Source: an optimization exercise on an open RTL-to-GDS flow (aim: small area, a short achievable clock period and few clock cycles per item). Production flows keep margins and buffers that such runs may drop. At most, simulation tests tie the RTL to the original design; equivalence was not proved. The series may have gaps, and a smaller design here may also do less where the tests do not look. For runs 8 to 14, only the layout was checked, not whether the RTL still works. Power is estimated from default activity; no workload was simulated.

### Signal metal coverage by tile, run 1

Scale bar: 20 um. 22 x 22 tiles, from dark blue (low) to red (high), scaled to the fullest tile. Values are wire area over tile area, all layers added.
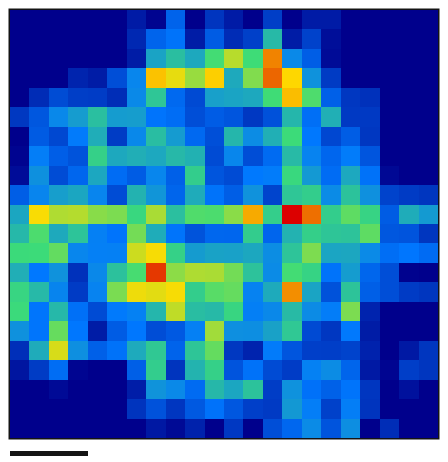
### Congestion heat map, run 1

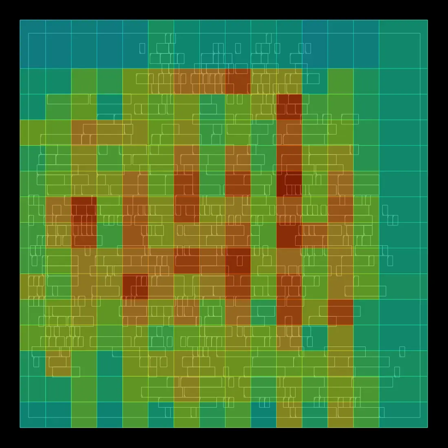
### Cell classes on the final placement, run 1

Scale bar: 20 um.
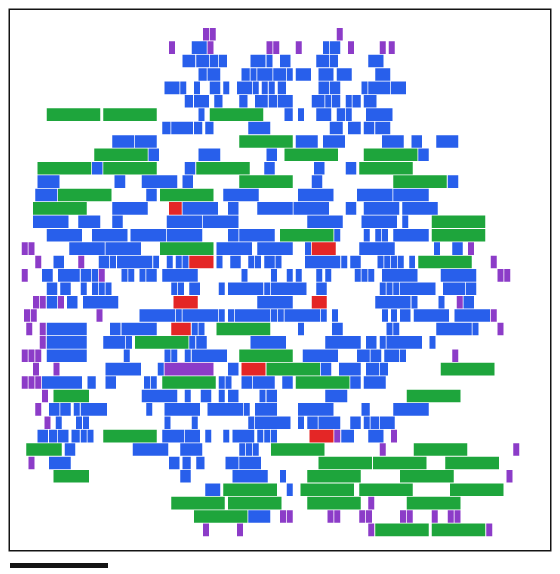
==> design/flow/flow/run.sh <==
#!/bin/bash
# The standard layout, with every port buffered by a small buffer
# (sky130_fd_sc_hd__buf_1) instead of the default choice.
set -euo pipefail
bash standard.sh BUFFER_PORTS_ARGS="-buffer_cell sky130_fd_sc_hd__buf_1" > standard.log 2>&1
==> design/flow/standard.sh <==
#!/bin/bash
# synth_recipe.tcl (not shown) runs the flow's synth.tcl, then flattens the netlist and writes it again
# the make line also repeats each setting of config.mk as NAME=value (left out here)
make -C /OpenROAD-flow-scripts/flow DESIGN_CONFIG=/design/flow/config.mk WORK_HOME=/design/flow/orfs CLKGATE_MAP_FILE= SYNTH_SCRIPT=/design/flow/synth_recipe.tcl "${@:-finish}"
==> design/flow/config.mk <==
export PLATFORM = sky130hd
export DESIGN_NAME = multiplier_1
export DESIGN_NICKNAME = multiplier_1
export VERILOG_FILES = /design/flow/design.v
export SDC_FILE = /design/flow/constraint.sdc
export NUM_CORES = 4
export LEC_CHECK = 0
export CAP_MARGIN = 20
export CORE_MARGIN = 2
export CORE_UTILIZATION = 40
export PLACE_DENSITY = 0.6
export SLEW_MARGIN = 20
==> design/flow/constraint.sdc <==
create_clock -name core_clock -period 5.0 [get_ports {clk}]
set_input_delay 1.0000 -clock core_clock [delete_from_list [all_inputs] [get_ports {clk}]]
set_output_delay 1.0000 -clock core_clock [all_outputs]
set_load 0.01 [all_outputs]
==> design/flow/design.v <==
module multiplier_1(
    input clk,
    input res_n,
    input start,
    output reg done,
    input [15:0] arg1,
    input [15:0] arg2,
    output reg [31:0] product
    );
    reg [1:0] cnt;             
    reg [15:0] S, C;               
    reg ci;                        
    reg [15:0] L;                  
    wire busy = (cnt != 0);
    wire [3:0] x = arg2[cnt*4 +: 4];
    wire [15:0] as = busy ? S : 16'd0;
    wire [15:0] ac = busy ? C : 16'd0;
    wire aci = busy & ci;
    wire [15:0] pp0 = x[0] ? arg1 : 16'd0;
    wire [15:0] pp1 = x[1] ? arg1 : 16'd0;
    wire [15:0] pp2 = x[2] ? arg1 : 16'd0;
    wire [15:0] pp3 = x[3] ? arg1 : 16'd0;
    wire s1;
    wire c2;
    wire s3;
    wire c4;
    wire s5;
    wire c6;
    wire s7;
    wire c8;
    wire s9;
    wire c10;
    wire s11;
    wire c12;
    wire s13;
    wire c14;
    wire s15;
    wire c16;
    wire s17;
    wire c18;
    wire s19;
    wire c20;
    wire s21;
    wire c22;
    wire s23;
    wire c24;
    wire s25;
    wire c26;
    wire s27;
    wire c28;
    wire s29;
    wire c30;
    wire s31;
    wire c32;
    wire s33;
    wire c34;
    wire s35;
    wire c36;
    wire s37;
    wire c38;
    wire s39;
    wire c40;
    wire s41;
    wire c42;
    wire s43;
    wire c44;
    wire s45;
    wire c46;
    wire s47;
    wire c48;
    wire s49;
    wire c50;
    wire s51;
    wire c52;
    wire s53;
    wire c54;
    wire s55;
    wire c56;
    wire s57;
    wire c58;
    wire s59;
    wire c60;
    wire s61;
    wire c62;
    wire s63;
    wire c64;
    wire s65;
    wire c66;
    wire s67;
    wire c68;
    wire s69;
    wire c70;
    wire s71;
    wire c72;
    wire s73;
    wire c74;
    wire s75;
    wire c76;
    wire s77;
    wire c78;
    wire s79;
    wire c80;
    wire s81;
    wire c82;
    wire s83;
    wire c84;
    wire s85;
    wire c86;
    wire s87;
    wire c88;
    wire s89;
    wire c90;
    wire s91;
    wire c92;
    wire s93;
    wire c94;
    wire s95;
    wire c96;
    wire s97;
    wire c98;
    wire s99;
    wire c100;
    wire s101;
    wire c102;
    wire s103;
    wire c104;
    wire s105;
    wire c106;
    wire s107;
    wire c108;
    wire s109;
    wire c110;
    wire s111;
    wire c112;
    wire s113;
    wire c114;
    wire s115;
    wire c116;
    wire s117;
    wire c118;
    wire s119;
    wire c120;
    wire s121;
    wire c122;
    wire s123;
    wire c124;
    wire s125;
    wire c126;
    wire s127;
    wire c128;
    wire s129;
    wire c130;
    assign {c2, s1} = as[2] + ac[2];
    assign {c4, s3} = as[3] + ac[3] + pp0[3];
    assign {c6, s5} = pp1[2] + pp2[1];
    assign {c8, s7} = as[4] + ac[4] + pp0[4];
    assign {c10, s9} = pp1[3] + pp2[2] + pp3[1];
    assign {c12, s11} = as[5] + ac[5] + pp0[5];
    assign {c14, s13} = pp1[4] + pp2[3] + pp3[2];
    assign {c16, s15} = as[6] + ac[6] + pp0[6];
    assign {c18, s17} = pp1[5] + pp2[4] + pp3[3];
    assign {c20, s19} = as[7] + ac[7] + pp0[7];
    assign {c22, s21} = pp1[6] + pp2[5] + pp3[4];
    assign {c24, s23} = as[8] + ac[8] + pp0[8];
    assign {c26, s25} = pp1[7] + pp2[6] + pp3[5];
    assign {c28, s27} = as[9] + ac[9] + pp0[9];
    assign {c30, s29} = pp1[8] + pp2[7] + pp3[6];
    assign {c32, s31} = as[10] + ac[10] + pp0[10];
    assign {c34, s33} = pp1[9] + pp2[8] + pp3[7];
    assign {c36, s35} = as[11] + ac[11] + pp0[11];
    assign {c38, s37} = pp1[10] + pp2[9] + pp3[8];
    assign {c40, s39} = as[12] + ac[12] + pp0[12];
    assign {c42, s41} = pp1[11] + pp2[10] + pp3[9];
    assign {c44, s43} = as[13] + ac[13] + pp0[13];
    assign {c46, s45} = pp1[12] + pp2[11] + pp3[10];
    assign {c48, s47} = as[14] + ac[14] + pp0[14];
    assign {c50, s49} = pp1[13] + pp2[12] + pp3[11];
    assign {c52, s51} = as[15] + ac[15] + pp0[15];
    assign {c54, s53} = pp1[14] + pp2[13] + pp3[12];
    assign {c56, s55} = pp1[15] + pp2[14];
    assign {c58, s57} = as[0] + ac[0];
    assign {c60, s59} = as[1] + ac[1] + pp0[1];
    assign {c62, s61} = s1 + pp0[2] + pp1[1];
    assign {c64, s63} = s3 + s5 + pp3[0];
    assign {c66, s65} = s7 + s9 + c4;
    assign {c68, s67} = s11 + s13 + c8;
    assign {c70, s69} = s15 + s17 + c12;
    assign {c72, s71} = s19 + s21 + c16;
    assign {c74, s73} = s23 + s25 + c20;
    assign {c76, s75} = s27 + s29 + c24;
    assign {c78, s77} = s31 + s33 + c28;
    assign {c80, s79} = s35 + s37 + c32;
    assign {c82, s81} = s39 + s41 + c36;
    assign {c84, s83} = s43 + s45 + c40;
    assign {c86, s85} = s47 + s49 + c44;
    assign {c88, s87} = s51 + s53 + c48;
    assign {c90, s89} = s55 + pp3[13] + c52;
    assign {c92, s91} = pp2[15] + pp3[14];
    assign {c94, s93} = s57 + aci;
    assign {c96, s95} = s59 + pp1[0] + c58;
    assign {c98, s97} = s61 + pp2[0] + c60;
    assign {c100, s99} = s63 + c2 + c62;
    assign {c102, s101} = s65 + c6 + c64;
    assign {c104, s103} = s67 + c10 + c66;
    assign {c106, s105} = s69 + c14 + c68;
    assign {c108, s107} = s71 + c18 + c70;
    assign {c110, s109} = s73 + c22 + c72;
    assign {c112, s111} = s75 + c26 + c74;
    assign {c114, s113} = s77 + c30 + c76;
    assign {c116, s115} = s79 + c34 + c78;
    assign {c118, s117} = s81 + c38 + c80;
    assign {c120, s119} = s83 + c42 + c82;
    assign {c122, s121} = s85 + c46 + c84;
    assign {c124, s123} = s87 + c50 + c86;
    assign {c126, s125} = s89 + c54 + c88;
    assign {c128, s127} = s91 + c56 + c90;
    assign {c130, s129} = pp3[15] + c92;
    wire [19:0] ra = {c130, s129, s127, s125, s123, s121, s119, s117, s115, s113, s111, s109, s107, s105, s103, s101, s99, s97, s95, s93};
    wire [19:0] rb = {1'b0, c128, c126, c124, c122, c120, c118, c116, c114, c112, c110, c108, c106, c104, c102, c100, c98, c96, c94, pp0[0]};
    wire [4:0] lo = ra[3:0] + rb[3:0];
    always @(*) product = {S + C + {15'd0, ci}, L};
    always @(posedge clk) begin
        if (!res_n) begin
            done <= 1'b0;
            cnt <= 0;
        end else if (!done && (busy || start)) begin
            cnt <= (cnt == 3) ? 0 : cnt + 1'b1;
            if (cnt == 3) done <= 1'b1;
        end
        if (!done) begin
            S <= ra[19:4];
            C <= rb[19:4];
            ci <= lo[4];
            L <= {lo[3:0], L[15:4]};
        end
    end
endmodule
==> flow_summary.toml, run 1 <==
[pwr]
p_leak_nw = 2.20
pwr_density_cell_mw_per_mm2 = 656
switching_share_pct = 45.7
comb_power_w = 0.00212
p_switching_w = 0.00149
clockPowerShare_pct = 8.1

[global_route]
overflow = 0
grt_pass1_wl_um = 15000
grt_max_degree = 50

[critical_path]
endpoint = "product[30]"
cp.depth = 10
critPathLaunchType = "flip-flop"
cp.arrival_ns = 2.81
reg2reg_slack_ns = 1.37
crit_buf_inv = 3

[synth]
synthMuxAreaShare_pct = 2.02
ys_seq_elements = 51
synthAdderAreaFrac_pct = 34.8
synthCells = 397
synth_top_cell_by_area = "edfxtp_1"
synth_warnings = 1
synthTopCellsByCount = "60 x fa_1, 55 x inv_1, 50 x nand2_1, 48 x edfxtp_1, 28 x ha_1"
synth_area_sq_mm = 0.00446
ys.flop_type = "edfxtp_1"
synth-simple-area-share_pct = 14.8
synth.distinct_cells = 39
synth_top_family_by_area = "adder cells"
seq_area_frac_synth_pct = 33.6
postSynthNetCount = 520

[cells_and_area]
final_area_sq_mm = 0.00498
layout_common_cells = "67 x buf_1, 60 x fa_1, 54 x inv_1, 50 x nand2_1, 48 x edfxtp_1"
syn_to_final_growth_pct = 11.6
multi_input_area_share_pct = 54.7
multiInputGateArea_sq_mm = 0.00272
regArea_sq_mm = 0.00150
largest_class = "multi-input gates"
stdcell_count = 604
nNetsFinal = 586
clkCellAreaFrac_pct = 1.93
layout_commonest_cell = "buf_1"
reg_top3 = "L: 16 flops, S: 16 flops, C: 15 flops"

[timing]
slew_headroom_pct = 58.4
hold_viol = 0
rsz0062_at_grt = "false"
setup_viol = 0
max_freq_mhz = 263

[clock_tree]
cts_tree = "built"
cts.hold.buffers_added = 0
path_clk_slew_ns = 0.11
postCtsSetupRepairBufs = 0
clock_latency_ns = 0.32

[hold_path]
whs_path_depth = 0
holdPathEnd = "L[1]$_DFFE_PN_"

[outcome]
status = "complete, no violations"

[routing]
drt-pass1-iter-count = 4
routed-wl-met2_um = 4270
viasPerCell = 4.99
met3RoutedLength_um = 552
top_layer_used = "met4"
drtIter0Drc = 126

[placed_design]
placedCellCount = 595
dpl.hpwl_um = 7280

[floorplanning]
core_area_sq_mm = 0.0109
die-height_um = 110
fp.dieArea_sq_mm = 0.0120
initial_core_util_pct = 41.0
Testbench counts for the RTL of run 1, summed over its fixed seeds: cycles 952, items 192.
## Picture notes: 'Signal metal coverage by tile'
fullest tile = 0.49
nearly empty tiles = 22%
mean over tiles = 0.12
DRT Wirelength: 8960 um
routed len/inst: 14.8 um

## Picture notes: 'Congestion heat map'
GR Layer Usage met3: 2.67%
GRT Resource Usage Total: 16.4%
gr busiest metal: met2
met2 usage: 27.4%
GRT met1 Usage: 22.3%

## Picture notes: 'Cell classes on the final placement'
red -> clock drivers and dummy loads  # cells 8, share of their area 2.0%
green -> sequential cells  # cells 51, share of their area 31%
purple -> remaining buffers and delay cells  # cells 68, share of their area 5.8%
blue -> combinational and other logic  # cells 337, share of their area 61%

### Nets reached from selected ports, run 1

Scale bar: 20 um.
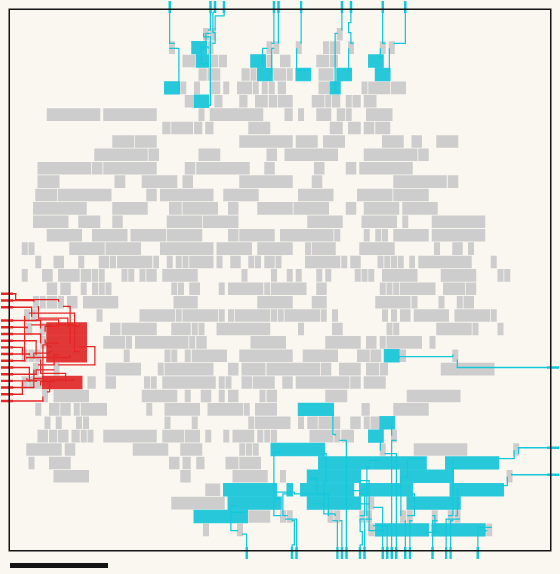

## Run 2: what changed since run 1
--- a/design/flow/config.mk
+++ b/design/flow/config.mk
@@ -10,3 +10,4 @@
 export CORE_UTILIZATION = 40
 export PLACE_DENSITY = 0.6
+export SETUP_SLACK_MARGIN = 1.6
 export SLEW_MARGIN = 20
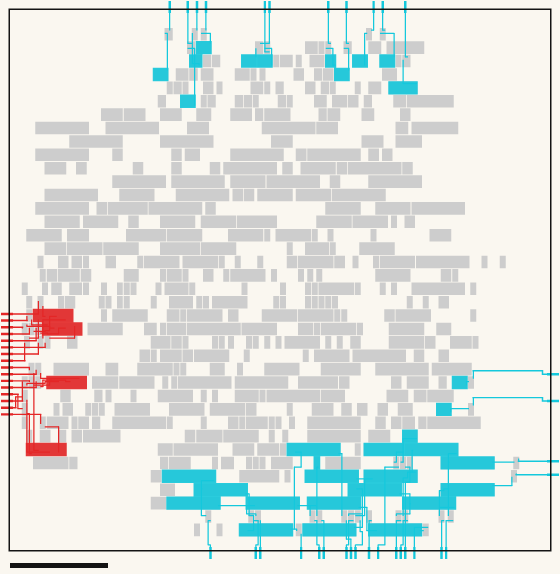
*Nets reached from selected ports, run 2*
Scale bar: 20 um.
cyan -> product  # bits 32, direction output, end cells 32, buffers 32, wire 515 um
red -> arg2  # bits 16, direction input, end cells 4, buffers 16, wire 215 um
# IOs: 68
I/O Buffers: 67

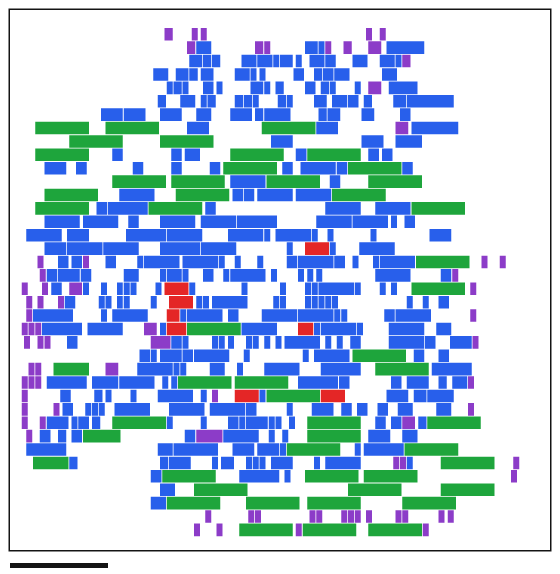
*Cell classes on the final placement, run 2*
Scale bar: 20 um.
row cnt: 38
Final Util: 47.5%
sequential share of cell area: 29.1%
Post-Layout Inst Area: 0.00517 sq mm

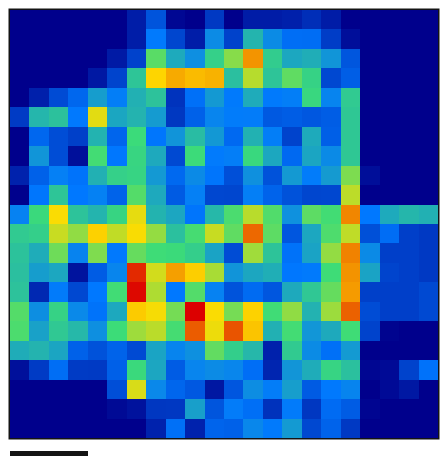
*Signal metal coverage by tile, run 2*
Scale bar: 20 um. 22 x 22 tiles, from dark blue (low) to red (high), scaled to the fullest tile. Values are wire area over tile area, all layers added.
nearly empty tiles = 21%
fullest tile = 0.46
tiles over half the peak = 17%
emptiest ninth of the die = north-east
mean over tiles = 0.13
DRT Wirelength: 9400 um
Vias: 3,068
GRT Resource Usage Total: 17.0%
routed len/inst: 15.4 um

==> run 2 against run 1 <==
  * Hold slack got worse by 0.0058 ns
  * Clock power about the same
  * Clock-buffer cell count unchanged
  * Register-to-register slack improved by 0.37 ns
  * Via count increased by 1.9%
  * Worst setup slack improved by 0.25 ns
  * Utilization increased by 1.7 points
  * Wire length increased by 4.9%
  * Combinational power increased by 8%
  * Critical endpoint unchanged
==> flow_summary.toml, run 2 <==
[timing]
hold_viol = 0
period_share_pct = 71.1
layout_setup_ws_ns = 1.44
final_max_slew_viol_count = 0
setup_tns_ns = 0
rsz0062_at_grt = "true"
skew_ns = 0.0124
tightest_slew_ns = 0.863
slew_headroom_pct = 42.4
setup_viol = 0
max_freq_mhz = 281

[global_route]
grtUsageMet2_pct = 27.9
grt_pass1_wl_um = 15500
grtUsageMet1_pct = 22.7
use_met3_pct = 3.79
antenna_found_initial = 0
overflow = 0
top_usage_layer = "met2"
grt_max_degree = 50

[pwr]
powerClk_w = 0.000265
switching_share_pct = 45.1
p_switching_w = 0.00155
ir_drop_v = 0.000209
comb_power_share_pct = 66.4
power.group.top = "combinational cells"
p_int_w = 0.00189
pwr_density_cell_mw_per_mm2 = 665
clockPowerShare_pct = 7.7
comb_power_w = 0.00228
p_leak_nw = 2.25
power_w = 0.00344

[synth]
synth_area_sq_mm = 0.00446
synth-simple-area-share_pct = 14.8
synth_top_family_by_area = "adder cells"
synth_most_common_cell = "fa_1"
ys_seq_elements = 51
synth_warnings = 1
seq_area_frac_synth_pct = 33.6
synth.distinct_cells = 39
synth_top_cell_by_area = "edfxtp_1"
synthMuxAreaShare_pct = 2.02
synthAdderAreaFrac_pct = 34.8
synthCells = 397
synthTopCellsByCount = "60 x fa_1, 55 x inv_1, 50 x nand2_1, 48 x edfxtp_1, 28 x ha_1"
async_flop_share_pct = 0
ys.flop_type = "edfxtp_1"
postSynthNetCount = 520

[cells_and_area]
nNetsFinal = 594
inverters = 55
layout_common_cells = "62 x buf_1, 52 x inv_1, 51 x fa_1, 49 x nand2_1, 48 x edfxtp_1"
reg_top3 = "L: 16 flops, S: 16 flops, C: 15 flops"
stdcell_count = 612
layout_commonest_cell = "buf_1"
multi_input_area_share_pct = 55.1
n_clock_buffer = 5
multiInputGateArea_sq_mm = 0.00285
largest_class = "multi-input gates"
nFillCells = 1004
drive_above_1_share_pct = 12.7
seq_cells = 51
clkCellAreaFrac_pct = 1.86
regArea_sq_mm = 0.00150
syn_to_final_growth_pct = 15.8

[floorplanning]
fp.dieArea_sq_mm = 0.0120
core_area_sq_mm = 0.0109
die-height_um = 110
die_w_um = 110
initial_core_util_pct = 41.0

[clock_tree]
cts_sinks = 51
htreeDepth = 2
postCtsSetupRepairBufs = 4
ctsResizeCount = 18
cts_root_buf = "clkbuf_8"
clock_latency_ns = 0.32
cts.hold.buffers_added = 0
path_clk_slew_ns = 0.11
cts_tree = "built"

[routing]
drt-met1-wl_um = 4070
viasPerCell = 5.01
met3RoutedLength_um = 566
drtIter0Drc = 130
drc = 0
top_layer_used = "met4"
routed-wl-met2_um = 4590
drt-pass1-iter-count = 4

[hold_path]
min_from = "L[11]$_DFFE_PN_"
whs_path_depth = 0
holdPathEnd = "L[7]$_DFFE_PN_"

[placed_design]
dpl.hpwl_um = 7320
dpl_cell_area_sq_mm = 0.00488
placedCellCount = 596

[critical_path]
r2r_start = "cnt[1]$_SDFFE_PN0P_"
startpoint = "C[0]$_DFFE_PN_"
crit_path_end_kind = "output pin"
endpoint = "product[30]"
cp.depth = 10
reg2reg_slack_ns = 1.74
crit_buf_inv = 3
cp_top_family = "compound AO/OA/AOI/OAI gates"
critPathRequiredTime_ns = 4.00
cp_max_fo = 3
path_cells = "inv_2 > fa_2 > inv_2 > fa_2 > a21o_4 > a221oi_4 > o31a_1 > o21ai_2 > xor2_1 > buf_2"
path_class = "flip-flop to output pin"
cp.arrival_ns = 2.56
critPathLaunchType = "flip-flop"

[flow_run]
maxCapViolations = 0

[outcome]
status = "complete, no violations"
### M1 wires, run 2

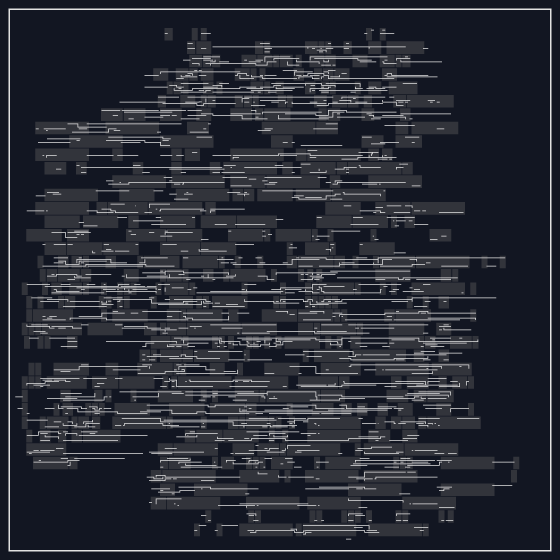

## Run 3: what changed since run 2
--- a/design/flow/config.mk
+++ b/design/flow/config.mk
@@ -10,4 +10,4 @@
 export CORE_UTILIZATION = 40
 export PLACE_DENSITY = 0.6
-export SETUP_SLACK_MARGIN = 1.6
+export SETUP_SLACK_MARGIN = 2.2
 export SLEW_MARGIN = 20
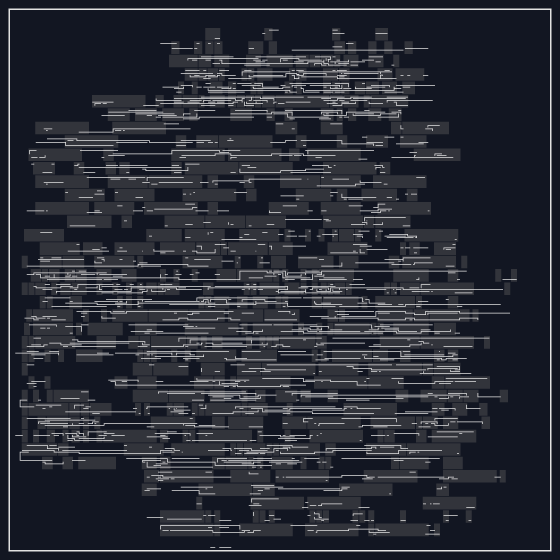
*M1 wires, run 3*
main direction = horizontal
share of all routed wire = 45%
nets with wire on the layer = 532

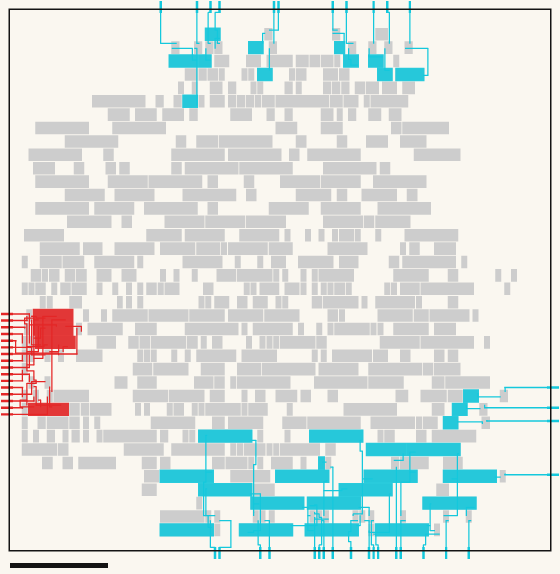
*Nets reached from selected ports, run 3*
Scale bar: 20 um.
cyan -> product  # bits 32, direction output, end cells 32, buffers 32, wire 516 um
red -> arg2  # bits 16, direction input, end cells 4, buffers 16, wire 238 um

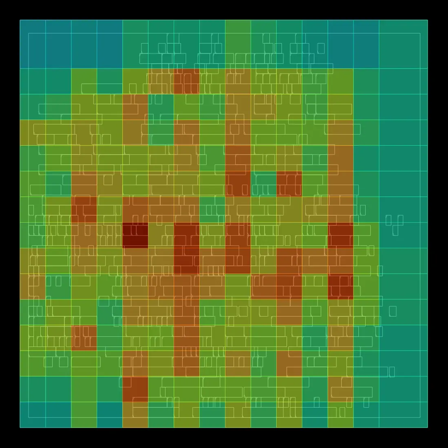
*Congestion heat map, run 3*
GRT met1 Usage: 24.4%
routed len/inst: 15.5 um
GRT Resource Usage Total: 17.7%

==> run 3 against run 2 <==
  * Sequential power rose by 1%
  * Wire length rose by 2.2%
  * Maximum frequency fell by 0.87%
  * First-iteration DRC count rose by 6.9%
  * Flip-flop and latch count did not move
  * Clock skew fell by 0.0026 ns
  * Synthesized area did not move
  * Utilization rose by 3.0 points
  * Global-route usage rose by 0.74 points
  * Synthesized cell count did not move
  * Total power rose by 9.1%
==> flow_summary.toml, run 3 <==
[floorplanning]
io_pins = 68
fp-row-count = 38
initial_core_util_pct = 41.0
core_area_sq_mm = 0.0109
fp.dieArea_sq_mm = 0.0120
die_w_um = 110
die-height_um = 110

[global_route]
use_met3_pct = 2.55
grt_pass1_wl_um = 16200
top_usage_layer = "met2"
antenna_found_initial = 0
grtUsageMet2_pct = 29.6
grt_max_degree = 50
overflow = 0

[routing]
top_layer_used = "met4"
routed-wl-met2_um = 4690
drt-met1-wl_um = 4330
drtIter0Drc = 139
viasPerCell = 4.97
drt-pass1-iter-count = 4
met3RoutedLength_um = 421
wl_um = 9610
num_vias = 3080
drc = 0

[cells_and_area]
layout_commonest_cell = "buf_1"
n_clock_buffer = 5
multi_input_area_share_pct = 55.7
diodes = 0
nNetsFinal = 602
stdcell_count = 620
final_area_sq_mm = 0.00550
comb.multi_input.count = 282
reg_top3 = "L: 16 flops, S: 16 flops, C: 15 flops"
clkCellAreaFrac_pct = 2.09
largest_class = "multi-input gates"
layout_common_cells = "52 x buf_1, 49 x inv_1, 48 x edfxtp_1, 38 x nand2_1, 33 x fa_2"
final_util_pct = 50.5
nFillCells = 984
drive_above_1_share_pct = 27.3
multiInputGateArea_sq_mm = 0.00306
regArea_sq_mm = 0.00150
syn_to_final_growth_pct = 23.1
inverters = 55
seq_cells = 51
seq_share_pct = 27.3

[critical_path]
r2r_start = "cnt[1]$_SDFFE_PN0P_"
cp_top_family = "compound AO/OA/AOI/OAI gates"
crit_path_end_kind = "output pin"
endpoint = "product[28]"
path_cells = "inv_2 > fa_2 > inv_2 > fa_2 > a21o_4 > a221oi_4 > o221ai_2 > a21oi_2 > xnor2_1 > buf_2"
critPathLaunchType = "flip-flop"
crit_buf_inv = 3
path_class = "flip-flop to output pin"
cp.depth = 10
cp.arrival_ns = 2.59
critPathRequiredTime_ns = 4.00
reg2reg_slack_ns = 1.58
startpoint = "C[0]$_DFFE_PN_"
cp_max_fo = 3

[placed_design]
placedCellCount = 596
dpl_cell_area_sq_mm = 0.00496
dpl.hpwl_um = 7380
port_buffers = 67

[synth]
synth-simple-area-share_pct = 14.8
synth_warnings = 1
postSynthNetCount = 520
synth_top_cell_by_area = "edfxtp_1"
synthAdderAreaFrac_pct = 34.8
synthTopCellsByCount = "60 x fa_1, 55 x inv_1, 50 x nand2_1, 48 x edfxtp_1, 28 x ha_1"
synth_top_family_by_area = "adder cells"
synth_most_common_cell = "fa_1"
synthCells = 397
ys.flop_type = "edfxtp_1"
seq_area_frac_synth_pct = 33.6
synth.distinct_cells = 39
synthMuxAreaShare_pct = 2.02
ys_seq_elements = 51
async_flop_share_pct = 0
synth_area_sq_mm = 0.00446

[timing]
max_freq_mhz = 279
skew_ns = 0.00978
rsz0062_at_grt = "true"
setup_viol = 0
final_max_slew_viol_count = 0
slew_headroom_pct = 41.9
period_share_pct = 71.7
tightest_slew_ns = 0.872
layout_setup_ws_ns = 1.41
setup_tns_ns = 0
hold_viol = 0

[pwr]
power.group.top = "combinational cells"
power_w = 0.00375
p_int_w = 0.00211
comb_power_w = 0.00254
p_leak_nw = 2.32
ir_drop_v = 0.000239
switching_share_pct = 43.6
p_switching_w = 0.00164
clockPowerShare_pct = 8.1
pwr_density_cell_mw_per_mm2 = 682
comb_power_share_pct = 67.8
powerClk_w = 0.000305

[hold_path]
whs_path_depth = 0
holdPathEnd = "L[0]$_DFFE_PN_"
min_from = "L[4]$_DFFE_PN_"
hold_class = "flip-flop to flip-flop"

[clock_tree]
ctsResizeCount = 71
cts_root_buf = "clkbuf_8"
cts_tree = "built"
cts.hold.buffers_added = 0
htreeDepth = 2
clock_latency_ns = 0.31
postCtsSetupRepairBufs = 13
path_clk_slew_ns = 0.11
cts_sinks = 51

[outcome]
status = "complete, no violations"

[flow_run]
maxCapViolations = 0
### Signal metal coverage by tile, run 3

Scale bar: 20 um. 22 x 22 tiles, from dark blue (low) to red (high), scaled to the fullest tile. Values are wire area over tile area, all layers added.
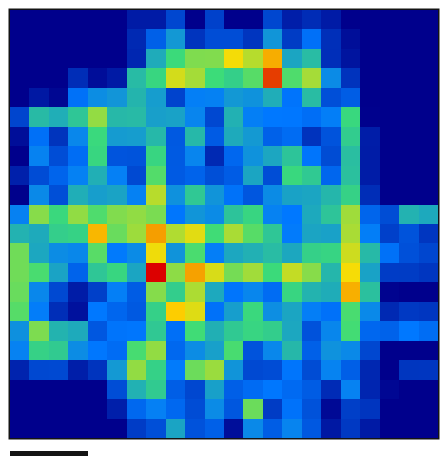

## Run 4: what changed since run 3
--- a/design/flow/design.v
+++ b/design/flow/design.v
@@ -13,5 +13,6 @@
     reg [15:0] L;                  
     wire busy = (cnt != 0);
-    wire [3:0] x = arg2[cnt*4 +: 4];
+    reg [3:0] xr;                 
+    wire [3:0] x = busy ? xr : arg2[3:0];
     wire [15:0] as = busy ? S : 16'd0;
     wire [15:0] ac = busy ? C : 16'd0;
@@ -233,4 +234,5 @@
             ci <= lo[4];
             L <= {lo[3:0], L[15:4]};
+            xr <= arg2[(cnt+1'b1)*4 +: 4];
         end
     end
--- a/design/flow/config.mk
+++ b/design/flow/config.mk
@@ -10,4 +10,4 @@
 export CORE_UTILIZATION = 40
 export PLACE_DENSITY = 0.6
-export SETUP_SLACK_MARGIN = 2.2
+export SETUP_SLACK_MARGIN = 1.6
 export SLEW_MARGIN = 20
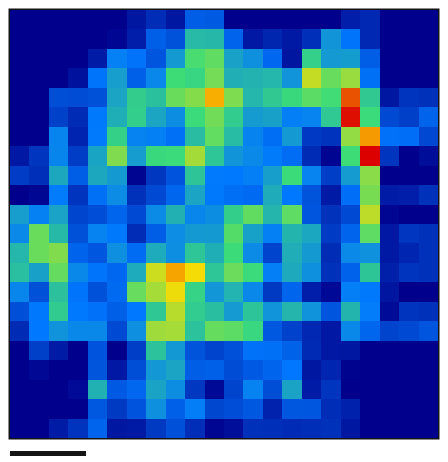
*Signal metal coverage by tile, run 4*
Scale bar: 20 um. 22 x 22 tiles, from dark blue (low) to red (high), scaled to the fullest tile. Values are wire area over tile area, all layers added.
tiles over half the peak = 9.5%
fullest tile = 0.54
densest ninth of the die = centre

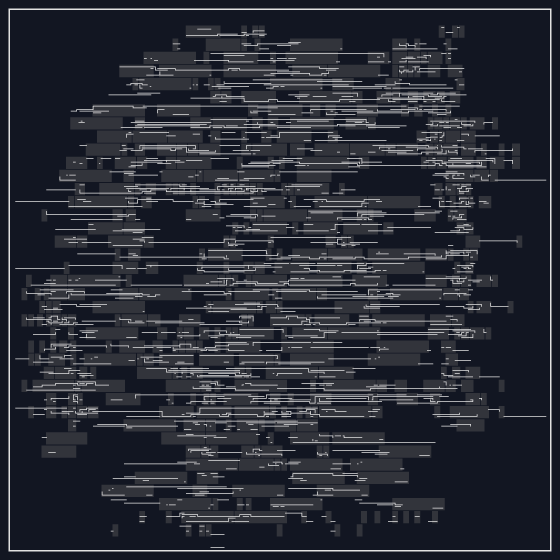
*M1 wires, run 4*
longest straight run = 54.5 um
main direction = horizontal
share of all routed wire = 46%
nets with wire on the layer = 532
wire length on this layer = 4,520 um

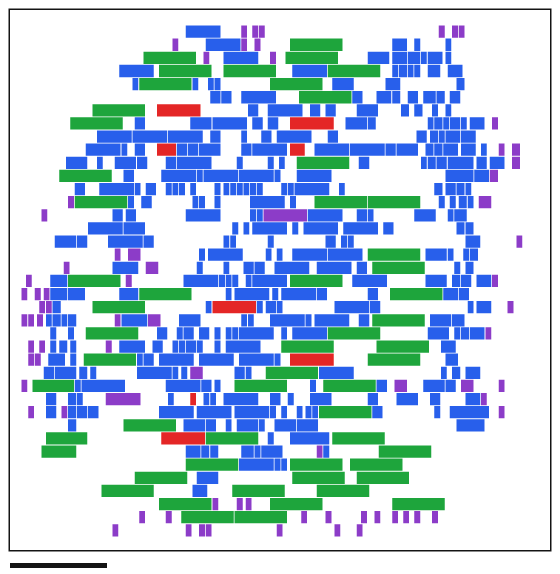
*Cell classes on the final placement, run 4*
Scale bar: 20 um.
red -> clock drivers and dummy loads  # cells 8, share of their area 2.9%
green -> sequential cells  # cells 55, share of their area 32%
blue -> combinational and other logic  # cells 358, share of their area 59%
purple -> remaining buffers and delay cells  # cells 76, share of their area 6.8%
Final Util: 47.0%
row cnt: 39

==> run 4 against run 3 <==
  * Still clean
  * Clock-buffer cell count did not move
  * Register-to-register slack improved by 0.09 ns
  * Combinational power fell by 9.8%
  * Wire length rose by 1.7%
  * First-iteration DRC count rose by 15%
  * Critical path depth did not move
  * Clock skew fell by 0.0035 ns
  * Worst setup slack improved by 0.16 ns
  * Sequential share of layout area rose by 3.1 points
  * Highest routed layer unchanged
==> flow_summary.toml, run 4 <==
[global_route]
grtUsageMet2_pct = 25.7
top_usage_layer = "met2"
overflow = 0
grt_max_degree = 54
use_met3_pct = 3.65
grtUsageTotal_pct = 16.2
grtUsageMet1_pct = 22.6
grt_pass1_wl_um = 16000
antenna_found_initial = 0

[hold_path]
hold_class = "flip-flop to flip-flop"
holdPathEnd = "L[10]$_DFFE_PN_"
min_from = "L[14]$_DFFE_PN_"
whs_path_depth = 0

[floorplanning]
initial_core_util_pct = 41.0
io_pins = 68
die-height_um = 112
fp.dieArea_sq_mm = 0.0125
taps = 143
die_w_um = 112
core_area_sq_mm = 0.0114

[routing]
drt-met1-wl_um = 4520
met3RoutedLength_um = 546
postRouteAntennaNets = 0
routed-wl-met2_um = 4560
num_vias = 3128
drt-pass1-iter-count = 4
drtIter0Drc = 160
wl_per_cell_um = 15.3
top_layer_used = "met4"
wl_um = 9770
drc = 0

[pwr]
clockPowerShare_pct = 10.0
comb_power_w = 0.00229
power_w = 0.00363
p_int_w = 0.00203
switching_share_pct = 44.1
p_leak_nw = 2.37
powerClk_w = 0.000362
pwr_density_cell_mw_per_mm2 = 678
p_switching_w = 0.00160
power.group.top = "combinational cells"
comb_power_share_pct = 63.0
ir_drop_v = 0.000328

[critical_path]
r2r_start = "cnt[1]$_SDFFE_PN0P_"
cp_top_family = "adder cells"
path_class = "flip-flop to output pin"
startpoint = "C[0]$_DFFE_PN_"
cp.depth = 10
crit_path_end_kind = "output pin"
cp.arrival_ns = 2.42
endpoint = "product[26]"
critPathRequiredTime_ns = 4.00
reg2reg_slack_ns = 1.67
crit_buf_inv = 3
critPathLaunchType = "flip-flop"
path_cells = "inv_2 > fa_2 > inv_2 > fa_2 > a21oi_4 > or2_1 > a41oi_2 > a31oi_1 > xnor2_1 > buf_2"
cp_max_fo = 3

[timing]
setup_viol = 0
period_share_pct = 68.4
final_max_slew_viol_count = 0
skew_ns = 0.00624
setup_tns_ns = 0
max_freq_mhz = 292
layout_setup_ws_ns = 1.58
hold_viol = 0
timing.hold.ws_ns = 0.456
rsz0062_at_grt = "true"
tightest_slew_ns = 0.898

[cells_and_area]
layout_common_cells = "64 x buf_1, 60 x nand2_1, 58 x fa_1, 52 x edfxtp_1, 46 x inv_1"
multi_input_area_share_pct = 53.1
layout_commonest_cell = "buf_1"
stdcell_count = 640
signal_buffers = 76
comb.multi_input.count = 305
seq_cells = 55
syn_to_final_growth_pct = 14.8
nNetsFinal = 619
final_area_sq_mm = 0.00535
inverters = 53
multiInputGateArea_sq_mm = 0.00284
drive_above_1_share_pct = 8.65
clkCellAreaFrac_pct = 2.78
n_clock_buffer = 5
nFillCells = 1077
bufAreaShareNonClock_pct = 6.60
regArea_sq_mm = 0.00163
seq_share_pct = 30.5
largest_class = "multi-input gates"
reg_top3 = "L: 16 flops, S: 16 flops, C: 15 flops"
diodes = 0

[synth]
synthTopCellsByCount = "61 x nand2_1, 60 x fa_1, 53 x inv_1, 52 x edfxtp_1, 28 x ha_1"
synthCells = 423
synth_area_sq_mm = 0.00466
synth_top_cell_by_area = "edfxtp_1"
synth.area.top_cells = "edfxtp_1 34%, fa_1 26%, ha_1 7.5%"
synth_most_common_cell = "nand2_1"
ys_seq_elements = 55
synth.distinct_cells = 39
async_flop_share_pct = 0
synthMuxAreaShare_pct = 1.83
seq_area_frac_synth_pct = 34.8
ys.flop_type = "edfxtp_1"
postSynthNetCount = 546
synthAdderAreaFrac_pct = 33.3
synth_top_family_by_area = "adder cells"
synth_warnings = 1
synth-simple-area-share_pct = 16.2

[clock_tree]
cts_made_buffers = 5
cts_root_buf = "clkbuf_16"
cts_max_path_buffers = 2
path_clk_slew_ns = 0.08
cts.hold.buffers_added = 0
cts_tree = "built"
htreeDepth = 2
ctsResizeCount = 16
postCtsSetupRepairBufs = 5
clock_latency_ns = 0.30
cts_sinks = 55

[placed_design]
dpl.hpwl_um = 7680
placedCellCount = 624
port_buffers = 67
dpl_cell_area_sq_mm = 0.00505

[flow_run]
maxCapViolations = 0

[outcome]
status = "complete, no violations"
Testbench counts for the RTL of run 4, summed over its fixed seeds: cycles 952, items 192.
### Nets reached from selected ports, run 4

Scale bar: 20 um.
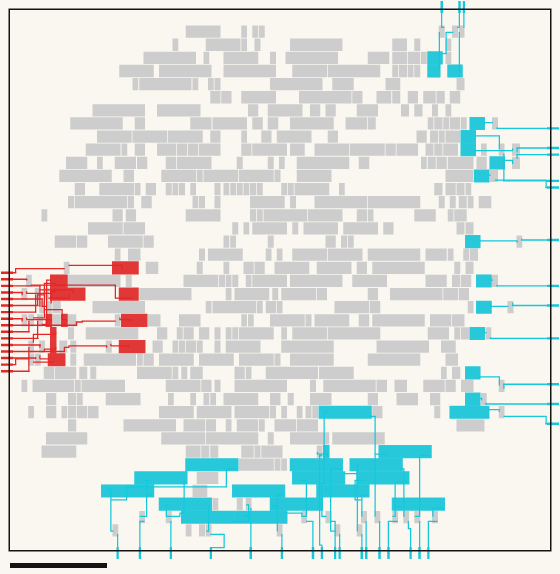

## Run 5: what changed since run 4
--- a/design/flow/design.v
+++ b/design/flow/design.v
@@ -13,6 +13,5 @@
     reg [15:0] L;                  
     wire busy = (cnt != 0);
-    reg [3:0] xr;                 
-    wire [3:0] x = busy ? xr : arg2[3:0];
+    wire [3:0] x = arg2[cnt*4 +: 4];
     wire [15:0] as = busy ? S : 16'd0;
     wire [15:0] ac = busy ? C : 16'd0;
@@ -234,5 +233,4 @@
             ci <= lo[4];
             L <= {lo[3:0], L[15:4]};
-            xr <= arg2[(cnt+1'b1)*4 +: 4];
         end
     end
==> design/flow/run.sh (new file) <==
#!/bin/bash
# synth_recipe.tcl (not shown) runs the flow's synth.tcl, then flattens the netlist and writes it again
# the make line also repeats each setting of config.mk as NAME=value (left out here)
make -C /OpenROAD-flow-scripts/flow DESIGN_CONFIG=/design/flow/config.mk WORK_HOME=/design/flow/orfs CLKGATE_MAP_FILE= SYNTH_SCRIPT=/design/flow/synth_recipe.tcl finish
--- a/design/flow/config.mk
+++ b/design/flow/config.mk
@@ -10,4 +10,3 @@
 export CORE_UTILIZATION = 40
 export PLACE_DENSITY = 0.6
-export SETUP_SLACK_MARGIN = 1.6
 export SLEW_MARGIN = 20
removed: design/flow/flow/run.sh
removed: design/flow/standard.sh
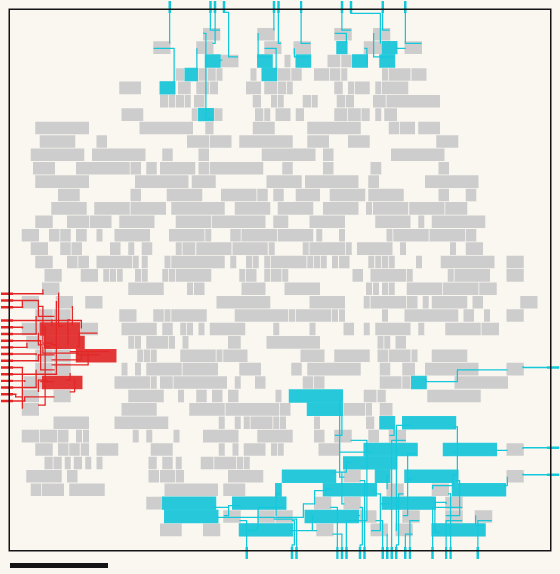
*Nets reached from selected ports, run 5*
Scale bar: 20 um.

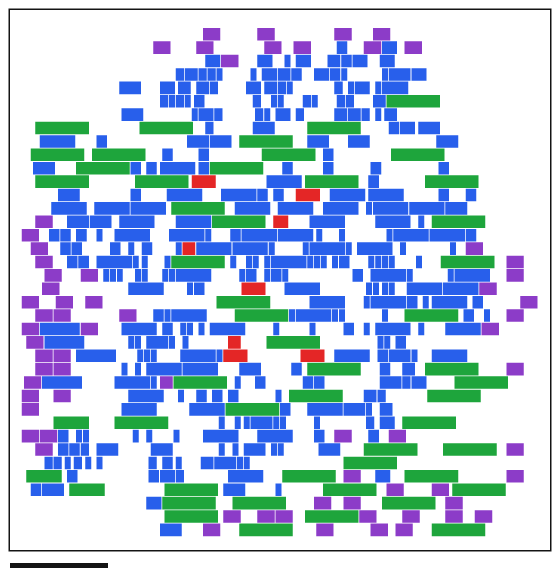
*Cell classes on the final placement, run 5*
Scale bar: 20 um.
sequential share of cell area: 27.9%
row cnt: 38

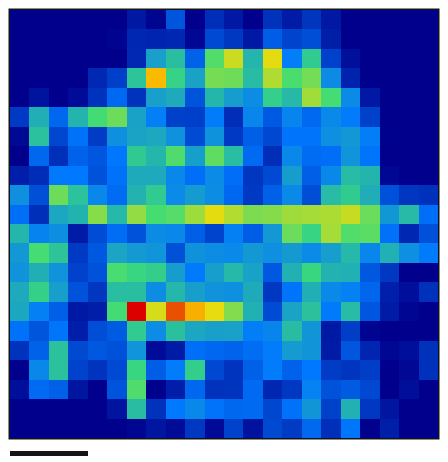
*Signal metal coverage by tile, run 5*
Scale bar: 20 um. 22 x 22 tiles, from dark blue (low) to red (high), scaled to the fullest tile. Values are wire area over tile area, all layers added.
Vias: 2,990
routed len/inst: 15.1 um
DRT Wirelength: 9100 um
GRT Resource Usage Total: 16.9%

==> run 5 against run 4 <==
  * Largest power group unchanged
  * Sequential power shrank 8.7%
  * Worst setup slack lost 0.78 ns
  * Via count shrank 4.4%
  * Non-clock buffer count shrank 8
  * Wire length shrank 6.8%
  * Highest routed layer unchanged
  * Register-to-register slack lost 0.34 ns
  * Combinational power grew 5%
  * Synthesized area shrank 4.2%
  * Total power shrank 1.8%
  * Critical path depth is the same
  * Largest cell class unchanged
  * Synthesized cell count shrank 6.1%
==> flow_summary.toml, run 5 <==
[hold_path]
holdPathEnd = "L[3]$_DFFE_PN_"
hold_class = "flip-flop to flip-flop"
whs_path_depth = 0
min_from = "L[7]$_DFFE_PN_"

[routing]
top_layer_used = "met4"
drc = 0
drtIter0Drc = 134
drt-met1-wl_um = 3970
viasPerCell = 4.95
drt-pass1-iter-count = 4
met3RoutedLength_um = 665
postRouteAntennaNets = 0
routed-wl-met2_um = 4410

[timing]
period_share_pct = 84.1
layout_setup_ws_ns = 0.796
final_max_slew_viol_count = 0
setup_viol = 0
max_freq_mhz = 238
hold_viol = 0
skew_ns = 0.0143
rsz0062_at_grt = "false"
slew_headroom_pct = 42.4
setup_tns_ns = 0
tightest_slew_ns = 0.863
timing.hold.ws_ns = 0.455
fin_crit_ns = 4.20

[pwr]
pwr_density_cell_mw_per_mm2 = 663
switching_share_pct = 42.0
p_leak_nw = 2.37
ir_drop_v = 0.000255
power.group.top = "combinational cells"
p_seq_share_pct = 25.1
comb_power_share_pct = 67.6
p_switching_w = 0.00150
seq_power_w = 0.000893
p_int_w = 0.00207
clockPowerShare_pct = 7.3
powerClk_w = 0.000260
comb_power_w = 0.00241
power_w = 0.00356

[cells_and_area]
n_clock_buffer = 5
signal_buffers = 68
stdcell_count = 604
diodes = 0
layout_common_cells = "67 x clkdlybuf4s50_1, 60 x fa_1, 54 x inv_1, 50 x nand2_1, 48 x edfxtp_1"
reg_top3 = "L: 16 flops, S: 16 flops, C: 15 flops"
nNetsFinal = 586
comb.multi_input.count = 282
inverters = 55
layout_commonest_cell = "clkdlybuf4s50_1"
largest_class = "multi-input gates"
nFillCells = 998
final_util_pct = 49.4
multi_input_area_share_pct = 50.6
clkCellAreaFrac_pct = 1.72
bufAreaShareNonClock_pct = 12.6
seq_cells = 51
syn_to_final_growth_pct = 20.4
final_area_sq_mm = 0.00538
drive_above_1_share_pct = 3.88
multiInputGateArea_sq_mm = 0.00272
regArea_sq_mm = 0.00150

[global_route]
first_global_vias = 3210
overflow = 0
grtUsageMet2_pct = 28.1
grt_pass1_wl_um = 15500
use_met3_pct = 3.26
grtUsageMet1_pct = 23.5
antenna_found_initial = 0
grt_max_degree = 50
top_usage_layer = "met2"

[floorplanning]
fp.dieArea_sq_mm = 0.0120
die_w_um = 110
taps = 140
core_area_sq_mm = 0.0109
io_pins = 68
initial_core_util_pct = 41.0
die-height_um = 110

[synth]
synth-xor-area-share_pct = 2.75
async_flop_share_pct = 0
synthMuxAreaShare_pct = 2.02
synth.area.top_cells = "edfxtp_1 32%, fa_1 27%, ha_1 7.8%"
seq_area_frac_synth_pct = 33.6
synth.distinct_cells = 39
synthAdderAreaFrac_pct = 34.8
ys.flop_type = "edfxtp_1"
synth_top_cell_by_area = "edfxtp_1"
avgSynthCellArea_sq_um = 11.2
synthTopCellsByCount = "60 x fa_1, 55 x inv_1, 50 x nand2_1, 48 x edfxtp_1, 28 x ha_1"
synth_area_sq_mm = 0.00446
postSynthNetCount = 520
synth_warnings = 1
ys_seq_elements = 51
synth_most_common_cell = "fa_1"
synth-simple-area-share_pct = 14.8
synth_top_family_by_area = "adder cells"
synthCells = 397
synth_enable_flop_cells = 48
yosysTopAreaCellShare_pct = 32.3
synth_compound_area_share_pct = 6.61

[critical_path]
slowest_delay_ns = 0.56
endpoint = "product[28]"
crit_buf_inv = 3
cp_top_family = "compound AO/OA/AOI/OAI gates"
path_class = "flip-flop to output pin"
critPathRequiredTime_ns = 4.00
rr_endpoint = "ci$_DFFE_PN_"
path_cells = "inv_1 > fa_1 > inv_1 > fa_1 > a21o_1 > a221oi_2 > o221ai_1 > a21oi_1 > xnor2_1 > clkdlybuf4s50_1"
crit_path_end_kind = "output pin"
critPathLaunchType = "flip-flop"
reg2reg_slack_ns = 1.33
startpoint = "C[0]$_DFFE_PN_"
cp.arrival_ns = 3.20
crit_slowest_cell = "clkdlybuf4s50_1"
cp.depth = 10
r2r_start = "cnt[0]$_SDFFE_PN0P_"
r2r_cells = 10
cp_max_fo = 3

[clock_tree]
cts_root_buf = "clkbuf_8"
cts_tree = "built"
htreeDepth = 2
cts_max_path_buffers = 2
postCtsSetupRepairBufs = 0
clock_latency_ns = 0.32
cts_made_buffers = 5
cts.hold.buffers_added = 0
cts_sinks = 51
path_clk_slew_ns = 0.11
ctsResizeCount = 0

[placed_design]
dpl_cell_area_sq_mm = 0.00528
placedCellCount = 596
pre_cts_slack_ns = 0.576
dpl.hpwl_um = 7460
port_buffers = 67
place_congestion = 0.827

[outcome]
status = "complete, no violations"

[flow_run]
maxCapViolations = 0
Testbench counts for the RTL of run 5, summed over its fixed seeds: cycles 952, items 192.
### M1 wires, run 5

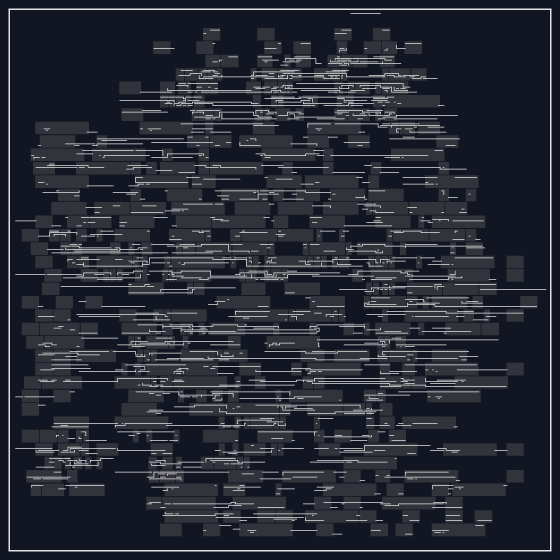

## Run 6: what changed since run 5
==> design/flow/flow/run.sh (new file) <==
#!/bin/bash
# The standard layout, with every port buffered by a small buffer
# (sky130_fd_sc_hd__buf_2) instead of the default choice.
set -euo pipefail
bash standard.sh BUFFER_PORTS_ARGS="-buffer_cell sky130_fd_sc_hd__buf_2" > standard.log 2>&1
==> design/flow/standard.sh (new file) <==
#!/bin/bash
# synth_recipe.tcl (not shown) runs the flow's synth.tcl, then flattens the netlist and writes it again
# the make line also repeats each setting of config.mk as NAME=value (left out here)
make -C /OpenROAD-flow-scripts/flow DESIGN_CONFIG=/design/flow/config.mk WORK_HOME=/design/flow/orfs CLKGATE_MAP_FILE= SYNTH_SCRIPT=/design/flow/synth_recipe.tcl "${@:-finish}"
removed: design/flow/run.sh
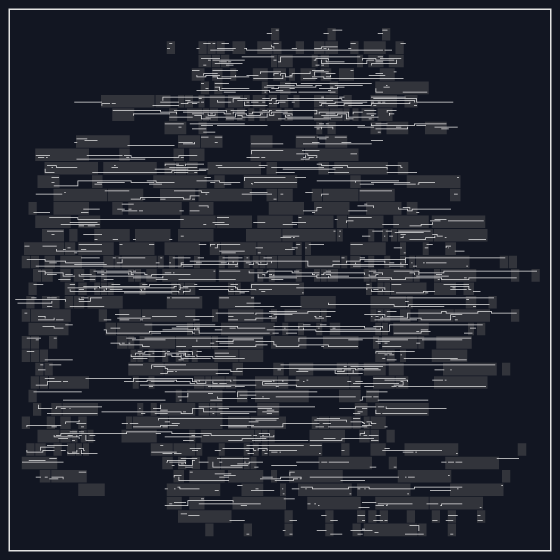
*M1 wires, run 6*
wire length on this layer = 3,930 um
longest straight run = 43.5 um
DRT Wirelength: 8880 um
Vias: 2,989
GRT met1 Usage: 21.9%

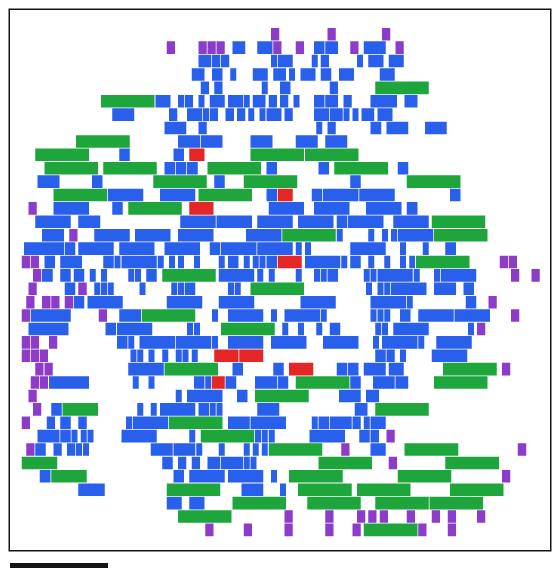
*Cell classes on the final placement, run 6*
Scale bar: 20 um.
blue -> combinational and other logic  # cells 337, share of their area 60%
red -> clock drivers and dummy loads  # cells 8, share of their area 1.9%
green -> sequential cells  # cells 51, share of their area 31%
purple -> remaining buffers and delay cells  # cells 67, share of their area 6.9%
Post-Layout Inst Area: 0.00504 sq mm
Final Util: 46.3%
Core ar.: 0.0109 sq mm

==> run 6 against run 5 <==
  * Highest routed layer unchanged
  * Largest cell class unchanged
  * Combinational power is 11% lower
  * Total power shrank 7.5%
  * Non-clock buffer count decreased by 1
  * Maximum frequency grew 12%
  * Global-route usage decreased by 0.75 points
==> flow_summary.toml, run 6 <==
[timing]
layout_setup_ws_ns = 1.24
max_freq_mhz = 266
setup_viol = 0
rsz0062_at_grt = "false"
tightest_slew_ns = 0.861
hold_viol = 0
timing.hold.ws_ns = 0.448
period_share_pct = 75.2
setup_tns_ns = 0
slew_headroom_pct = 42.6
fin_crit_ns = 3.76
skew_ns = 0.0119

[cells_and_area]
n_clock_buffer = 5
reg_top3 = "L: 16 flops, S: 16 flops, C: 15 flops"
regArea_sq_mm = 0.00150
bufAreaShareNonClock_pct = 6.66
drive_above_1_share_pct = 18.4
largest_class = "multi-input gates"
inverters = 55
diodes = 0
layout_commonest_cell = "buf_2"
signal_buffers = 67
nFillCells = 1055
multi_input_area_share_pct = 54.1
stdcell_count = 603
seq_share_pct = 29.8
multiInputGateArea_sq_mm = 0.00272
seq_cells = 51

[clock_tree]
ctsResizeCount = 0
cts_tree = "built"
postCtsSetupRepairBufs = 0
cts.hold.buffers_added = 0
cts_root_buf = "clkbuf_8"
cts_made_buffers = 5
cts_max_path_buffers = 2
htreeDepth = 2
path_clk_slew_ns = 0.11
cts_sinks = 51

[outcome]
status = "complete, no violations"

[pwr]
power.group.top = "combinational cells"
comb_power_share_pct = 65.3
p_int_w = 0.00183
clockPowerShare_pct = 7.6
p_seq_share_pct = 27.1
switching_share_pct = 44.6
pwr_density_cell_mw_per_mm2 = 654
seq_power_w = 0.000891
ir_drop_v = 0.000212
p_leak_nw = 2.37
power_w = 0.00329
p_switching_w = 0.00147
comb_power_w = 0.00215

[synth]
synth.area.top_cells = "edfxtp_1 32%, fa_1 27%, ha_1 7.8%"
synth_top_family_by_area = "adder cells"
synth.distinct_cells = 39
async_flop_share_pct = 0
synth_top_cell_by_area = "edfxtp_1"
yosysTopAreaCellShare_pct = 32.3
synthAdderAreaFrac_pct = 34.8
seq_area_frac_synth_pct = 33.6
avgSynthCellArea_sq_um = 11.2
synthTopCellsByCount = "60 x fa_1, 55 x inv_1, 50 x nand2_1, 48 x edfxtp_1, 28 x ha_1"
ys.flop_type = "edfxtp_1"
synthMuxAreaShare_pct = 2.02
synth-xor-area-share_pct = 2.75
synth_compound_area_share_pct = 6.61
synth_most_common_cell = "fa_1"
synth-simple-area-share_pct = 14.8
ys_seq_elements = 51
synth_enable_flop_cells = 48
postSynthNetCount = 520

[routing]
met3RoutedLength_um = 423
wl_per_cell_um = 14.7
drtIter0Drc = 132
postRouteAntennaNets = 0
routed-wl-met2_um = 4390

[critical_path]
cp_top_family = "compound AO/OA/AOI/OAI gates"
crit_buf_inv = 3
path_class = "flip-flop to output pin"
crit_path_end_kind = "output pin"
rr_endpoint = "ci$_DFFE_PN_"
r2r_start = "cnt[0]$_SDFFE_PN0P_"
r2r_cells = 12
crit_slowest_cell = "fa_1"
startpoint = "S[0]$_DFFE_PN_"
path_cells = "inv_1 > fa_1 > inv_1 > fa_1 > a21o_1 > a221oi_2 > o221ai_1 > a21oi_1 > xnor2_1 > buf_2"
slowest_delay_ns = 0.41
cp.arrival_ns = 2.76
critPathRequiredTime_ns = 4.00
cp.depth = 10
cp_max_fo = 3
endpoint = "product[28]"
critPathLaunchType = "flip-flop"
reg2reg_slack_ns = 1.37

[hold_path]
min_from = "L[6]$_DFFE_PN_"
holdPathEnd = "L[2]$_DFFE_PN_"
hold_class = "flip-flop to flip-flop"
whs_path_depth = 0

[global_route]
first_global_vias = 3123
grtUsageTotal_pct = 16.2
grtUsageMet2_pct = 27.4
antenna_found_initial = 0
use_met3_pct = 2.49
overflow = 0
top_usage_layer = "met2"

[flow_run]
maxCapViolations = 0

[floorplanning]
die-height_um = 110
taps = 140
die_w_um = 110
initial_core_util_pct = 41.0
fp-row-count = 38

[placed_design]
place_congestion = 0.818
dpl_cell_area_sq_mm = 0.00494
pre_cts_slack_ns = 0.887
dpl.hpwl_um = 7260
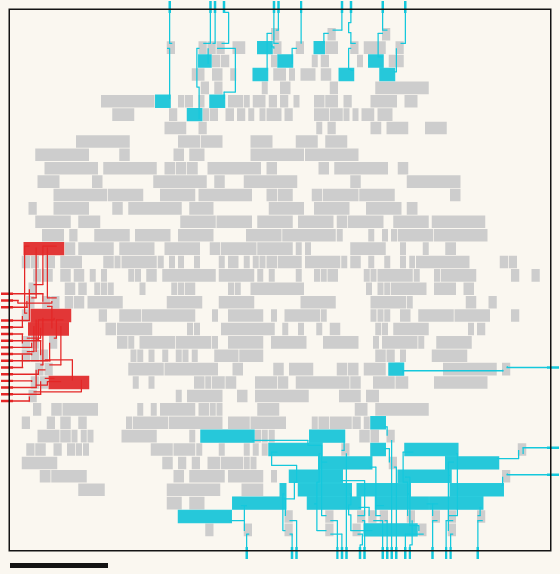
*Nets reached from selected ports, run 6*
Scale bar: 20 um.
red -> arg2  # bits 16, direction input, end cells 4, buffers 16, wire 241 um
cyan -> product  # bits 32, direction output, end cells 32, buffers 32, wire 559 um

### Congestion heat map, run 6

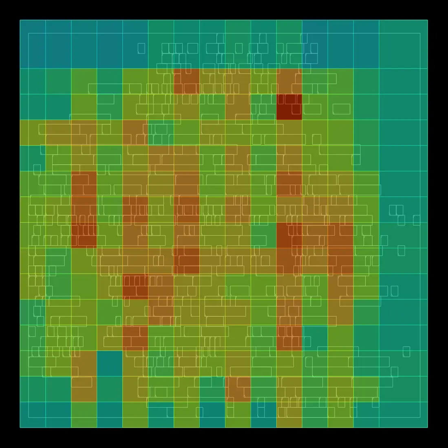

## Run 7: what changed since run 6
--- a/design/flow/design.v
+++ b/design/flow/design.v
@@ -13,5 +13,6 @@
     reg [15:0] L;                  
     wire busy = (cnt != 0);
-    wire [3:0] x = arg2[cnt*4 +: 4];
+    reg [3:0] xr;                 
+    wire [3:0] x = busy ? xr : arg2[3:0];
     wire [15:0] as = busy ? S : 16'd0;
     wire [15:0] ac = busy ? C : 16'd0;
@@ -233,4 +234,5 @@
             ci <= lo[4];
             L <= {lo[3:0], L[15:4]};
+            xr <= arg2[(cnt+1'b1)*4 +: 4];
         end
     end
==> design/flow/flow/run.sh (replaced) <==
#!/bin/bash
# The standard layout, with every port buffered by the smallest buffer
# (sky130_fd_sc_hd__buf_1) and a leaner clock tree.
set -euo pipefail
bash standard.sh BUFFER_PORTS_ARGS="-buffer_cell sky130_fd_sc_hd__buf_1" CTS_ARGS="-sink_clustering_enable -repair_clock_nets -dont_use_dummy_load -buf_list sky130_fd_sc_hd__clkbuf_8" > standard.log 2>&1
--- a/design/flow/config.mk
+++ b/design/flow/config.mk
@@ -10,3 +10,4 @@
 export CORE_UTILIZATION = 40
 export PLACE_DENSITY = 0.6
+export SETUP_SLACK_MARGIN = 1.6
 export SLEW_MARGIN = 20
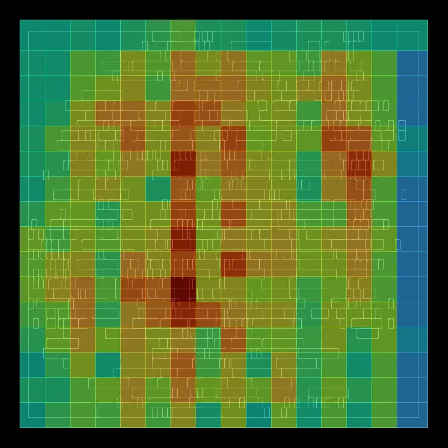
*Congestion heat map, run 7*
routed len/inst: 15.5 um
GR Layer Usage met3: 3.38%
met2 usage: 25.9%

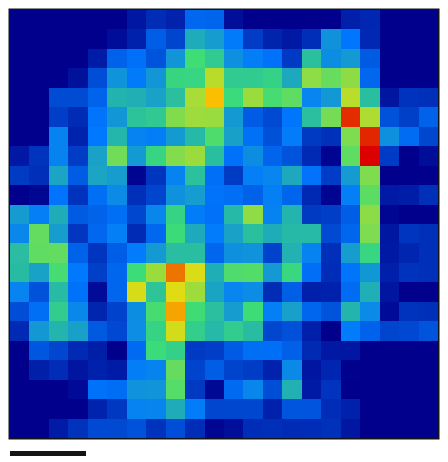
*Signal metal coverage by tile, run 7*
Scale bar: 20 um. 22 x 22 tiles, from dark blue (low) to red (high), scaled to the fullest tile. Values are wire area over tile area, all layers added.
mean over tiles = 0.12
tiles over half the peak = 10%
fullest tile = 0.56
emptiest ninth of the die = south-east
nearly empty tiles = 19%
DRT Wirelength: 9870 um
Vias: 3,126
GRT Resource Usage Total: 16.5%

==> run 7 against run 6 <==
  * Still clean on timing, DRC and antenna
  * Utilization grew 0.49 points
  * Maximum frequency up 8.9%
  * Register-to-register slack improved by 0.38 ns
  * Synthesized cell count grew 6.5%
  * Combinational power increased by 9%
  * Clock-buffer cell count unchanged
  * Clock skew up 0.018 ns
  * Sequential share of layout area increased by 0.84 points
  * Worst setup slack improved by 0.31 ns
  * Total power up 7.7%
==> flow_summary.toml, run 7 <==
[outcome]
status = "complete, no violations"

[critical_path]
crit_slowest_cell = "edfxtp_1"
path_cells = "inv_2 > fa_2 > inv_2 > fa_2 > a21oi_4 > or2_1 > a41oi_2 > a31oi_1 > xnor2_1 > buf_2"
crit_path_end_kind = "output pin"
r2r_start = "cnt[0]$_SDFFE_PN0P_"
startpoint = "C[0]$_DFFE_PN_"
cp.depth = 10
cp_max_fo = 3
critPathLaunchType = "flip-flop"
reg2reg_slack_ns = 1.75
endpoint = "product[26]"
cp_top_family = "adder cells"
cp.arrival_ns = 2.46
critPathRequiredTime_ns = 4.00
slowest_delay_ns = 0.43
r2r_cells = 12
crit_buf_inv = 3
rr_endpoint = "ci$_DFFE_PN_"
path_class = "flip-flop to output pin"

[cells_and_area]
syn_to_final_growth_pct = 14.1
reg_top3 = "L: 16 flops, S: 16 flops, C: 15 flops"
final_util_pct = 46.8
seq_cells = 55
bufAreaShareNonClock_pct = 6.92
inverters = 53
seq_share_pct = 30.6
multi_input_area_share_pct = 54.0
nNetsFinal = 620
multiInputGateArea_sq_mm = 0.00287
regArea_sq_mm = 0.00163
largest_class = "multi-input gates"
comb.multi_input.count = 305
clkCellAreaFrac_pct = 1.29
stdcell_count = 638
diodes = 0
signal_buffers = 77
nFillCells = 1082
n_clock_buffer = 5
drive_above_1_share_pct = 9.09
layout_commonest_cell = "buf_1"
layout_common_cells = "64 x buf_1, 60 x nand2_1, 58 x fa_1, 52 x edfxtp_1, 46 x inv_1"
final_area_sq_mm = 0.00532

[placed_design]
dpl_cell_area_sq_mm = 0.00505
place_congestion = 0.848
port_buffers = 67
pre_cts_slack_ns = 1.25
dpl.hpwl_um = 7680
placedCellCount = 624

[timing]
skew_ns = 0.0294
slew_headroom_pct = 39.6
fin_crit_ns = 3.46
tightest_slew_ns = 0.904
timing.hold.ws_ns = 0.464
rsz0062_at_grt = "true"
setup_viol = 0
hold_viol = 0
period_share_pct = 69.1
setup_tns_ns = 0
final_max_slew_viol_count = 0
max_freq_mhz = 289
layout_setup_ws_ns = 1.54

[pwr]
ir_drop_v = 0.000342
power_w = 0.00355
switching_share_pct = 44.6
p_leak_nw = 2.34
p_switching_w = 0.00158
pwr_density_cell_mw_per_mm2 = 667
power.group.top = "combinational cells"
clockPowerShare_pct = 6.6
seq_power_w = 0.000976
p_seq_share_pct = 27.5
powerClk_w = 0.000234
comb_power_w = 0.00234
p_int_w = 0.00197
comb_power_share_pct = 65.9

[synth]
async_flop_share_pct = 0
synth_area_sq_mm = 0.00466
synth-xor-area-share_pct = 2.82
synth.area.top_cells = "edfxtp_1 34%, fa_1 26%, ha_1 7.5%"
ys_seq_elements = 55
synth_most_common_cell = "nand2_1"
ys.flop_type = "edfxtp_1"
synth_compound_area_share_pct = 5.75
seq_area_frac_synth_pct = 34.8
synth_enable_flop_cells = 52
avgSynthCellArea_sq_um = 11.0
synth.distinct_cells = 39
synth_warnings = 1
synth-simple-area-share_pct = 16.2
postSynthNetCount = 546
synthAdderAreaFrac_pct = 33.3
yosysTopAreaCellShare_pct = 33.5
synth_top_family_by_area = "adder cells"
synth_top_cell_by_area = "edfxtp_1"
synthTopCellsByCount = "61 x nand2_1, 60 x fa_1, 53 x inv_1, 52 x edfxtp_1, 28 x ha_1"
synthCells = 423
synthMuxAreaShare_pct = 1.83

[floorplanning]
core_area_sq_mm = 0.0114
initial_core_util_pct = 41.0
die-height_um = 112
io_pins = 68
taps = 143
fp-row-count = 39
die_w_um = 112

[clock_tree]
cts_sinks = 55
cts_max_path_buffers = 2
cts_made_buffers = 5
clock_latency_ns = 0.33
htreeDepth = 2
cts_root_buf = "clkbuf_8"
cts_tree = "built"
postCtsSetupRepairBufs = 5
cts.hold.buffers_added = 0
path_clk_slew_ns = 0.11
ctsResizeCount = 20

[routing]
routed-wl-met2_um = 4580
drt-pass1-iter-count = 4
top_layer_used = "met4"
drt-met1-wl_um = 4600
drtIter0Drc = 171
drc = 0
viasPerCell = 4.90
met3RoutedLength_um = 514
postRouteAntennaNets = 0

[hold_path]
hold_class = "flip-flop to flip-flop"
holdPathEnd = "L[10]$_DFFE_PN_"
min_from = "L[14]$_DFFE_PN_"
whs_path_depth = 0

[global_route]
grt_pass1_wl_um = 16300
antenna_found_initial = 0
grt_max_degree = 54
first_global_vias = 3266
overflow = 0
top_usage_layer = "met2"
Testbench counts for the RTL of run 7, summed over its fixed seeds: cycles 952, items 192.
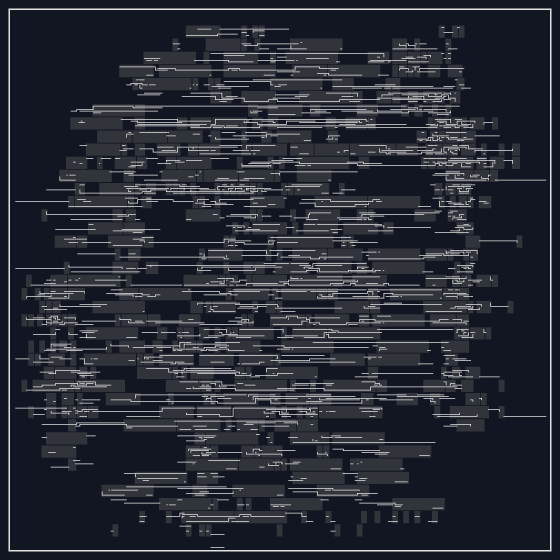
*M1 wires, run 7*
wire length on this layer = 4,600 um
nets with wire on the layer = 535
longest straight run = 56.1 um
GRT met1 Usage: 23.5%

### Cell classes on the final placement, run 7

Scale bar: 20 um.
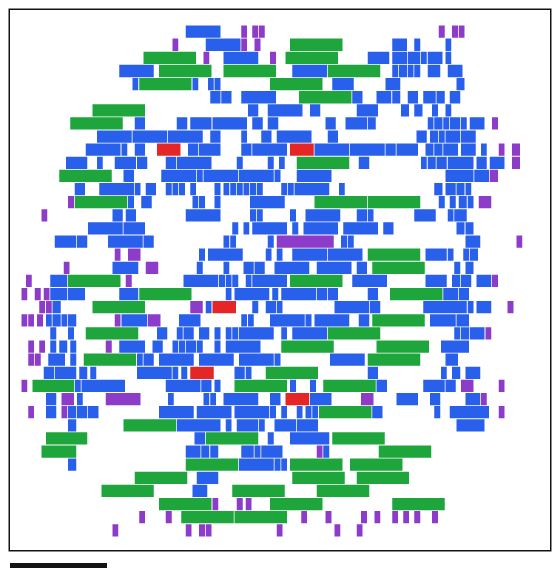

## Run 8: what changed since run 7
--- a/design/flow/design.v
+++ b/design/flow/design.v
@@ -234,6 +234,10 @@
             ci <= lo[4];
             L <= {lo[3:0], L[15:4]};
-            xr <= arg2[(cnt+1'b1)*4 +: 4];
         end
+        case (cnt)
+            0: xr <= arg2[7:4];
+            1: xr <= arg2[11:8];
+            default: xr <= arg2[15:12];
+        endcase
     end
 endmodule
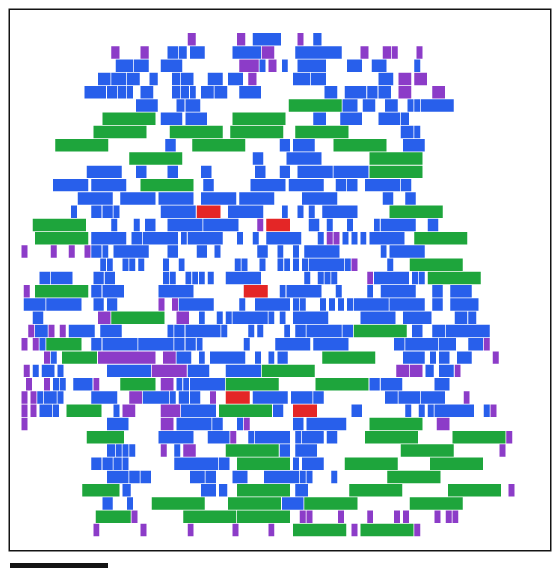
*Cell classes on the final placement, run 8*
Scale bar: 20 um.
Final Util: 48.9%
Post-Layout Inst Area: 0.00538 sq mm

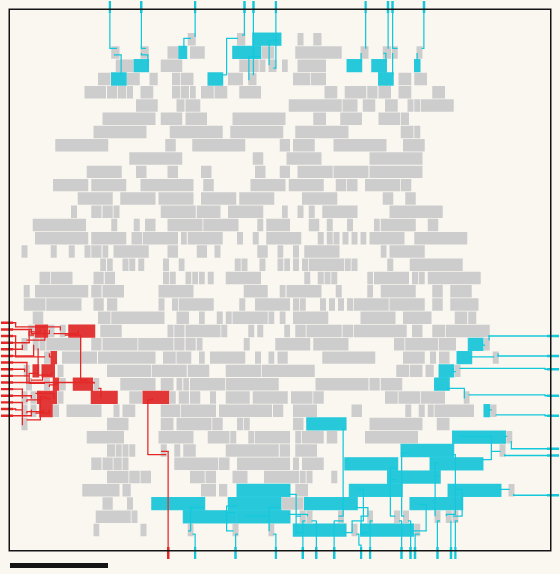
*Nets reached from selected ports, run 8*
Scale bar: 20 um.

==> run 8 against run 7 <==
  * Still clean on timing, DRC and antenna
  * First-iteration DRC count down 35%
  * Sequential share of layout area shrank 1.2 points
  * Via count down 3.0%
  * Global-route usage fell by 1.2 points
  * Critical endpoint is now product[30]
==> flow_summary.toml, run 8 <==
[pwr]
seq_power_w = 0.000954
pwr_density_cell_mw_per_mm2 = 695
switching_share_pct = 43.1
power_w = 0.00374
comb_power_share_pct = 68.3
ir_drop_v = 0.000265
powerClk_w = 0.000230
clockPowerShare_pct = 6.1
power.group.top = "combinational cells"
p_seq_share_pct = 25.5

[critical_path]
cp.depth = 10
path_class = "flip-flop to output pin"
cp_top_family = "compound AO/OA/AOI/OAI gates"
cp.arrival_ns = 2.59
r2r_start = "cnt[1]$_SDFFE_PN0P_"
crit_path_end_kind = "output pin"
crit_buf_inv = 2
r2r_cells = 13
cp_max_fo = 3
rr_endpoint = "ci$_DFFE_PN_"
critPathRequiredTime_ns = 4.00
crit_slowest_cell = "edfxtp_1"
slowest_delay_ns = 0.39

[floorplanning]
core_area_sq_mm = 0.0110
taps = 140
die_w_um = 111
fp-row-count = 38
io_pins = 68
die-height_um = 111
fp.dieArea_sq_mm = 0.0123
initial_core_util_pct = 41.5

[timing]
slew_headroom_pct = 30.3
skew_ns = 0.0307
tightest_slew_ns = 1.04
fin_crit_ns = 3.59
final_max_slew_viol_count = 0
rsz0062_at_grt = "true"
setup_viol = 0
layout_setup_ws_ns = 1.41
period_share_pct = 71.7
setup_tns_ns = 0

[routing]
num_vias = 3031
drt-pass1-iter-count = 4
met3RoutedLength_um = 417
drtIter0Drc = 111
postRouteAntennaNets = 0
top_layer_used = "met4"
wl_um = 9190
routed-wl-met2_um = 4500
wl_per_cell_um = 14.7
drc = 0

[flow_run]
maxCapViolations = 0

[clock_tree]
cts.hold.buffers_added = 0
postCtsSetupRepairBufs = 11
cts_sinks = 55
cts_made_buffers = 5
cts_tree = "built"
cts_max_path_buffers = 2
path_clk_slew_ns = 0.10
ctsResizeCount = 28
clock_latency_ns = 0.31

[cells_and_area]
multi_input_area_share_pct = 53.8
diodes = 0
seq_cells = 55
comb.multi_input.count = 285
bufAreaShareNonClock_pct = 8.50
largest_class = "multi-input gates"
drive_above_1_share_pct = 13.6
reg_top3 = "L: 16 flops, S: 16 flops, C: 15 flops"
n_clock_buffer = 5
stdcell_count = 625
regArea_sq_mm = 0.00158
nFillCells = 1036
clkCellAreaFrac_pct = 1.28

[synth]
synth_area_sq_mm = 0.00455
synthTopCellsByCount = "60 x fa_1, 53 x inv_1, 53 x nand2_1, 48 x edfxtp_1, 29 x ha_1"
synth_enable_flop_cells = 48
avgSynthCellArea_sq_um = 11.4
synth.area.top_cells = "edfxtp_1 32%, fa_1 26%, ha_1 8.0%"
async_flop_share_pct = 0
synthAdderAreaFrac_pct = 34.3
yosysTopAreaCellShare_pct = 31.6
synth.distinct_cells = 39
synth_most_common_cell = "fa_1"
synth_top_family_by_area = "adder cells"
synth_warnings = 1
synth_top_cell_by_area = "edfxtp_1"
synth-simple-area-share_pct = 14.7

[global_route]
grtUsageMet2_pct = 25.9
antenna_found_initial = 0
grt_pass1_wl_um = 15100
first_global_vias = 3117
grt_max_degree = 50

[hold_path]
whs_path_depth = 0
min_from = "L[4]$_DFFE_PN_"
hold_class = "flip-flop to flip-flop"

[outcome]
status = "complete, no violations"

[placed_design]
dpl.hpwl_um = 7190
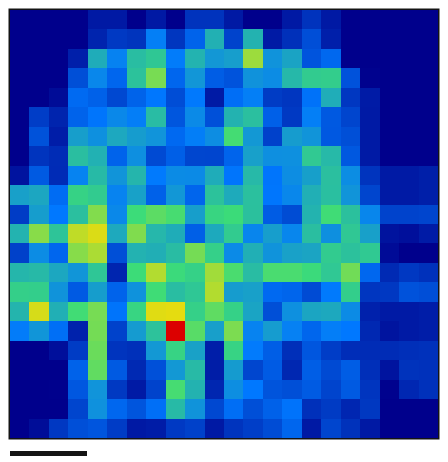
*Signal metal coverage by tile, run 8*
Scale bar: 20 um. 22 x 22 tiles, from dark blue (low) to red (high), scaled to the fullest tile. Values are wire area over tile area, all layers added.
emptiest ninth of the die = north-east
fullest tile = 0.51
tiles over half the peak = 7.4%
nearly empty tiles = 16%
mean over tiles = 0.12

### Congestion heat map, run 8

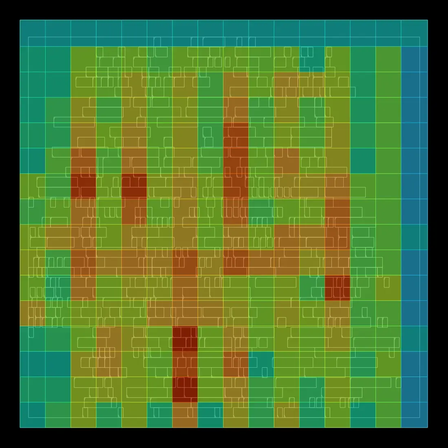

## Run 9: what changed since run 8
--- a/design/flow/design.v
+++ b/design/flow/design.v
@@ -234,10 +234,10 @@
             ci <= lo[4];
             L <= {lo[3:0], L[15:4]};
+            case (cnt)
+                0: xr <= arg2[7:4];
+                1: xr <= arg2[11:8];
+                default: xr <= arg2[15:12];
+            endcase
         end
-        case (cnt)
-            0: xr <= arg2[7:4];
-            1: xr <= arg2[11:8];
-            default: xr <= arg2[15:12];
-        endcase
     end
 endmodule
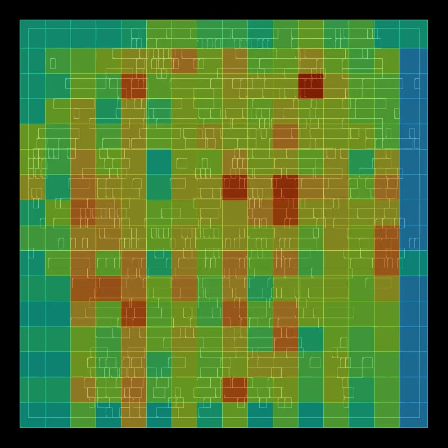
*Congestion heat map, run 9*
met2 usage: 28.7%
GRT Resource Usage Total: 16.0%
GRT met1 Usage: 21.0%
routed len/inst: 15.0 um

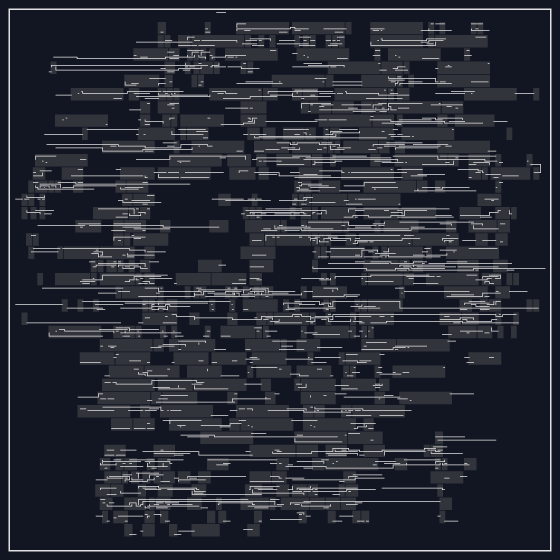
*M1 wires, run 9*
main direction = horizontal
wire length on this layer = 4,160 um
share of all routed wire = 44%
nets with wire on the layer = 536
longest straight run = 33.6 um

==> run 9 against run 8 <==
  * Design area is 1.0% lower
  * Synthesized area grew 0.88%
  * Clock-buffer cell count did not move
  * Global-route usage is 0.67 points higher
  * First-iteration DRC count increased by 6.3%
  * Hold slack is essentially flat
  * Still clean
  * Register-to-register slack about the same
  * Wire length up 2.0%
  * Clock power barely moved
  * Via count fell by 0.13%
  * Critical endpoint unchanged
  * Die area grew 0.84%
==> flow_summary.toml, run 9 <==
[outcome]
status = "complete, no violations"

[timing]
rsz0062_at_grt = "true"
layout_setup_ws_ns = 1.44
setup_tns_ns = 0
tightest_slew_ns = 0.910
setup_viol = 0
period_share_pct = 71.2
max_freq_mhz = 281
hold_viol = 0
final_max_slew_viol_count = 0
skew_ns = 0.0266
slew_headroom_pct = 39.3

[placed_design]
dpl.hpwl_um = 7520
port_buffers = 67
placedCellCount = 604
place_congestion = 0.785

[global_route]
top_usage_layer = "met2"
grt_pass1_wl_um = 15800
antenna_found_initial = 0
use_met3_pct = 2.08
grt_max_degree = 54
first_global_vias = 3201

[clock_tree]
ctsResizeCount = 22
cts_made_buffers = 5
cts_tree = "built"
clock_latency_ns = 0.32
htreeDepth = 2
cts_sinks = 55
cts_max_path_buffers = 2
cts_root_buf = "clkbuf_8"
path_clk_slew_ns = 0.11
postCtsSetupRepairBufs = 12

[pwr]
seq_power_w = 0.000978
powerClk_w = 0.000232
switching_share_pct = 43.5
ir_drop_v = 0.000253
p_switching_w = 0.00160
pwr_density_cell_mw_per_mm2 = 692
clockPowerShare_pct = 6.3
power.group.top = "combinational cells"
p_seq_share_pct = 26.6
p_int_w = 0.00208

[synth]
synth.distinct_cells = 39
synth.area.top_cells = "edfxtp_1 34%, fa_1 26%, ha_1 7.9%"
synth_warnings = 1
postSynthNetCount = 525
synthCells = 401
synth_area_sq_mm = 0.00459
yosysTopAreaCellShare_pct = 34.0
synth_compound_area_share_pct = 7.43
synth_top_cell_by_area = "edfxtp_1"
synth_most_common_cell = "fa_1"
ys_seq_elements = 55
avgSynthCellArea_sq_um = 11.5
synth_top_family_by_area = "adder cells"
synth_enable_flop_cells = 52
synthMuxAreaShare_pct = 1.20
synthTopCellsByCount = "60 x fa_1, 53 x inv_1, 53 x nand2_1, 52 x edfxtp_1, 29 x ha_1"
synthAdderAreaFrac_pct = 34.0

[critical_path]
crit_slowest_cell = "edfxtp_1"
r2r_start = "cnt[0]$_SDFFE_PN0P_"
startpoint = "ci$_DFFE_PN_"
cp_top_family = "compound AO/OA/AOI/OAI gates"
cp_max_fo = 3
path_class = "flip-flop to output pin"
reg2reg_slack_ns = 1.70
slowest_delay_ns = 0.40
cp.depth = 10
endpoint = "product[30]"
path_cells = "fa_2 > inv_1 > fa_2 > nor2b_4 > o21bai_4 > a21boi_4 > a41oi_2 > o31ai_2 > xor2_1 > buf_2"
cp.arrival_ns = 2.56
rr_endpoint = "L[15]$_DFFE_PN_"
critPathRequiredTime_ns = 4.00
crit_buf_inv = 2
crit_path_end_kind = "output pin"

[cells_and_area]
multi_input_area_share_pct = 54.0
signal_buffers = 82
clkCellAreaFrac_pct = 1.29
bufAreaShareNonClock_pct = 7.10
final_area_sq_mm = 0.00532
n_clock_buffer = 5
reg_top3 = "L: 16 flops, S: 16 flops, C: 15 flops"
seq_cells = 55
layout_common_cells = "59 x buf_1, 58 x fa_1, 53 x nand2_1, 52 x edfxtp_1, 52 x inv_1"
drive_above_1_share_pct = 11.0
inverters = 53
diodes = 0
final_util_pct = 47.0

[routing]
met3RoutedLength_um = 263
top_layer_used = "met4"
postRouteAntennaNets = 0
routed-wl-met2_um = 4880
drt-met1-wl_um = 4160
viasPerCell = 4.86
num_vias = 3027
drtIter0Drc = 118
drc = 0

[floorplanning]
die_w_um = 111
initial_core_util_pct = 40.6
io_pins = 68
fp.dieArea_sq_mm = 0.0124
die-height_um = 111

[hold_path]
holdPathEnd = "L[0]$_DFFE_PN_"
min_from = "L[4]$_DFFE_PN_"
hold_class = "flip-flop to flip-flop"
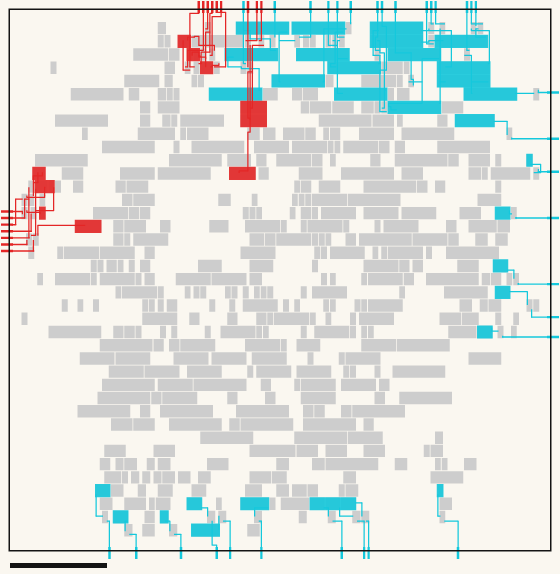
*Nets reached from selected ports, run 9*
Scale bar: 20 um.
red -> arg2  # bits 16, direction input, end cells 12, buffers 16, wire 287 um
cyan -> product  # bits 32, direction output, end cells 32, buffers 32, wire 494 um

### Signal metal coverage by tile, run 9

Scale bar: 20 um. 22 x 22 tiles, from dark blue (low) to red (high), scaled to the fullest tile. Values are wire area over tile area, all layers added.
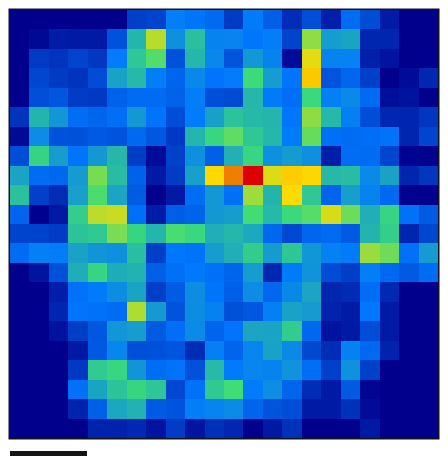

## Run 10: what changed since run 9
--- a/design/flow/config.mk
+++ b/design/flow/config.mk
@@ -10,4 +10,4 @@
 export CORE_UTILIZATION = 40
 export PLACE_DENSITY = 0.6
-export SETUP_SLACK_MARGIN = 1.6
+export SETUP_SLACK_MARGIN = 2.0
 export SLEW_MARGIN = 20
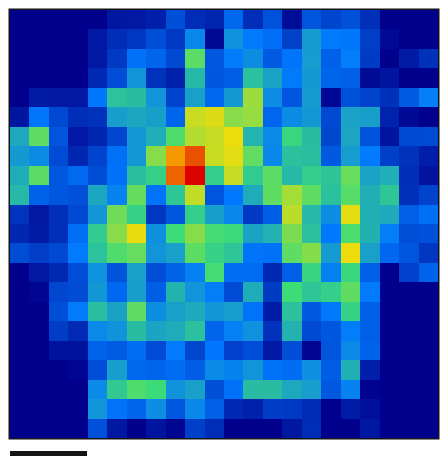
*Signal metal coverage by tile, run 10*
Scale bar: 20 um. 22 x 22 tiles, from dark blue (low) to red (high), scaled to the fullest tile. Values are wire area over tile area, all layers added.
tiles over half the peak = 10%
densest ninth of the die = centre
nearly empty tiles = 19%
GRT Resource Usage Total: 17.4%
routed len/inst: 16.1 um
DRT Wirelength: 10,400 um

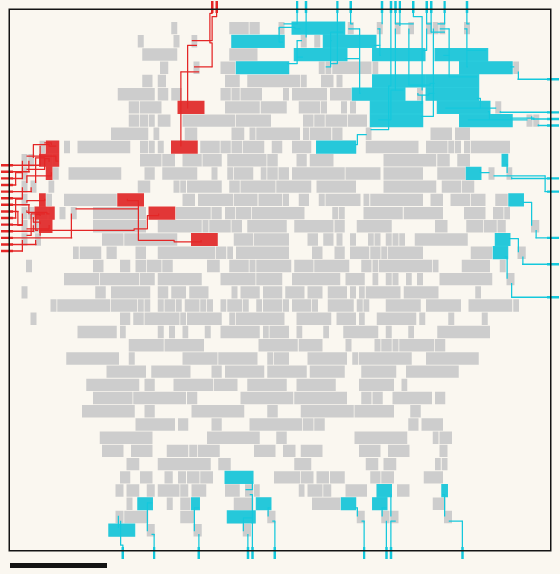
*Nets reached from selected ports, run 10*
Scale bar: 20 um.
cyan -> product  # bits 32, direction output, end cells 32, buffers 32, wire 483 um
red -> arg2  # bits 16, direction input, end cells 13, buffers 16, wire 284 um

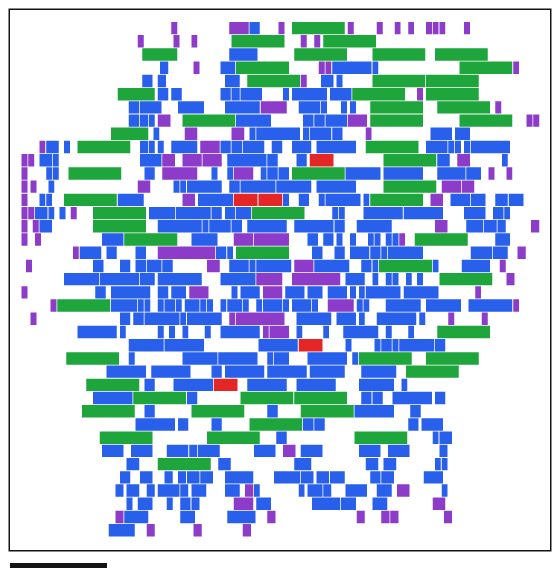
*Cell classes on the final placement, run 10*
Scale bar: 20 um.
sequential share of cell area: 27.7%
Core ar.: 0.0113 sq mm
Final Util: 51.8%
Post-Layout Inst Area: 0.00586 sq mm

==> run 10 against run 9 <==
  * Wire length is 11% higher
  * Hold slack worse by 0.016 ns
  * Critical endpoint is now product[28]
  * Highest routed layer unchanged
  * Still clean on timing, DRC and antenna
  * First-iteration DRC count is 14% higher
  * Worst setup slack worse by 0.094 ns
  * Maximum frequency is 2.6% lower
  * Global-route usage is 1.4 points higher
  * Design area is 10% higher
  * Via count is 5.8% higher
  * Clock-buffer cell count stayed put
  * Register-to-register slack hardly changed
==> flow_summary.toml, run 10 <==
[timing]
setup_tns_ns = 0
tightest_slew_ns = 0.908
setup_viol = 0
period_share_pct = 73.1
max_freq_mhz = 274
fin_crit_ns = 3.65
final_max_slew_viol_count = 0
layout_setup_ws_ns = 1.35

[pwr]
power_w = 0.00417
pwr_density_cell_mw_per_mm2 = 712
comb_power_w = 0.00296
p_seq_share_pct = 23.7
clockPowerShare_pct = 5.5
p_leak_nw = 2.63
comb_power_share_pct = 70.8
p_int_w = 0.00241
seq_power_w = 0.000988
ir_drop_v = 0.000267
powerClk_w = 0.000231
p_switching_w = 0.00177

[cells_and_area]
reg_top3 = "L: 16 flops, S: 16 flops, C: 15 flops"
comb.multi_input.count = 286
bufAreaShareNonClock_pct = 11.8
seq_cells = 55
inverters = 53
layout_common_cells = "54 x buf_1, 52 x edfxtp_1, 42 x inv_1, 37 x nand2_1"
nFillCells = 1035
layout_commonest_cell = "buf_1"
signal_buffers = 102
regArea_sq_mm = 0.00162
n_clock_buffer = 5
multiInputGateArea_sq_mm = 0.00309
syn_to_final_growth_pct = 27.5
largest_class = "multi-input gates"
stdcell_count = 644

[synth]
synth_top_family_by_area = "adder cells"
avgSynthCellArea_sq_um = 11.5
synth_most_common_cell = "fa_1"
synth.area.top_cells = "edfxtp_1 34%, fa_1 26%, ha_1 7.9%"
synthMuxAreaShare_pct = 1.20
ys_seq_elements = 55
synth_warnings = 1
postSynthNetCount = 525
synth.distinct_cells = 39
synthCells = 401
async_flop_share_pct = 0
synthTopCellsByCount = "60 x fa_1, 53 x inv_1, 53 x nand2_1, 52 x edfxtp_1, 29 x ha_1"
synth_compound_area_share_pct = 7.43
seq_area_frac_synth_pct = 35.3
synth_enable_flop_cells = 52
synth-simple-area-share_pct = 14.6
synth-xor-area-share_pct = 2.48
synthAdderAreaFrac_pct = 34.0
synth_area_sq_mm = 0.00459

[critical_path]
startpoint = "ci$_DFFE_PN_"
reg2reg_slack_ns = 1.70
r2r_cells = 13
critPathRequiredTime_ns = 4.00
cp.depth = 10
crit_buf_inv = 2
r2r_start = "cnt[1]$_SDFFE_PN0P_"
path_cells = "fa_2 > inv_2 > fa_2 > nor2b_2 > o21bai_2 > a21boi_2 > a221o_1 > a21oi_2 > xnor2_2 > buf_2"
cp_top_family = "compound AO/OA/AOI/OAI gates"
path_class = "flip-flop to output pin"
slowest_delay_ns = 0.44
crit_slowest_cell = "edfxtp_1"
crit_path_end_kind = "output pin"

[routing]
num_vias = 3202
postRouteAntennaNets = 0
drc = 0
drtIter0Drc = 134
top_layer_used = "met4"
routed-wl-met2_um = 5260

[global_route]
grt_max_degree = 54
use_met3_pct = 2.08
grtUsageMet2_pct = 30.3
grtUsageMet1_pct = 23.0
overflow = 0
antenna_found_initial = 0
first_global_vias = 3446
grt_pass1_wl_um = 17100

[clock_tree]
cts_tree = "built"
clock_latency_ns = 0.31
cts_made_buffers = 5
htreeDepth = 2
cts_max_path_buffers = 2
cts_sinks = 55
path_clk_slew_ns = 0.11
cts.hold.buffers_added = 0
cts_root_buf = "clkbuf_8"
ctsResizeCount = 73

[floorplanning]
initial_core_util_pct = 40.6
taps = 143
die-height_um = 111
fp-row-count = 39
fp.dieArea_sq_mm = 0.0124

[flow_run]
maxCapViolations = 0

[hold_path]
hold_class = "flip-flop to flip-flop"
min_from = "L[14]$_DFFE_PN_"

[placed_design]
port_buffers = 67
dpl.hpwl_um = 7630
place_congestion = 0.783
placedCellCount = 604
dpl_cell_area_sq_mm = 0.00510
pre_cts_slack_ns = 1.16

[outcome]
status = "complete, no violations"
### M1 wires, run 10

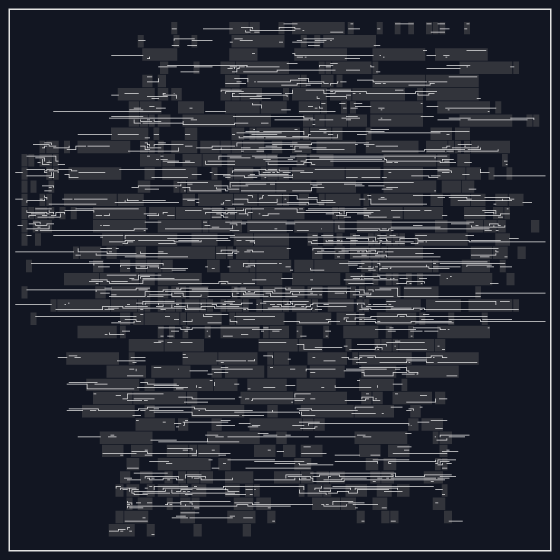

## Run 11: what changed since run 10
--- a/design/flow/design.v
+++ b/design/flow/design.v
@@ -12,5 +12,5 @@
     reg ci;                        
     reg [15:0] L;                  
-    wire busy = (cnt != 0);
+    reg busy;                      
     reg [3:0] xr;                 
     wire [3:0] x = busy ? xr : arg2[3:0];
@@ -225,6 +225,8 @@
             done <= 1'b0;
             cnt <= 0;
+            busy <= 1'b0;
         end else if (!done && (busy || start)) begin
             cnt <= (cnt == 3) ? 0 : cnt + 1'b1;
+            busy <= (cnt != 3);
             if (cnt == 3) done <= 1'b1;
         end
--- a/design/flow/config.mk
+++ b/design/flow/config.mk
@@ -10,4 +10,4 @@
 export CORE_UTILIZATION = 40
 export PLACE_DENSITY = 0.6
-export SETUP_SLACK_MARGIN = 2.0
+export SETUP_SLACK_MARGIN = 1.6
 export SLEW_MARGIN = 20
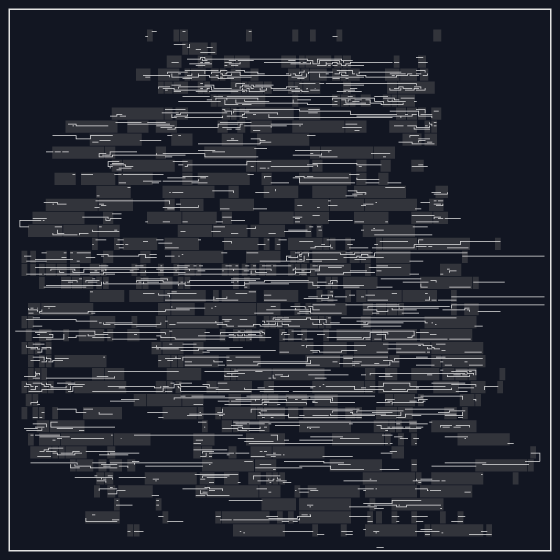
*M1 wires, run 11*
nets with wire on the layer = 535
longest straight run = 38.2 um
main direction = horizontal
GRT met1 Usage: 20.6%
Vias: 3,189

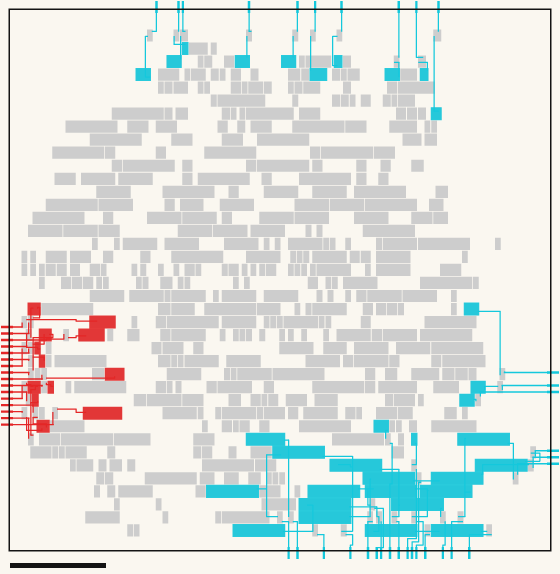
*Nets reached from selected ports, run 11*
Scale bar: 20 um.
cyan -> product  # bits 32, direction output, end cells 32, buffers 32, wire 545 um
red -> arg2  # bits 16, direction input, end cells 12, buffers 16, wire 198 um

==> run 11 against run 10 <==
  * Clock skew decreased by 0.0084 ns
  * Clock power about the same
  * Worst setup slack improved by 0.055 ns
==> flow_summary.toml, run 11 <==
[outcome]
status = "complete, no violations"

[pwr]
powerClk_w = 0.000231
p_seq_share_pct = 29.9
power_w = 0.00304
p_leak_nw = 2.40
comb_power_w = 0.00190
ir_drop_v = 0.000287
power.group.top = "combinational cells"
comb_power_share_pct = 62.5
p_switching_w = 0.00134
pwr_density_cell_mw_per_mm2 = 563
seq_power_w = 0.000908

[placed_design]
place_congestion = 0.834
port_buffers = 67
dpl_cell_area_sq_mm = 0.00516
placedCellCount = 620
dpl.hpwl_um = 7670

[synth]
synth-xor-area-share_pct = 2.04
ys.flop_type = "edfxtp_1"
synthMuxAreaShare_pct = 1.59
synth.distinct_cells = 45
synth_warnings = 1
synth_top_family_by_area = "adder cells"
avgSynthCellArea_sq_um = 11.2
synthTopCellsByCount = "60 x fa_1, 57 x nand2_1, 52 x edfxtp_1, 46 x inv_1, 40 x and2_1"
yosysTopAreaCellShare_pct = 33.0
synth_compound_area_share_pct = 8.49
postSynthNetCount = 545
seq_area_frac_synth_pct = 34.7
synth_area_sq_mm = 0.00473
synthAdderAreaFrac_pct = 33.1
synth.area.top_cells = "edfxtp_1 33%, fa_1 25%, ha_1 7.7%"
async_flop_share_pct = 0
synthCells = 421
synth-simple-area-share_pct = 15.4

[cells_and_area]
layout_commonest_cell = "buf_1"
inverters = 46
layout_common_cells = "64 x buf_1, 58 x fa_1, 57 x nand2_1, 52 x edfxtp_1, 44 x inv_1"
clkCellAreaFrac_pct = 1.28
nFillCells = 1074
largest_class = "multi-input gates"
multi_input_area_share_pct = 55.0
bufAreaShareNonClock_pct = 6.77
seq_share_pct = 30.4
syn_to_final_growth_pct = 14.0
comb.multi_input.count = 306
stdcell_count = 635
final_area_sq_mm = 0.00540
n_clock_buffer = 5
drive_above_1_share_pct = 9.15
signal_buffers = 79
nNetsFinal = 618
seq_cells = 56

[critical_path]
cp_top_family = "adder cells"
startpoint = "C[0]$_DFFE_PN_"
r2r_start = "busy$_SDFFE_PN0P_"
rr_endpoint = "ci$_DFFE_PN_"
critPathLaunchType = "flip-flop"
r2r_cells = 10
cp.arrival_ns = 2.60
cp.depth = 9
reg2reg_slack_ns = 1.81
crit_buf_inv = 2
crit_slowest_cell = "or4b_1"
critPathRequiredTime_ns = 4.00

[timing]
setup_tns_ns = 0
period_share_pct = 72.0
fin_crit_ns = 3.60
max_freq_mhz = 278
timing.hold.ws_ns = 0.456
hold_viol = 0
layout_setup_ws_ns = 1.40
tightest_slew_ns = 0.743
final_max_slew_viol_count = 0
setup_viol = 0
rsz0062_at_grt = "true"

[clock_tree]
cts_sinks = 56
htreeDepth = 2
cts_max_path_buffers = 2
clock_latency_ns = 0.31
ctsResizeCount = 10
postCtsSetupRepairBufs = 4
cts_made_buffers = 5
cts_root_buf = "clkbuf_8"
cts.hold.buffers_added = 0
path_clk_slew_ns = 0.11

[routing]
drtIter0Drc = 180
drt-pass1-iter-count = 4
drc = 0
top_layer_used = "met4"
routed-wl-met2_um = 4800
wl_um = 9520

[global_route]
antenna_found_initial = 0
first_global_vias = 3271
top_usage_layer = "met2"
overflow = 0
grtUsageTotal_pct = 15.3
grt_max_degree = 33
grt_pass1_wl_um = 15400

[hold_path]
min_from = "L[15]$_DFFE_PN_"
whs_path_depth = 0
hold_class = "flip-flop to flip-flop"
holdPathEnd = "L[11]$_DFFE_PN_"

[floorplanning]
taps = 143
io_pins = 68
die-height_um = 113
core_area_sq_mm = 0.0115
die_w_um = 113
fp-row-count = 39
fp.dieArea_sq_mm = 0.0127

[flow_run]
maxCapViolations = 0
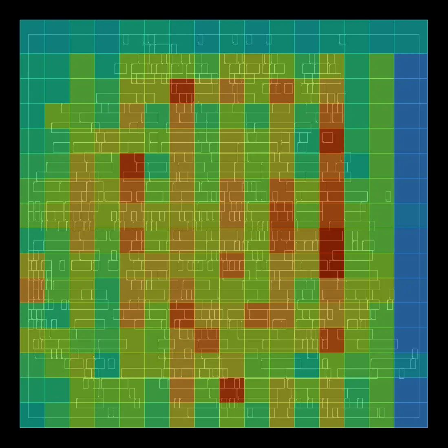
*Congestion heat map, run 11*
Final Util: 47.1%
GR Layer Usage met3: 2.30%
met2 usage: 25.9%
routed len/inst: 15.0 um

### Signal metal coverage by tile, run 11

Scale bar: 20 um. 23 x 23 tiles, from dark blue (low) to red (high), scaled to the fullest tile. Values are wire area over tile area, all layers added.
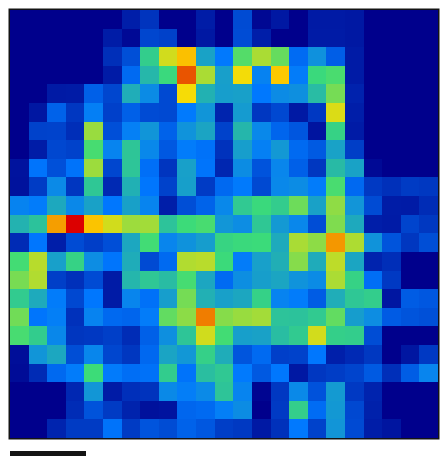

## Run 12: what changed since run 11
--- a/design/flow/design.v
+++ b/design/flow/design.v
@@ -9,13 +9,16 @@
     );
     reg [1:0] cnt;             
+    reg busy;                      
     reg [15:0] S, C;               
-    reg ci;                        
-    reg [15:0] L;                  
-    reg busy;                      
+    reg [3:0] LS, LC;              
+    reg [11:0] L;                  
+    wire [15:0] b = arg2;          
     reg [3:0] xr;                 
-    wire [3:0] x = busy ? xr : arg2[3:0];
+    wire [3:0] x = busy ? xr : b[3:0];
+    wire [19:0] hi = {S, LS} + {C, LC};
+    wire [4:0] lo = {hi[4] ^ S[0] ^ C[0], hi[3:0]};   
     wire [15:0] as = busy ? S : 16'd0;
     wire [15:0] ac = busy ? C : 16'd0;
-    wire aci = busy & ci;
+    wire aci = busy & lo[4];
     wire [15:0] pp0 = x[0] ? arg1 : 16'd0;
     wire [15:0] pp1 = x[1] ? arg1 : 16'd0;
@@ -219,11 +222,10 @@
     wire [19:0] ra = {c130, s129, s127, s125, s123, s121, s119, s117, s115, s113, s111, s109, s107, s105, s103, s101, s99, s97, s95, s93};
     wire [19:0] rb = {1'b0, c128, c126, c124, c122, c120, c118, c116, c114, c112, c110, c108, c106, c104, c102, c100, c98, c96, c94, pp0[0]};
-    wire [4:0] lo = ra[3:0] + rb[3:0];
-    always @(*) product = {S + C + {15'd0, ci}, L};
+    always @(*) product = {hi[19:0], L};
     always @(posedge clk) begin
         if (!res_n) begin
             done <= 1'b0;
+            busy <= 1'b0;
             cnt <= 0;
-            busy <= 1'b0;
         end else if (!done && (busy || start)) begin
             cnt <= (cnt == 3) ? 0 : cnt + 1'b1;
@@ -234,12 +236,13 @@
             S <= ra[19:4];
             C <= rb[19:4];
-            ci <= lo[4];
-            L <= {lo[3:0], L[15:4]};
-            case (cnt)
-                0: xr <= arg2[7:4];
-                1: xr <= arg2[11:8];
-                default: xr <= arg2[15:12];
-            endcase
+            LS <= ra[3:0];
+            LC <= rb[3:0];
+            L <= {lo[3:0], L[11:4]};
         end
+        case (cnt)
+            0: xr <= b[7:4];
+            1: xr <= b[11:8];
+            default: xr <= b[15:12];
+        endcase
     end
 endmodule
--- a/design/flow/config.mk
+++ b/design/flow/config.mk
@@ -10,4 +10,4 @@
 export CORE_UTILIZATION = 40
 export PLACE_DENSITY = 0.6
-export SETUP_SLACK_MARGIN = 1.6
+export SETUP_SLACK_MARGIN = 2.0
 export SLEW_MARGIN = 20
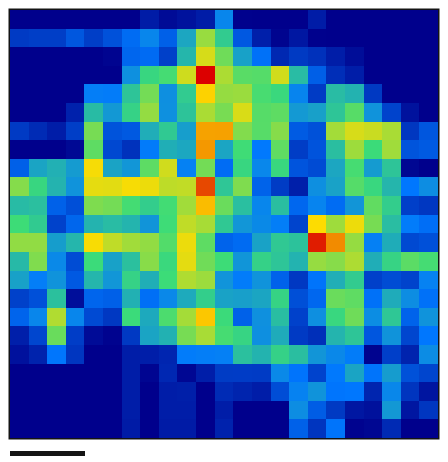
*Signal metal coverage by tile, run 12*
Scale bar: 20 um. 23 x 23 tiles, from dark blue (low) to red (high), scaled to the fullest tile. Values are wire area over tile area, all layers added.
nearly empty tiles = 20%
emptiest ninth of the die = south-west
tiles over half the peak = 20%
fullest tile = 0.47
mean over tiles = 0.13
densest ninth of the die = centre

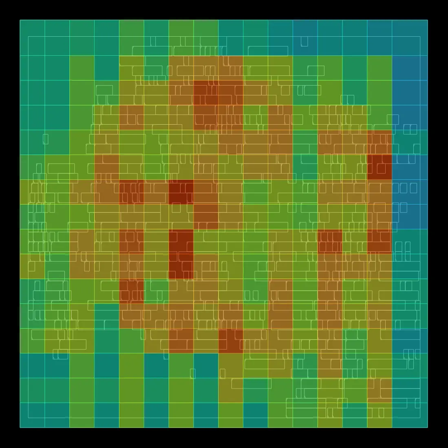
*Congestion heat map, run 12*
GR Layer Usage met3: 4.20%
met2 usage: 26.8%
GRT Resource Usage Total: 17.0%
routed len/inst: 16.0 um

==> run 12 against run 11 <==
  * Still clean on timing, DRC and antenna
  * Synthesized area increased by 1.2%
  * Global-route usage increased by 1.7 points
  * Final cell count increased by 5.2%
  * Non-clock buffer count increased by 10
==> flow_summary.toml, run 12 <==
[clock_tree]
cts_max_path_buffers = 2
cts_root_buf = "clkbuf_8"
clock_latency_ns = 0.36
postCtsSetupRepairBufs = 14

[routing]
drt-met1-wl_um = 5000
drtIter0Drc = 239
num_vias = 3373
met3RoutedLength_um = 580
top_layer_used = "met4"

[cells_and_area]
regArea_sq_mm = 0.00169
comb.multi_input.count = 317
nNetsFinal = 650
stdcell_count = 668
reg_top3 = "S: 16 flops, C: 15 flops, L: 12 flops"
layout_common_cells = "62 x nand2_1, 51 x edfxtp_1, 49 x inv_1, 47 x fa_1, 47 x buf_1"
drive_above_1_share_pct = 23.0
largest_class = "multi-input gates"
multiInputGateArea_sq_mm = 0.00316
inverters = 51
bufAreaShareNonClock_pct = 7.86
syn_to_final_growth_pct = 21.3
clkCellAreaFrac_pct = 2.13
layout_commonest_cell = "nand2_1"

[pwr]
comb_power_w = 0.00224
p_int_w = 0.00200
p_leak_nw = 2.63
ir_drop_v = 0.000200
powerClk_w = 0.000336
comb_power_share_pct = 63.3
pwr_density_cell_mw_per_mm2 = 609

[synth]
ys_seq_elements = 59
synth_most_common_cell = "nand2_1"
yosysTopAreaCellShare_pct = 32.0
async_flop_share_pct = 0
synth.distinct_cells = 43
ys.flop_type = "edfxtp_1"
synth_top_cell_by_area = "edfxtp_1"
synth_top_family_by_area = "adder cells"

[timing]
skew_ns = 0.0225
layout_setup_ws_ns = 1.61
timing.hold.ws_ns = 0.439
tightest_slew_ns = 0.722

[placed_design]
placedCellCount = 635
dpl_cell_area_sq_mm = 0.00528
dpl.hpwl_um = 7540
place_congestion = 0.829

[floorplanning]
die-height_um = 113
io_pins = 68

[global_route]
first_global_vias = 3469
grt_max_degree = 56
grtUsageMet1_pct = 23.5

[critical_path]
cp_top_family = "compound AO/OA/AOI/OAI gates"
endpoint = "product[30]"
r2r_start = "busy$_SDFFE_PN0P_"
crit_slowest_cell = "edfxtp_1"
path_class = "flip-flop to output pin"
crit_buf_inv = 2
cp_max_fo = 2

[outcome]
status = "complete, no violations"

[hold_path]
whs_path_depth = 0
hold_class = "flip-flop to flip-flop"
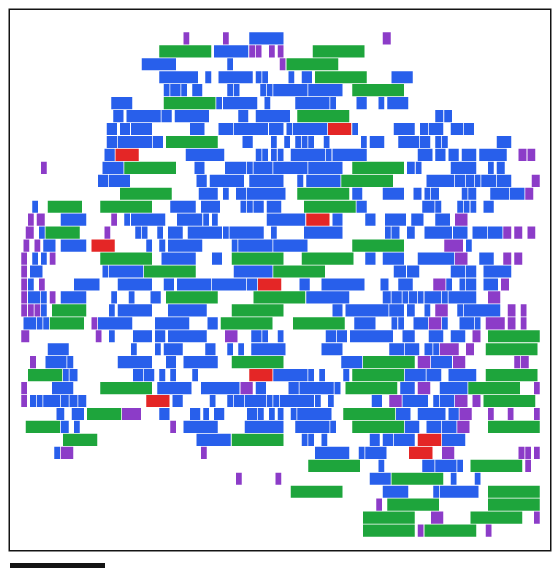
*Cell classes on the final placement, run 12*
Scale bar: 20 um.
red -> clock drivers  # cells 9, share of their area 2.2%
green -> sequential cells  # cells 59, share of their area 30%
purple -> remaining buffers and delay cells  # cells 89, share of their area 8.1%
blue -> combinational and other logic  # cells 368, share of their area 60%
sequential share of cell area: 29.1%
Core ar.: 0.0116 sq mm
Final Util: 50.2%
row cnt: 39
Post-Layout Inst Area: 0.00581 sq mm

### Nets reached from selected ports, run 12

Scale bar: 20 um.
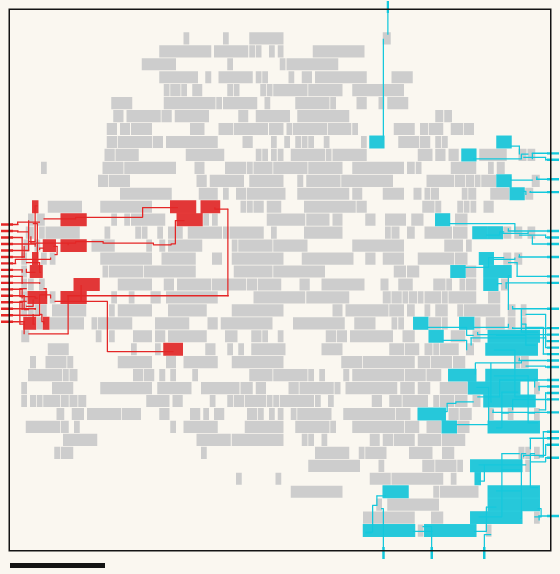

## Run 13: what changed since run 12
==> design/flow/flow/run.sh (replaced) <==
#!/bin/bash
# The standard layout, with every port buffered by a small buffer
# (sky130_fd_sc_hd__buf_1) instead of the default choice.
set -euo pipefail
bash standard.sh BUFFER_PORTS_ARGS="-buffer_cell sky130_fd_sc_hd__buf_1" > standard.log 2>&1
--- a/design/flow/config.mk
+++ b/design/flow/config.mk
@@ -10,4 +10,4 @@
 export CORE_UTILIZATION = 40
 export PLACE_DENSITY = 0.6
-export SETUP_SLACK_MARGIN = 2.0
+export SETUP_SLACK_MARGIN = 1.6
 export SLEW_MARGIN = 20
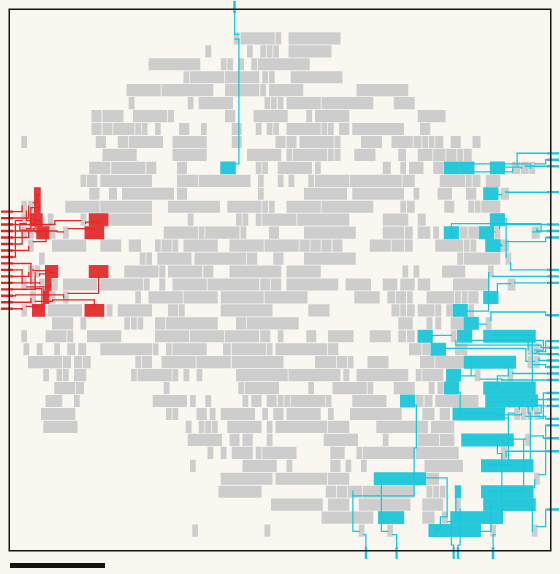
*Nets reached from selected ports, run 13*
Scale bar: 20 um.

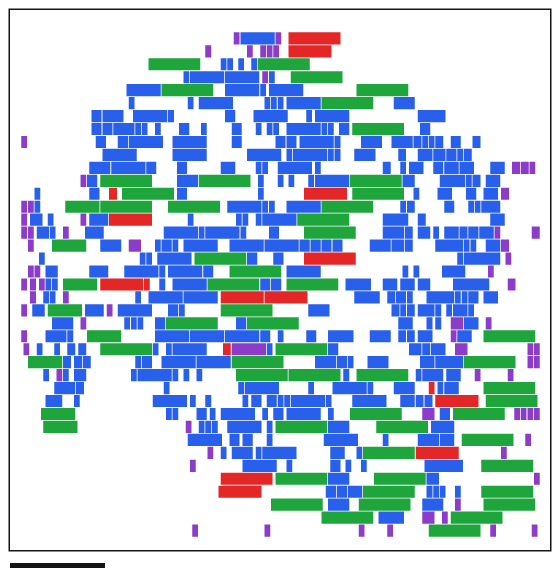
*Cell classes on the final placement, run 13*
Scale bar: 20 um.
red -> clock drivers and dummy loads  # cells 16, share of their area 6.1%
purple -> remaining buffers and delay cells  # cells 73, share of their area 5.8%
green -> sequential cells  # cells 59, share of their area 31%
blue -> combinational and other logic  # cells 364, share of their area 57%

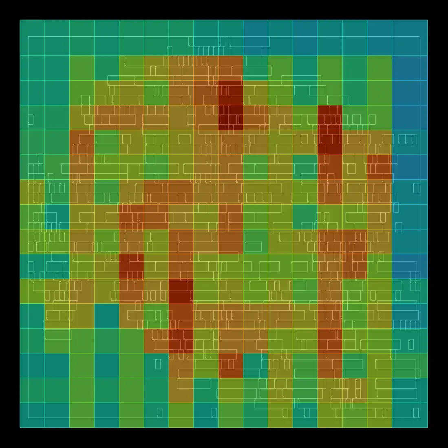
*Congestion heat map, run 13*
Final Util: 48.8%
met2 usage: 25.7%
routed len/inst: 15.1 um

==> run 13 against run 12 <==
  * Total power is 2.4% higher
  * Non-clock buffer count down 16
  * Sequential power down 1%
  * Global-route usage increased by 0.098 points
  * Still clean on timing, DRC and antenna
  * Critical endpoint is now product[26]
  * Maximum frequency fell by 0.42%
  * Register-to-register slack worse by 0.19 ns
  * Design area down 2.8%
  * Sequential share of layout area rose by 0.85 points
==> flow_summary.toml, run 13 <==
[routing]
num_vias = 3249
drtIter0Drc = 221
routed-wl-met2_um = 4450
wl_um = 9900
postRouteAntennaNets = 0
met3RoutedLength_um = 552
viasPerCell = 4.96
drc = 0

[synth]
synth_compound_area_share_pct = 8.34
synth.distinct_cells = 43
synthCells = 433
synth_top_family_by_area = "adder cells"
ys_seq_elements = 59
synth_enable_flop_cells = 51
synth_area_sq_mm = 0.00479
synthAdderAreaFrac_pct = 32.1
synth_most_common_cell = "nand2_1"
seq_area_frac_synth_pct = 35.3
synth-xor-area-share_pct = 3.66
synth-simple-area-share_pct = 14.4
synthTopCellsByCount = "74 x nand2_1, 58 x fa_1, 51 x edfxtp_1, 51 x inv_1, 46 x and2_1"
synth_top_cell_by_area = "edfxtp_1"
ys.flop_type = "edfxtp_1"
async_flop_share_pct = 0

[timing]
final_max_slew_viol_count = 0
setup_tns_ns = 0
period_share_pct = 68.2
setup_viol = 0
layout_setup_ws_ns = 1.59
rsz0062_at_grt = "true"
max_freq_mhz = 293

[pwr]
p_switching_w = 0.00150
clockPowerShare_pct = 19.5
p_int_w = 0.00212
comb_power_w = 0.00197
seq_power_w = 0.000947
comb_power_share_pct = 54.3
power.group.top = "combinational cells"
p_leak_nw = 2.55
powerClk_w = 0.000705
power_w = 0.00362

[critical_path]
crit_path_end_kind = "output pin"
r2r_start = "busy$_SDFFE_PN0P_"
critPathRequiredTime_ns = 4.00
path_class = "flip-flop to output pin"
cp.arrival_ns = 2.41
cp.depth = 10
cp_max_fo = 3
r2r_cells = 5
endpoint = "product[26]"

[cells_and_area]
n_clock_buffer = 10
multiInputGateArea_sq_mm = 0.00293
layout_common_cells = "74 x nand2_1, 61 x buf_1, 57 x fa_1, 51 x edfxtp_1, 49 x inv_1"
nFillCells = 1046
regArea_sq_mm = 0.00169
drive_above_1_share_pct = 10.9
final_area_sq_mm = 0.00564
clkCellAreaFrac_pct = 5.90
bufAreaShareNonClock_pct = 5.61
layout_commonest_cell = "nand2_1"
inverters = 51
multi_input_area_share_pct = 52.0
seq_cells = 59
diodes = 0
reg_top3 = "S: 16 flops, C: 15 flops, L: 12 flops"
signal_buffers = 73
nNetsFinal = 630

[floorplanning]
die-height_um = 113
taps = 143
initial_core_util_pct = 41.4
core_area_sq_mm = 0.0116
die_w_um = 113
fp-row-count = 39

[global_route]
grtUsageMet1_pct = 24.3
first_global_vias = 3377
use_met3_pct = 3.93
antenna_found_initial = 0
overflow = 0

[placed_design]
pre_cts_slack_ns = 1.55
port_buffers = 67
dpl.hpwl_um = 7800
placedCellCount = 635
place_congestion = 0.836

[clock_tree]
postCtsSetupRepairBufs = 0
cts_max_path_buffers = 2
clock_latency_ns = 0.33
cts_tree = "built"
cts_made_buffers = 9
path_clk_slew_ns = 0.05

[hold_path]
hold_class = "flip-flop to flip-flop"
whs_path_depth = 0
holdPathEnd = "L[0]$_DFFE_PN_"

[outcome]
status = "complete, no violations"

[flow_run]
maxCapViolations = 0
### Signal metal coverage by tile, run 13

Scale bar: 20 um. 23 x 23 tiles, from dark blue (low) to red (high), scaled to the fullest tile. Values are wire area over tile area, all layers added.
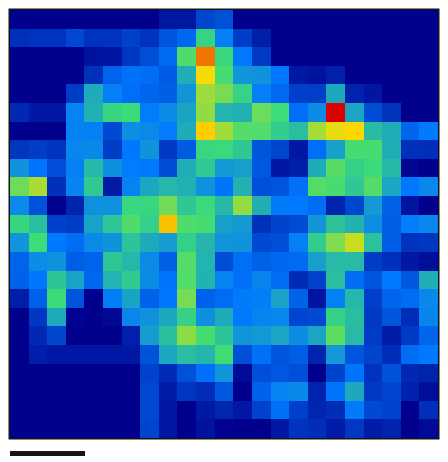

## Run 14: what changed since run 13
--- a/design/flow/design.v
+++ b/design/flow/design.v
@@ -16,6 +16,5 @@
     reg [3:0] xr;                 
     wire [3:0] x = busy ? xr : b[3:0];
-    wire [19:0] hi = {S, LS} + {C, LC};
-    wire [4:0] lo = {hi[4] ^ S[0] ^ C[0], hi[3:0]};   
+    wire [4:0] lo = LS + LC;         
     wire [15:0] as = busy ? S : 16'd0;
     wire [15:0] ac = busy ? C : 16'd0;
@@ -222,4 +221,5 @@
     wire [19:0] ra = {c130, s129, s127, s125, s123, s121, s119, s117, s115, s113, s111, s109, s107, s105, s103, s101, s99, s97, s95, s93};
     wire [19:0] rb = {1'b0, c128, c126, c124, c122, c120, c118, c116, c114, c112, c110, c108, c106, c104, c102, c100, c98, c96, c94, pp0[0]};
+    wire [19:0] hi = {S, LS} + {C, LC};
     always @(*) product = {hi[19:0], L};
     always @(posedge clk) begin
--- a/design/flow/config.mk
+++ b/design/flow/config.mk
@@ -10,4 +10,4 @@
 export CORE_UTILIZATION = 40
 export PLACE_DENSITY = 0.6
-export SETUP_SLACK_MARGIN = 1.6
+export SETUP_SLACK_MARGIN = 0
 export SLEW_MARGIN = 20
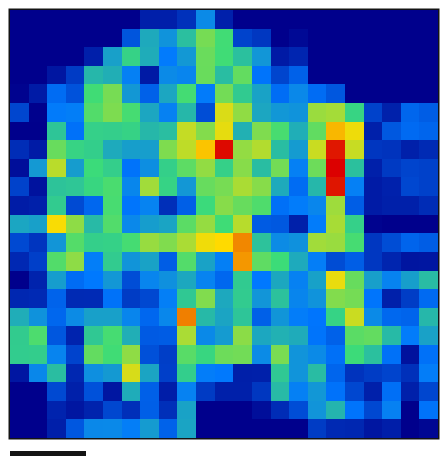
*Signal metal coverage by tile, run 14*
Scale bar: 20 um. 23 x 23 tiles, from dark blue (low) to red (high), scaled to the fullest tile. Values are wire area over tile area, all layers added.
emptiest ninth of the die = north-east
fullest tile = 0.43
mean over tiles = 0.12

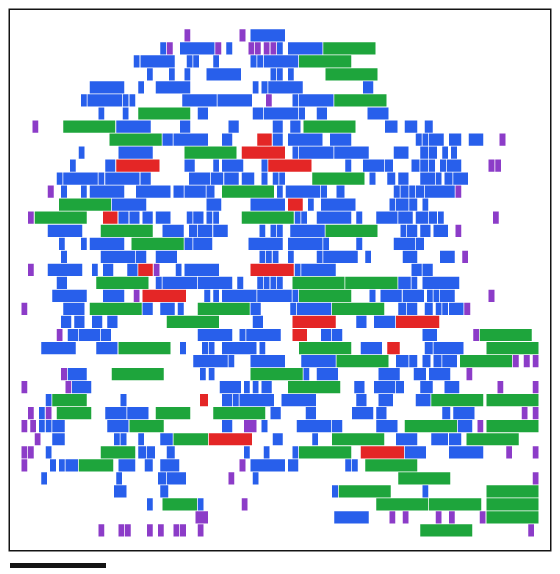
*Cell classes on the final placement, run 14*
Scale bar: 20 um.
sequential share of cell area: 31.2%
Post-Layout Inst Area: 0.00541 sq mm
Final Util: 47.2%

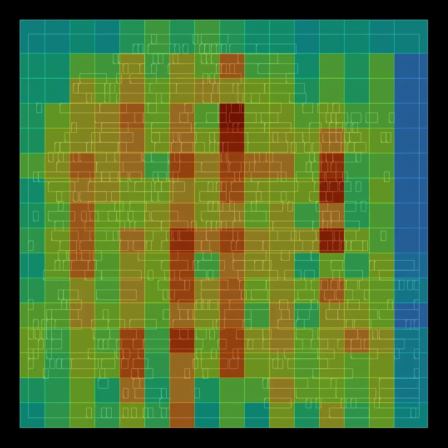
*Congestion heat map, run 14*
GRT Resource Usage Total: 17.1%
GRT met1 Usage: 22.9%
GR Layer Usage met3: 4.45%
routed len/inst: 15.4 um
met2 usage: 27.5%

==> run 14 against run 13 <==
  * Maximum frequency down 16%
  * Via count down 1.8%
  * Design area down 4.1%
  * Sequential share of layout area up 1.3 points
  * Combinational power down 9%
  * Flip-flop and latch count unchanged
  * Wire length down 0.12%
  * Utilization down 1.6 points
  * Register-to-register slack worse by 0.16 ns
  * Clock power down 17%
  * Synthesized area down 1.2%
  * Clock skew up 0.0014 ns
  * Largest power group unchanged
==> flow_summary.toml, run 14 <==
[synth]
ys_seq_elements = 59
seq_area_frac_synth_pct = 35.8
synth_compound_area_share_pct = 8.73
avgSynthCellArea_sq_um = 11.2
synth_warnings = 1
synthCells = 423
synth_area_sq_mm = 0.00473
synthAdderAreaFrac_pct = 32.5
synth-xor-area-share_pct = 3.33
synth.area.top_cells = "edfxtp_1 32%, fa_1 25%, ha_1 7.9%"
synthTopCellsByCount = "71 x nand2_1, 58 x fa_1, 51 x edfxtp_1, 49 x inv_1, 45 x and2_1"
synth_top_family_by_area = "adder cells"
synth_enable_flop_cells = 51
async_flop_share_pct = 0
synth-simple-area-share_pct = 13.7
ys.flop_type = "edfxtp_1"
synth_most_common_cell = "nand2_1"
postSynthNetCount = 546
yosysTopAreaCellShare_pct = 32.4
synthMuxAreaShare_pct = 1.16
synth_top_cell_by_area = "edfxtp_1"

[pwr]
comb_power_w = 0.00179
clockPowerShare_pct = 17.7
p_switching_w = 0.00142
powerClk_w = 0.000587
p_seq_share_pct = 28.2
power.group.top = "combinational cells"
pwr_density_cell_mw_per_mm2 = 611
power_w = 0.00331
p_int_w = 0.00189
p_leak_nw = 2.49
ir_drop_v = 0.000273
switching_share_pct = 42.9
seq_power_w = 0.000931

[cells_and_area]
reg_top3 = "S: 16 flops, C: 15 flops, L: 12 flops"
drive_above_1_share_pct = 6.41
regArea_sq_mm = 0.00169
multi_input_area_share_pct = 51.9
syn_to_final_growth_pct = 14.5
diodes = 0
comb.multi_input.count = 306
seq_cells = 59
signal_buffers = 69
inverters = 49
largest_class = "multi-input gates"
stdcell_count = 642
multiInputGateArea_sq_mm = 0.00281
n_clock_buffer = 9
nNetsFinal = 617
layout_commonest_cell = "nand2_1"
nFillCells = 1065
bufAreaShareNonClock_pct = 4.92

[critical_path]
endpoint = "product[28]"
critPathRequiredTime_ns = 4.00
cp.depth = 9
rr_endpoint = "S[0]$_DFFE_PN_"
path_class = "flip-flop to output pin"
crit_buf_inv = 1
cp_max_fo = 4
crit_path_end_kind = "output pin"
path_cells = "ha_1 > fa_1 > a211oi_1 > o21ai_0 > o21ai_0 > nor3_1 > nor3_1 > xnor2_1 > buf_1"
r2r_cells = 7
cp_top_family = "compound AO/OA/AOI/OAI gates"
startpoint = "LS[0]$_DFFE_PN_"
reg2reg_slack_ns = 1.73
cp.arrival_ns = 3.03
slowest_delay_ns = 0.44

[clock_tree]
htreeDepth = 3
path_clk_slew_ns = 0.06
cts_made_buffers = 9
cts_max_path_buffers = 2
cts.hold.buffers_added = 0
ctsResizeCount = 0
cts_sinks = 59

[timing]
setup_viol = 0
rsz0062_at_grt = "false"
fin_crit_ns = 4.03
final_max_slew_viol_count = 0
setup_tns_ns = 0
timing.hold.ws_ns = 0.446
tightest_slew_ns = 0.738
max_freq_mhz = 248
hold_viol = 0
layout_setup_ws_ns = 0.965
skew_ns = 0.00804
period_share_pct = 80.7

[global_route]
grt_max_degree = 56
grt_pass1_wl_um = 17000
top_usage_layer = "met2"
overflow = 0

[floorplanning]
initial_core_util_pct = 41.2
fp.dieArea_sq_mm = 0.0127
die_w_um = 113
taps = 143
core_area_sq_mm = 0.0115
die-height_um = 113
fp-row-count = 39
io_pins = 68

[flow_run]
maxCapViolations = 0

[routing]
viasPerCell = 4.97
drc = 0
top_layer_used = "met4"
drtIter0Drc = 135
drt-met1-wl_um = 4610
drt-pass1-iter-count = 4
num_vias = 3192
met3RoutedLength_um = 441
postRouteAntennaNets = 0
wl_um = 9890

[placed_design]
pre_cts_slack_ns = 1.37
place_congestion = 0.807
dpl_cell_area_sq_mm = 0.00513
port_buffers = 67
placedCellCount = 626
dpl.hpwl_um = 7660

[hold_path]
hold_class = "flip-flop to flip-flop"
holdPathEnd = "L[0]$_DFFE_PN_"
min_from = "L[4]$_DFFE_PN_"

[outcome]
status = "complete, no violations"

## separate check: timing with driven ports
How much do the figures lean on ideal ports? The routed layouts below were timed once more, with nothing changed but the port constraints. Step 1 (the two cells are an assumption about what drives the block):
set clk [get_ports {clk}]
set_driving_cell -lib_cell sky130_fd_sc_hd__clkbuf_16 $clk
set_driving_cell -lib_cell sky130_fd_sc_hd__buf_2 [delete_from_list [all_inputs] $clk]
Step 2 also shifts input and output timing later by t, the mid clock arrival at the registers, as if the neighbouring blocks saw the same clock. a / b / c = ideal / step 1 / step 2; a / b = the first two.
| run | t (ns) | setup slack, ns | hold WS [ns] |
|---|---|---|---|
| run 1 | 0.347 | 1.191 / 1.158 / 0.916 | 0.457 / 0.457 / 0.457 |
| run 2 | 0.347 | 1.445 / 1.409 / 1.168 | 0.451 / 0.451 / 0.451 |
| run 3 | 0.343 | 1.414 / 1.379 / 1.118 | 0.458 / 0.458 / 0.458 |
| run 4 | 0.335 | 1.578 / 1.544 / 1.416 | 0.456 / 0.456 / 0.456 |
| run 5 | 0.343 | 0.796 / 0.764 / 0.600 | 0.455 / 0.455 / 0.455 |
| run 6 | 0.337 | 1.238 / 1.205 / 0.921 | 0.448 / 0.448 / 0.448 |
| run 7 | 0.342 | 1.544 / 1.514 / 1.500 | 0.464 / 0.464 / 0.464 |
| run 8 | 0.325 | 1.415 / 1.382 / 1.357 | 0.459 / 0.459 / 0.459 |
| run 9 | 0.336 | 1.442 / 1.407 / 1.320 | 0.460 / 0.460 / 0.460 |
| run 10 | 0.330 | 1.347 / 1.317 / 1.248 | 0.444 / 0.444 / 0.444 |
| run 11 | 0.333 | 1.402 / 1.372 / 1.388 | 0.456 / 0.456 / 0.456 |
| run 12 | 0.388 | 1.606 / 1.571 / 1.617 | 0.439 / 0.439 / 0.439 |
| run 13 | 0.370 | 1.592 / 1.552 / 1.572 | 0.446 / 0.446 / 0.446 |
| run 14 | 0.369 | 0.965 / 0.928 / 1.297 | 0.446 / 0.446 / 0.446 |
After both steps setup and hold are still met in every run listed. The setup slack of run 6, which loses most, moves by -0.033 ns with the drivers and by -0.317 ns with both steps.
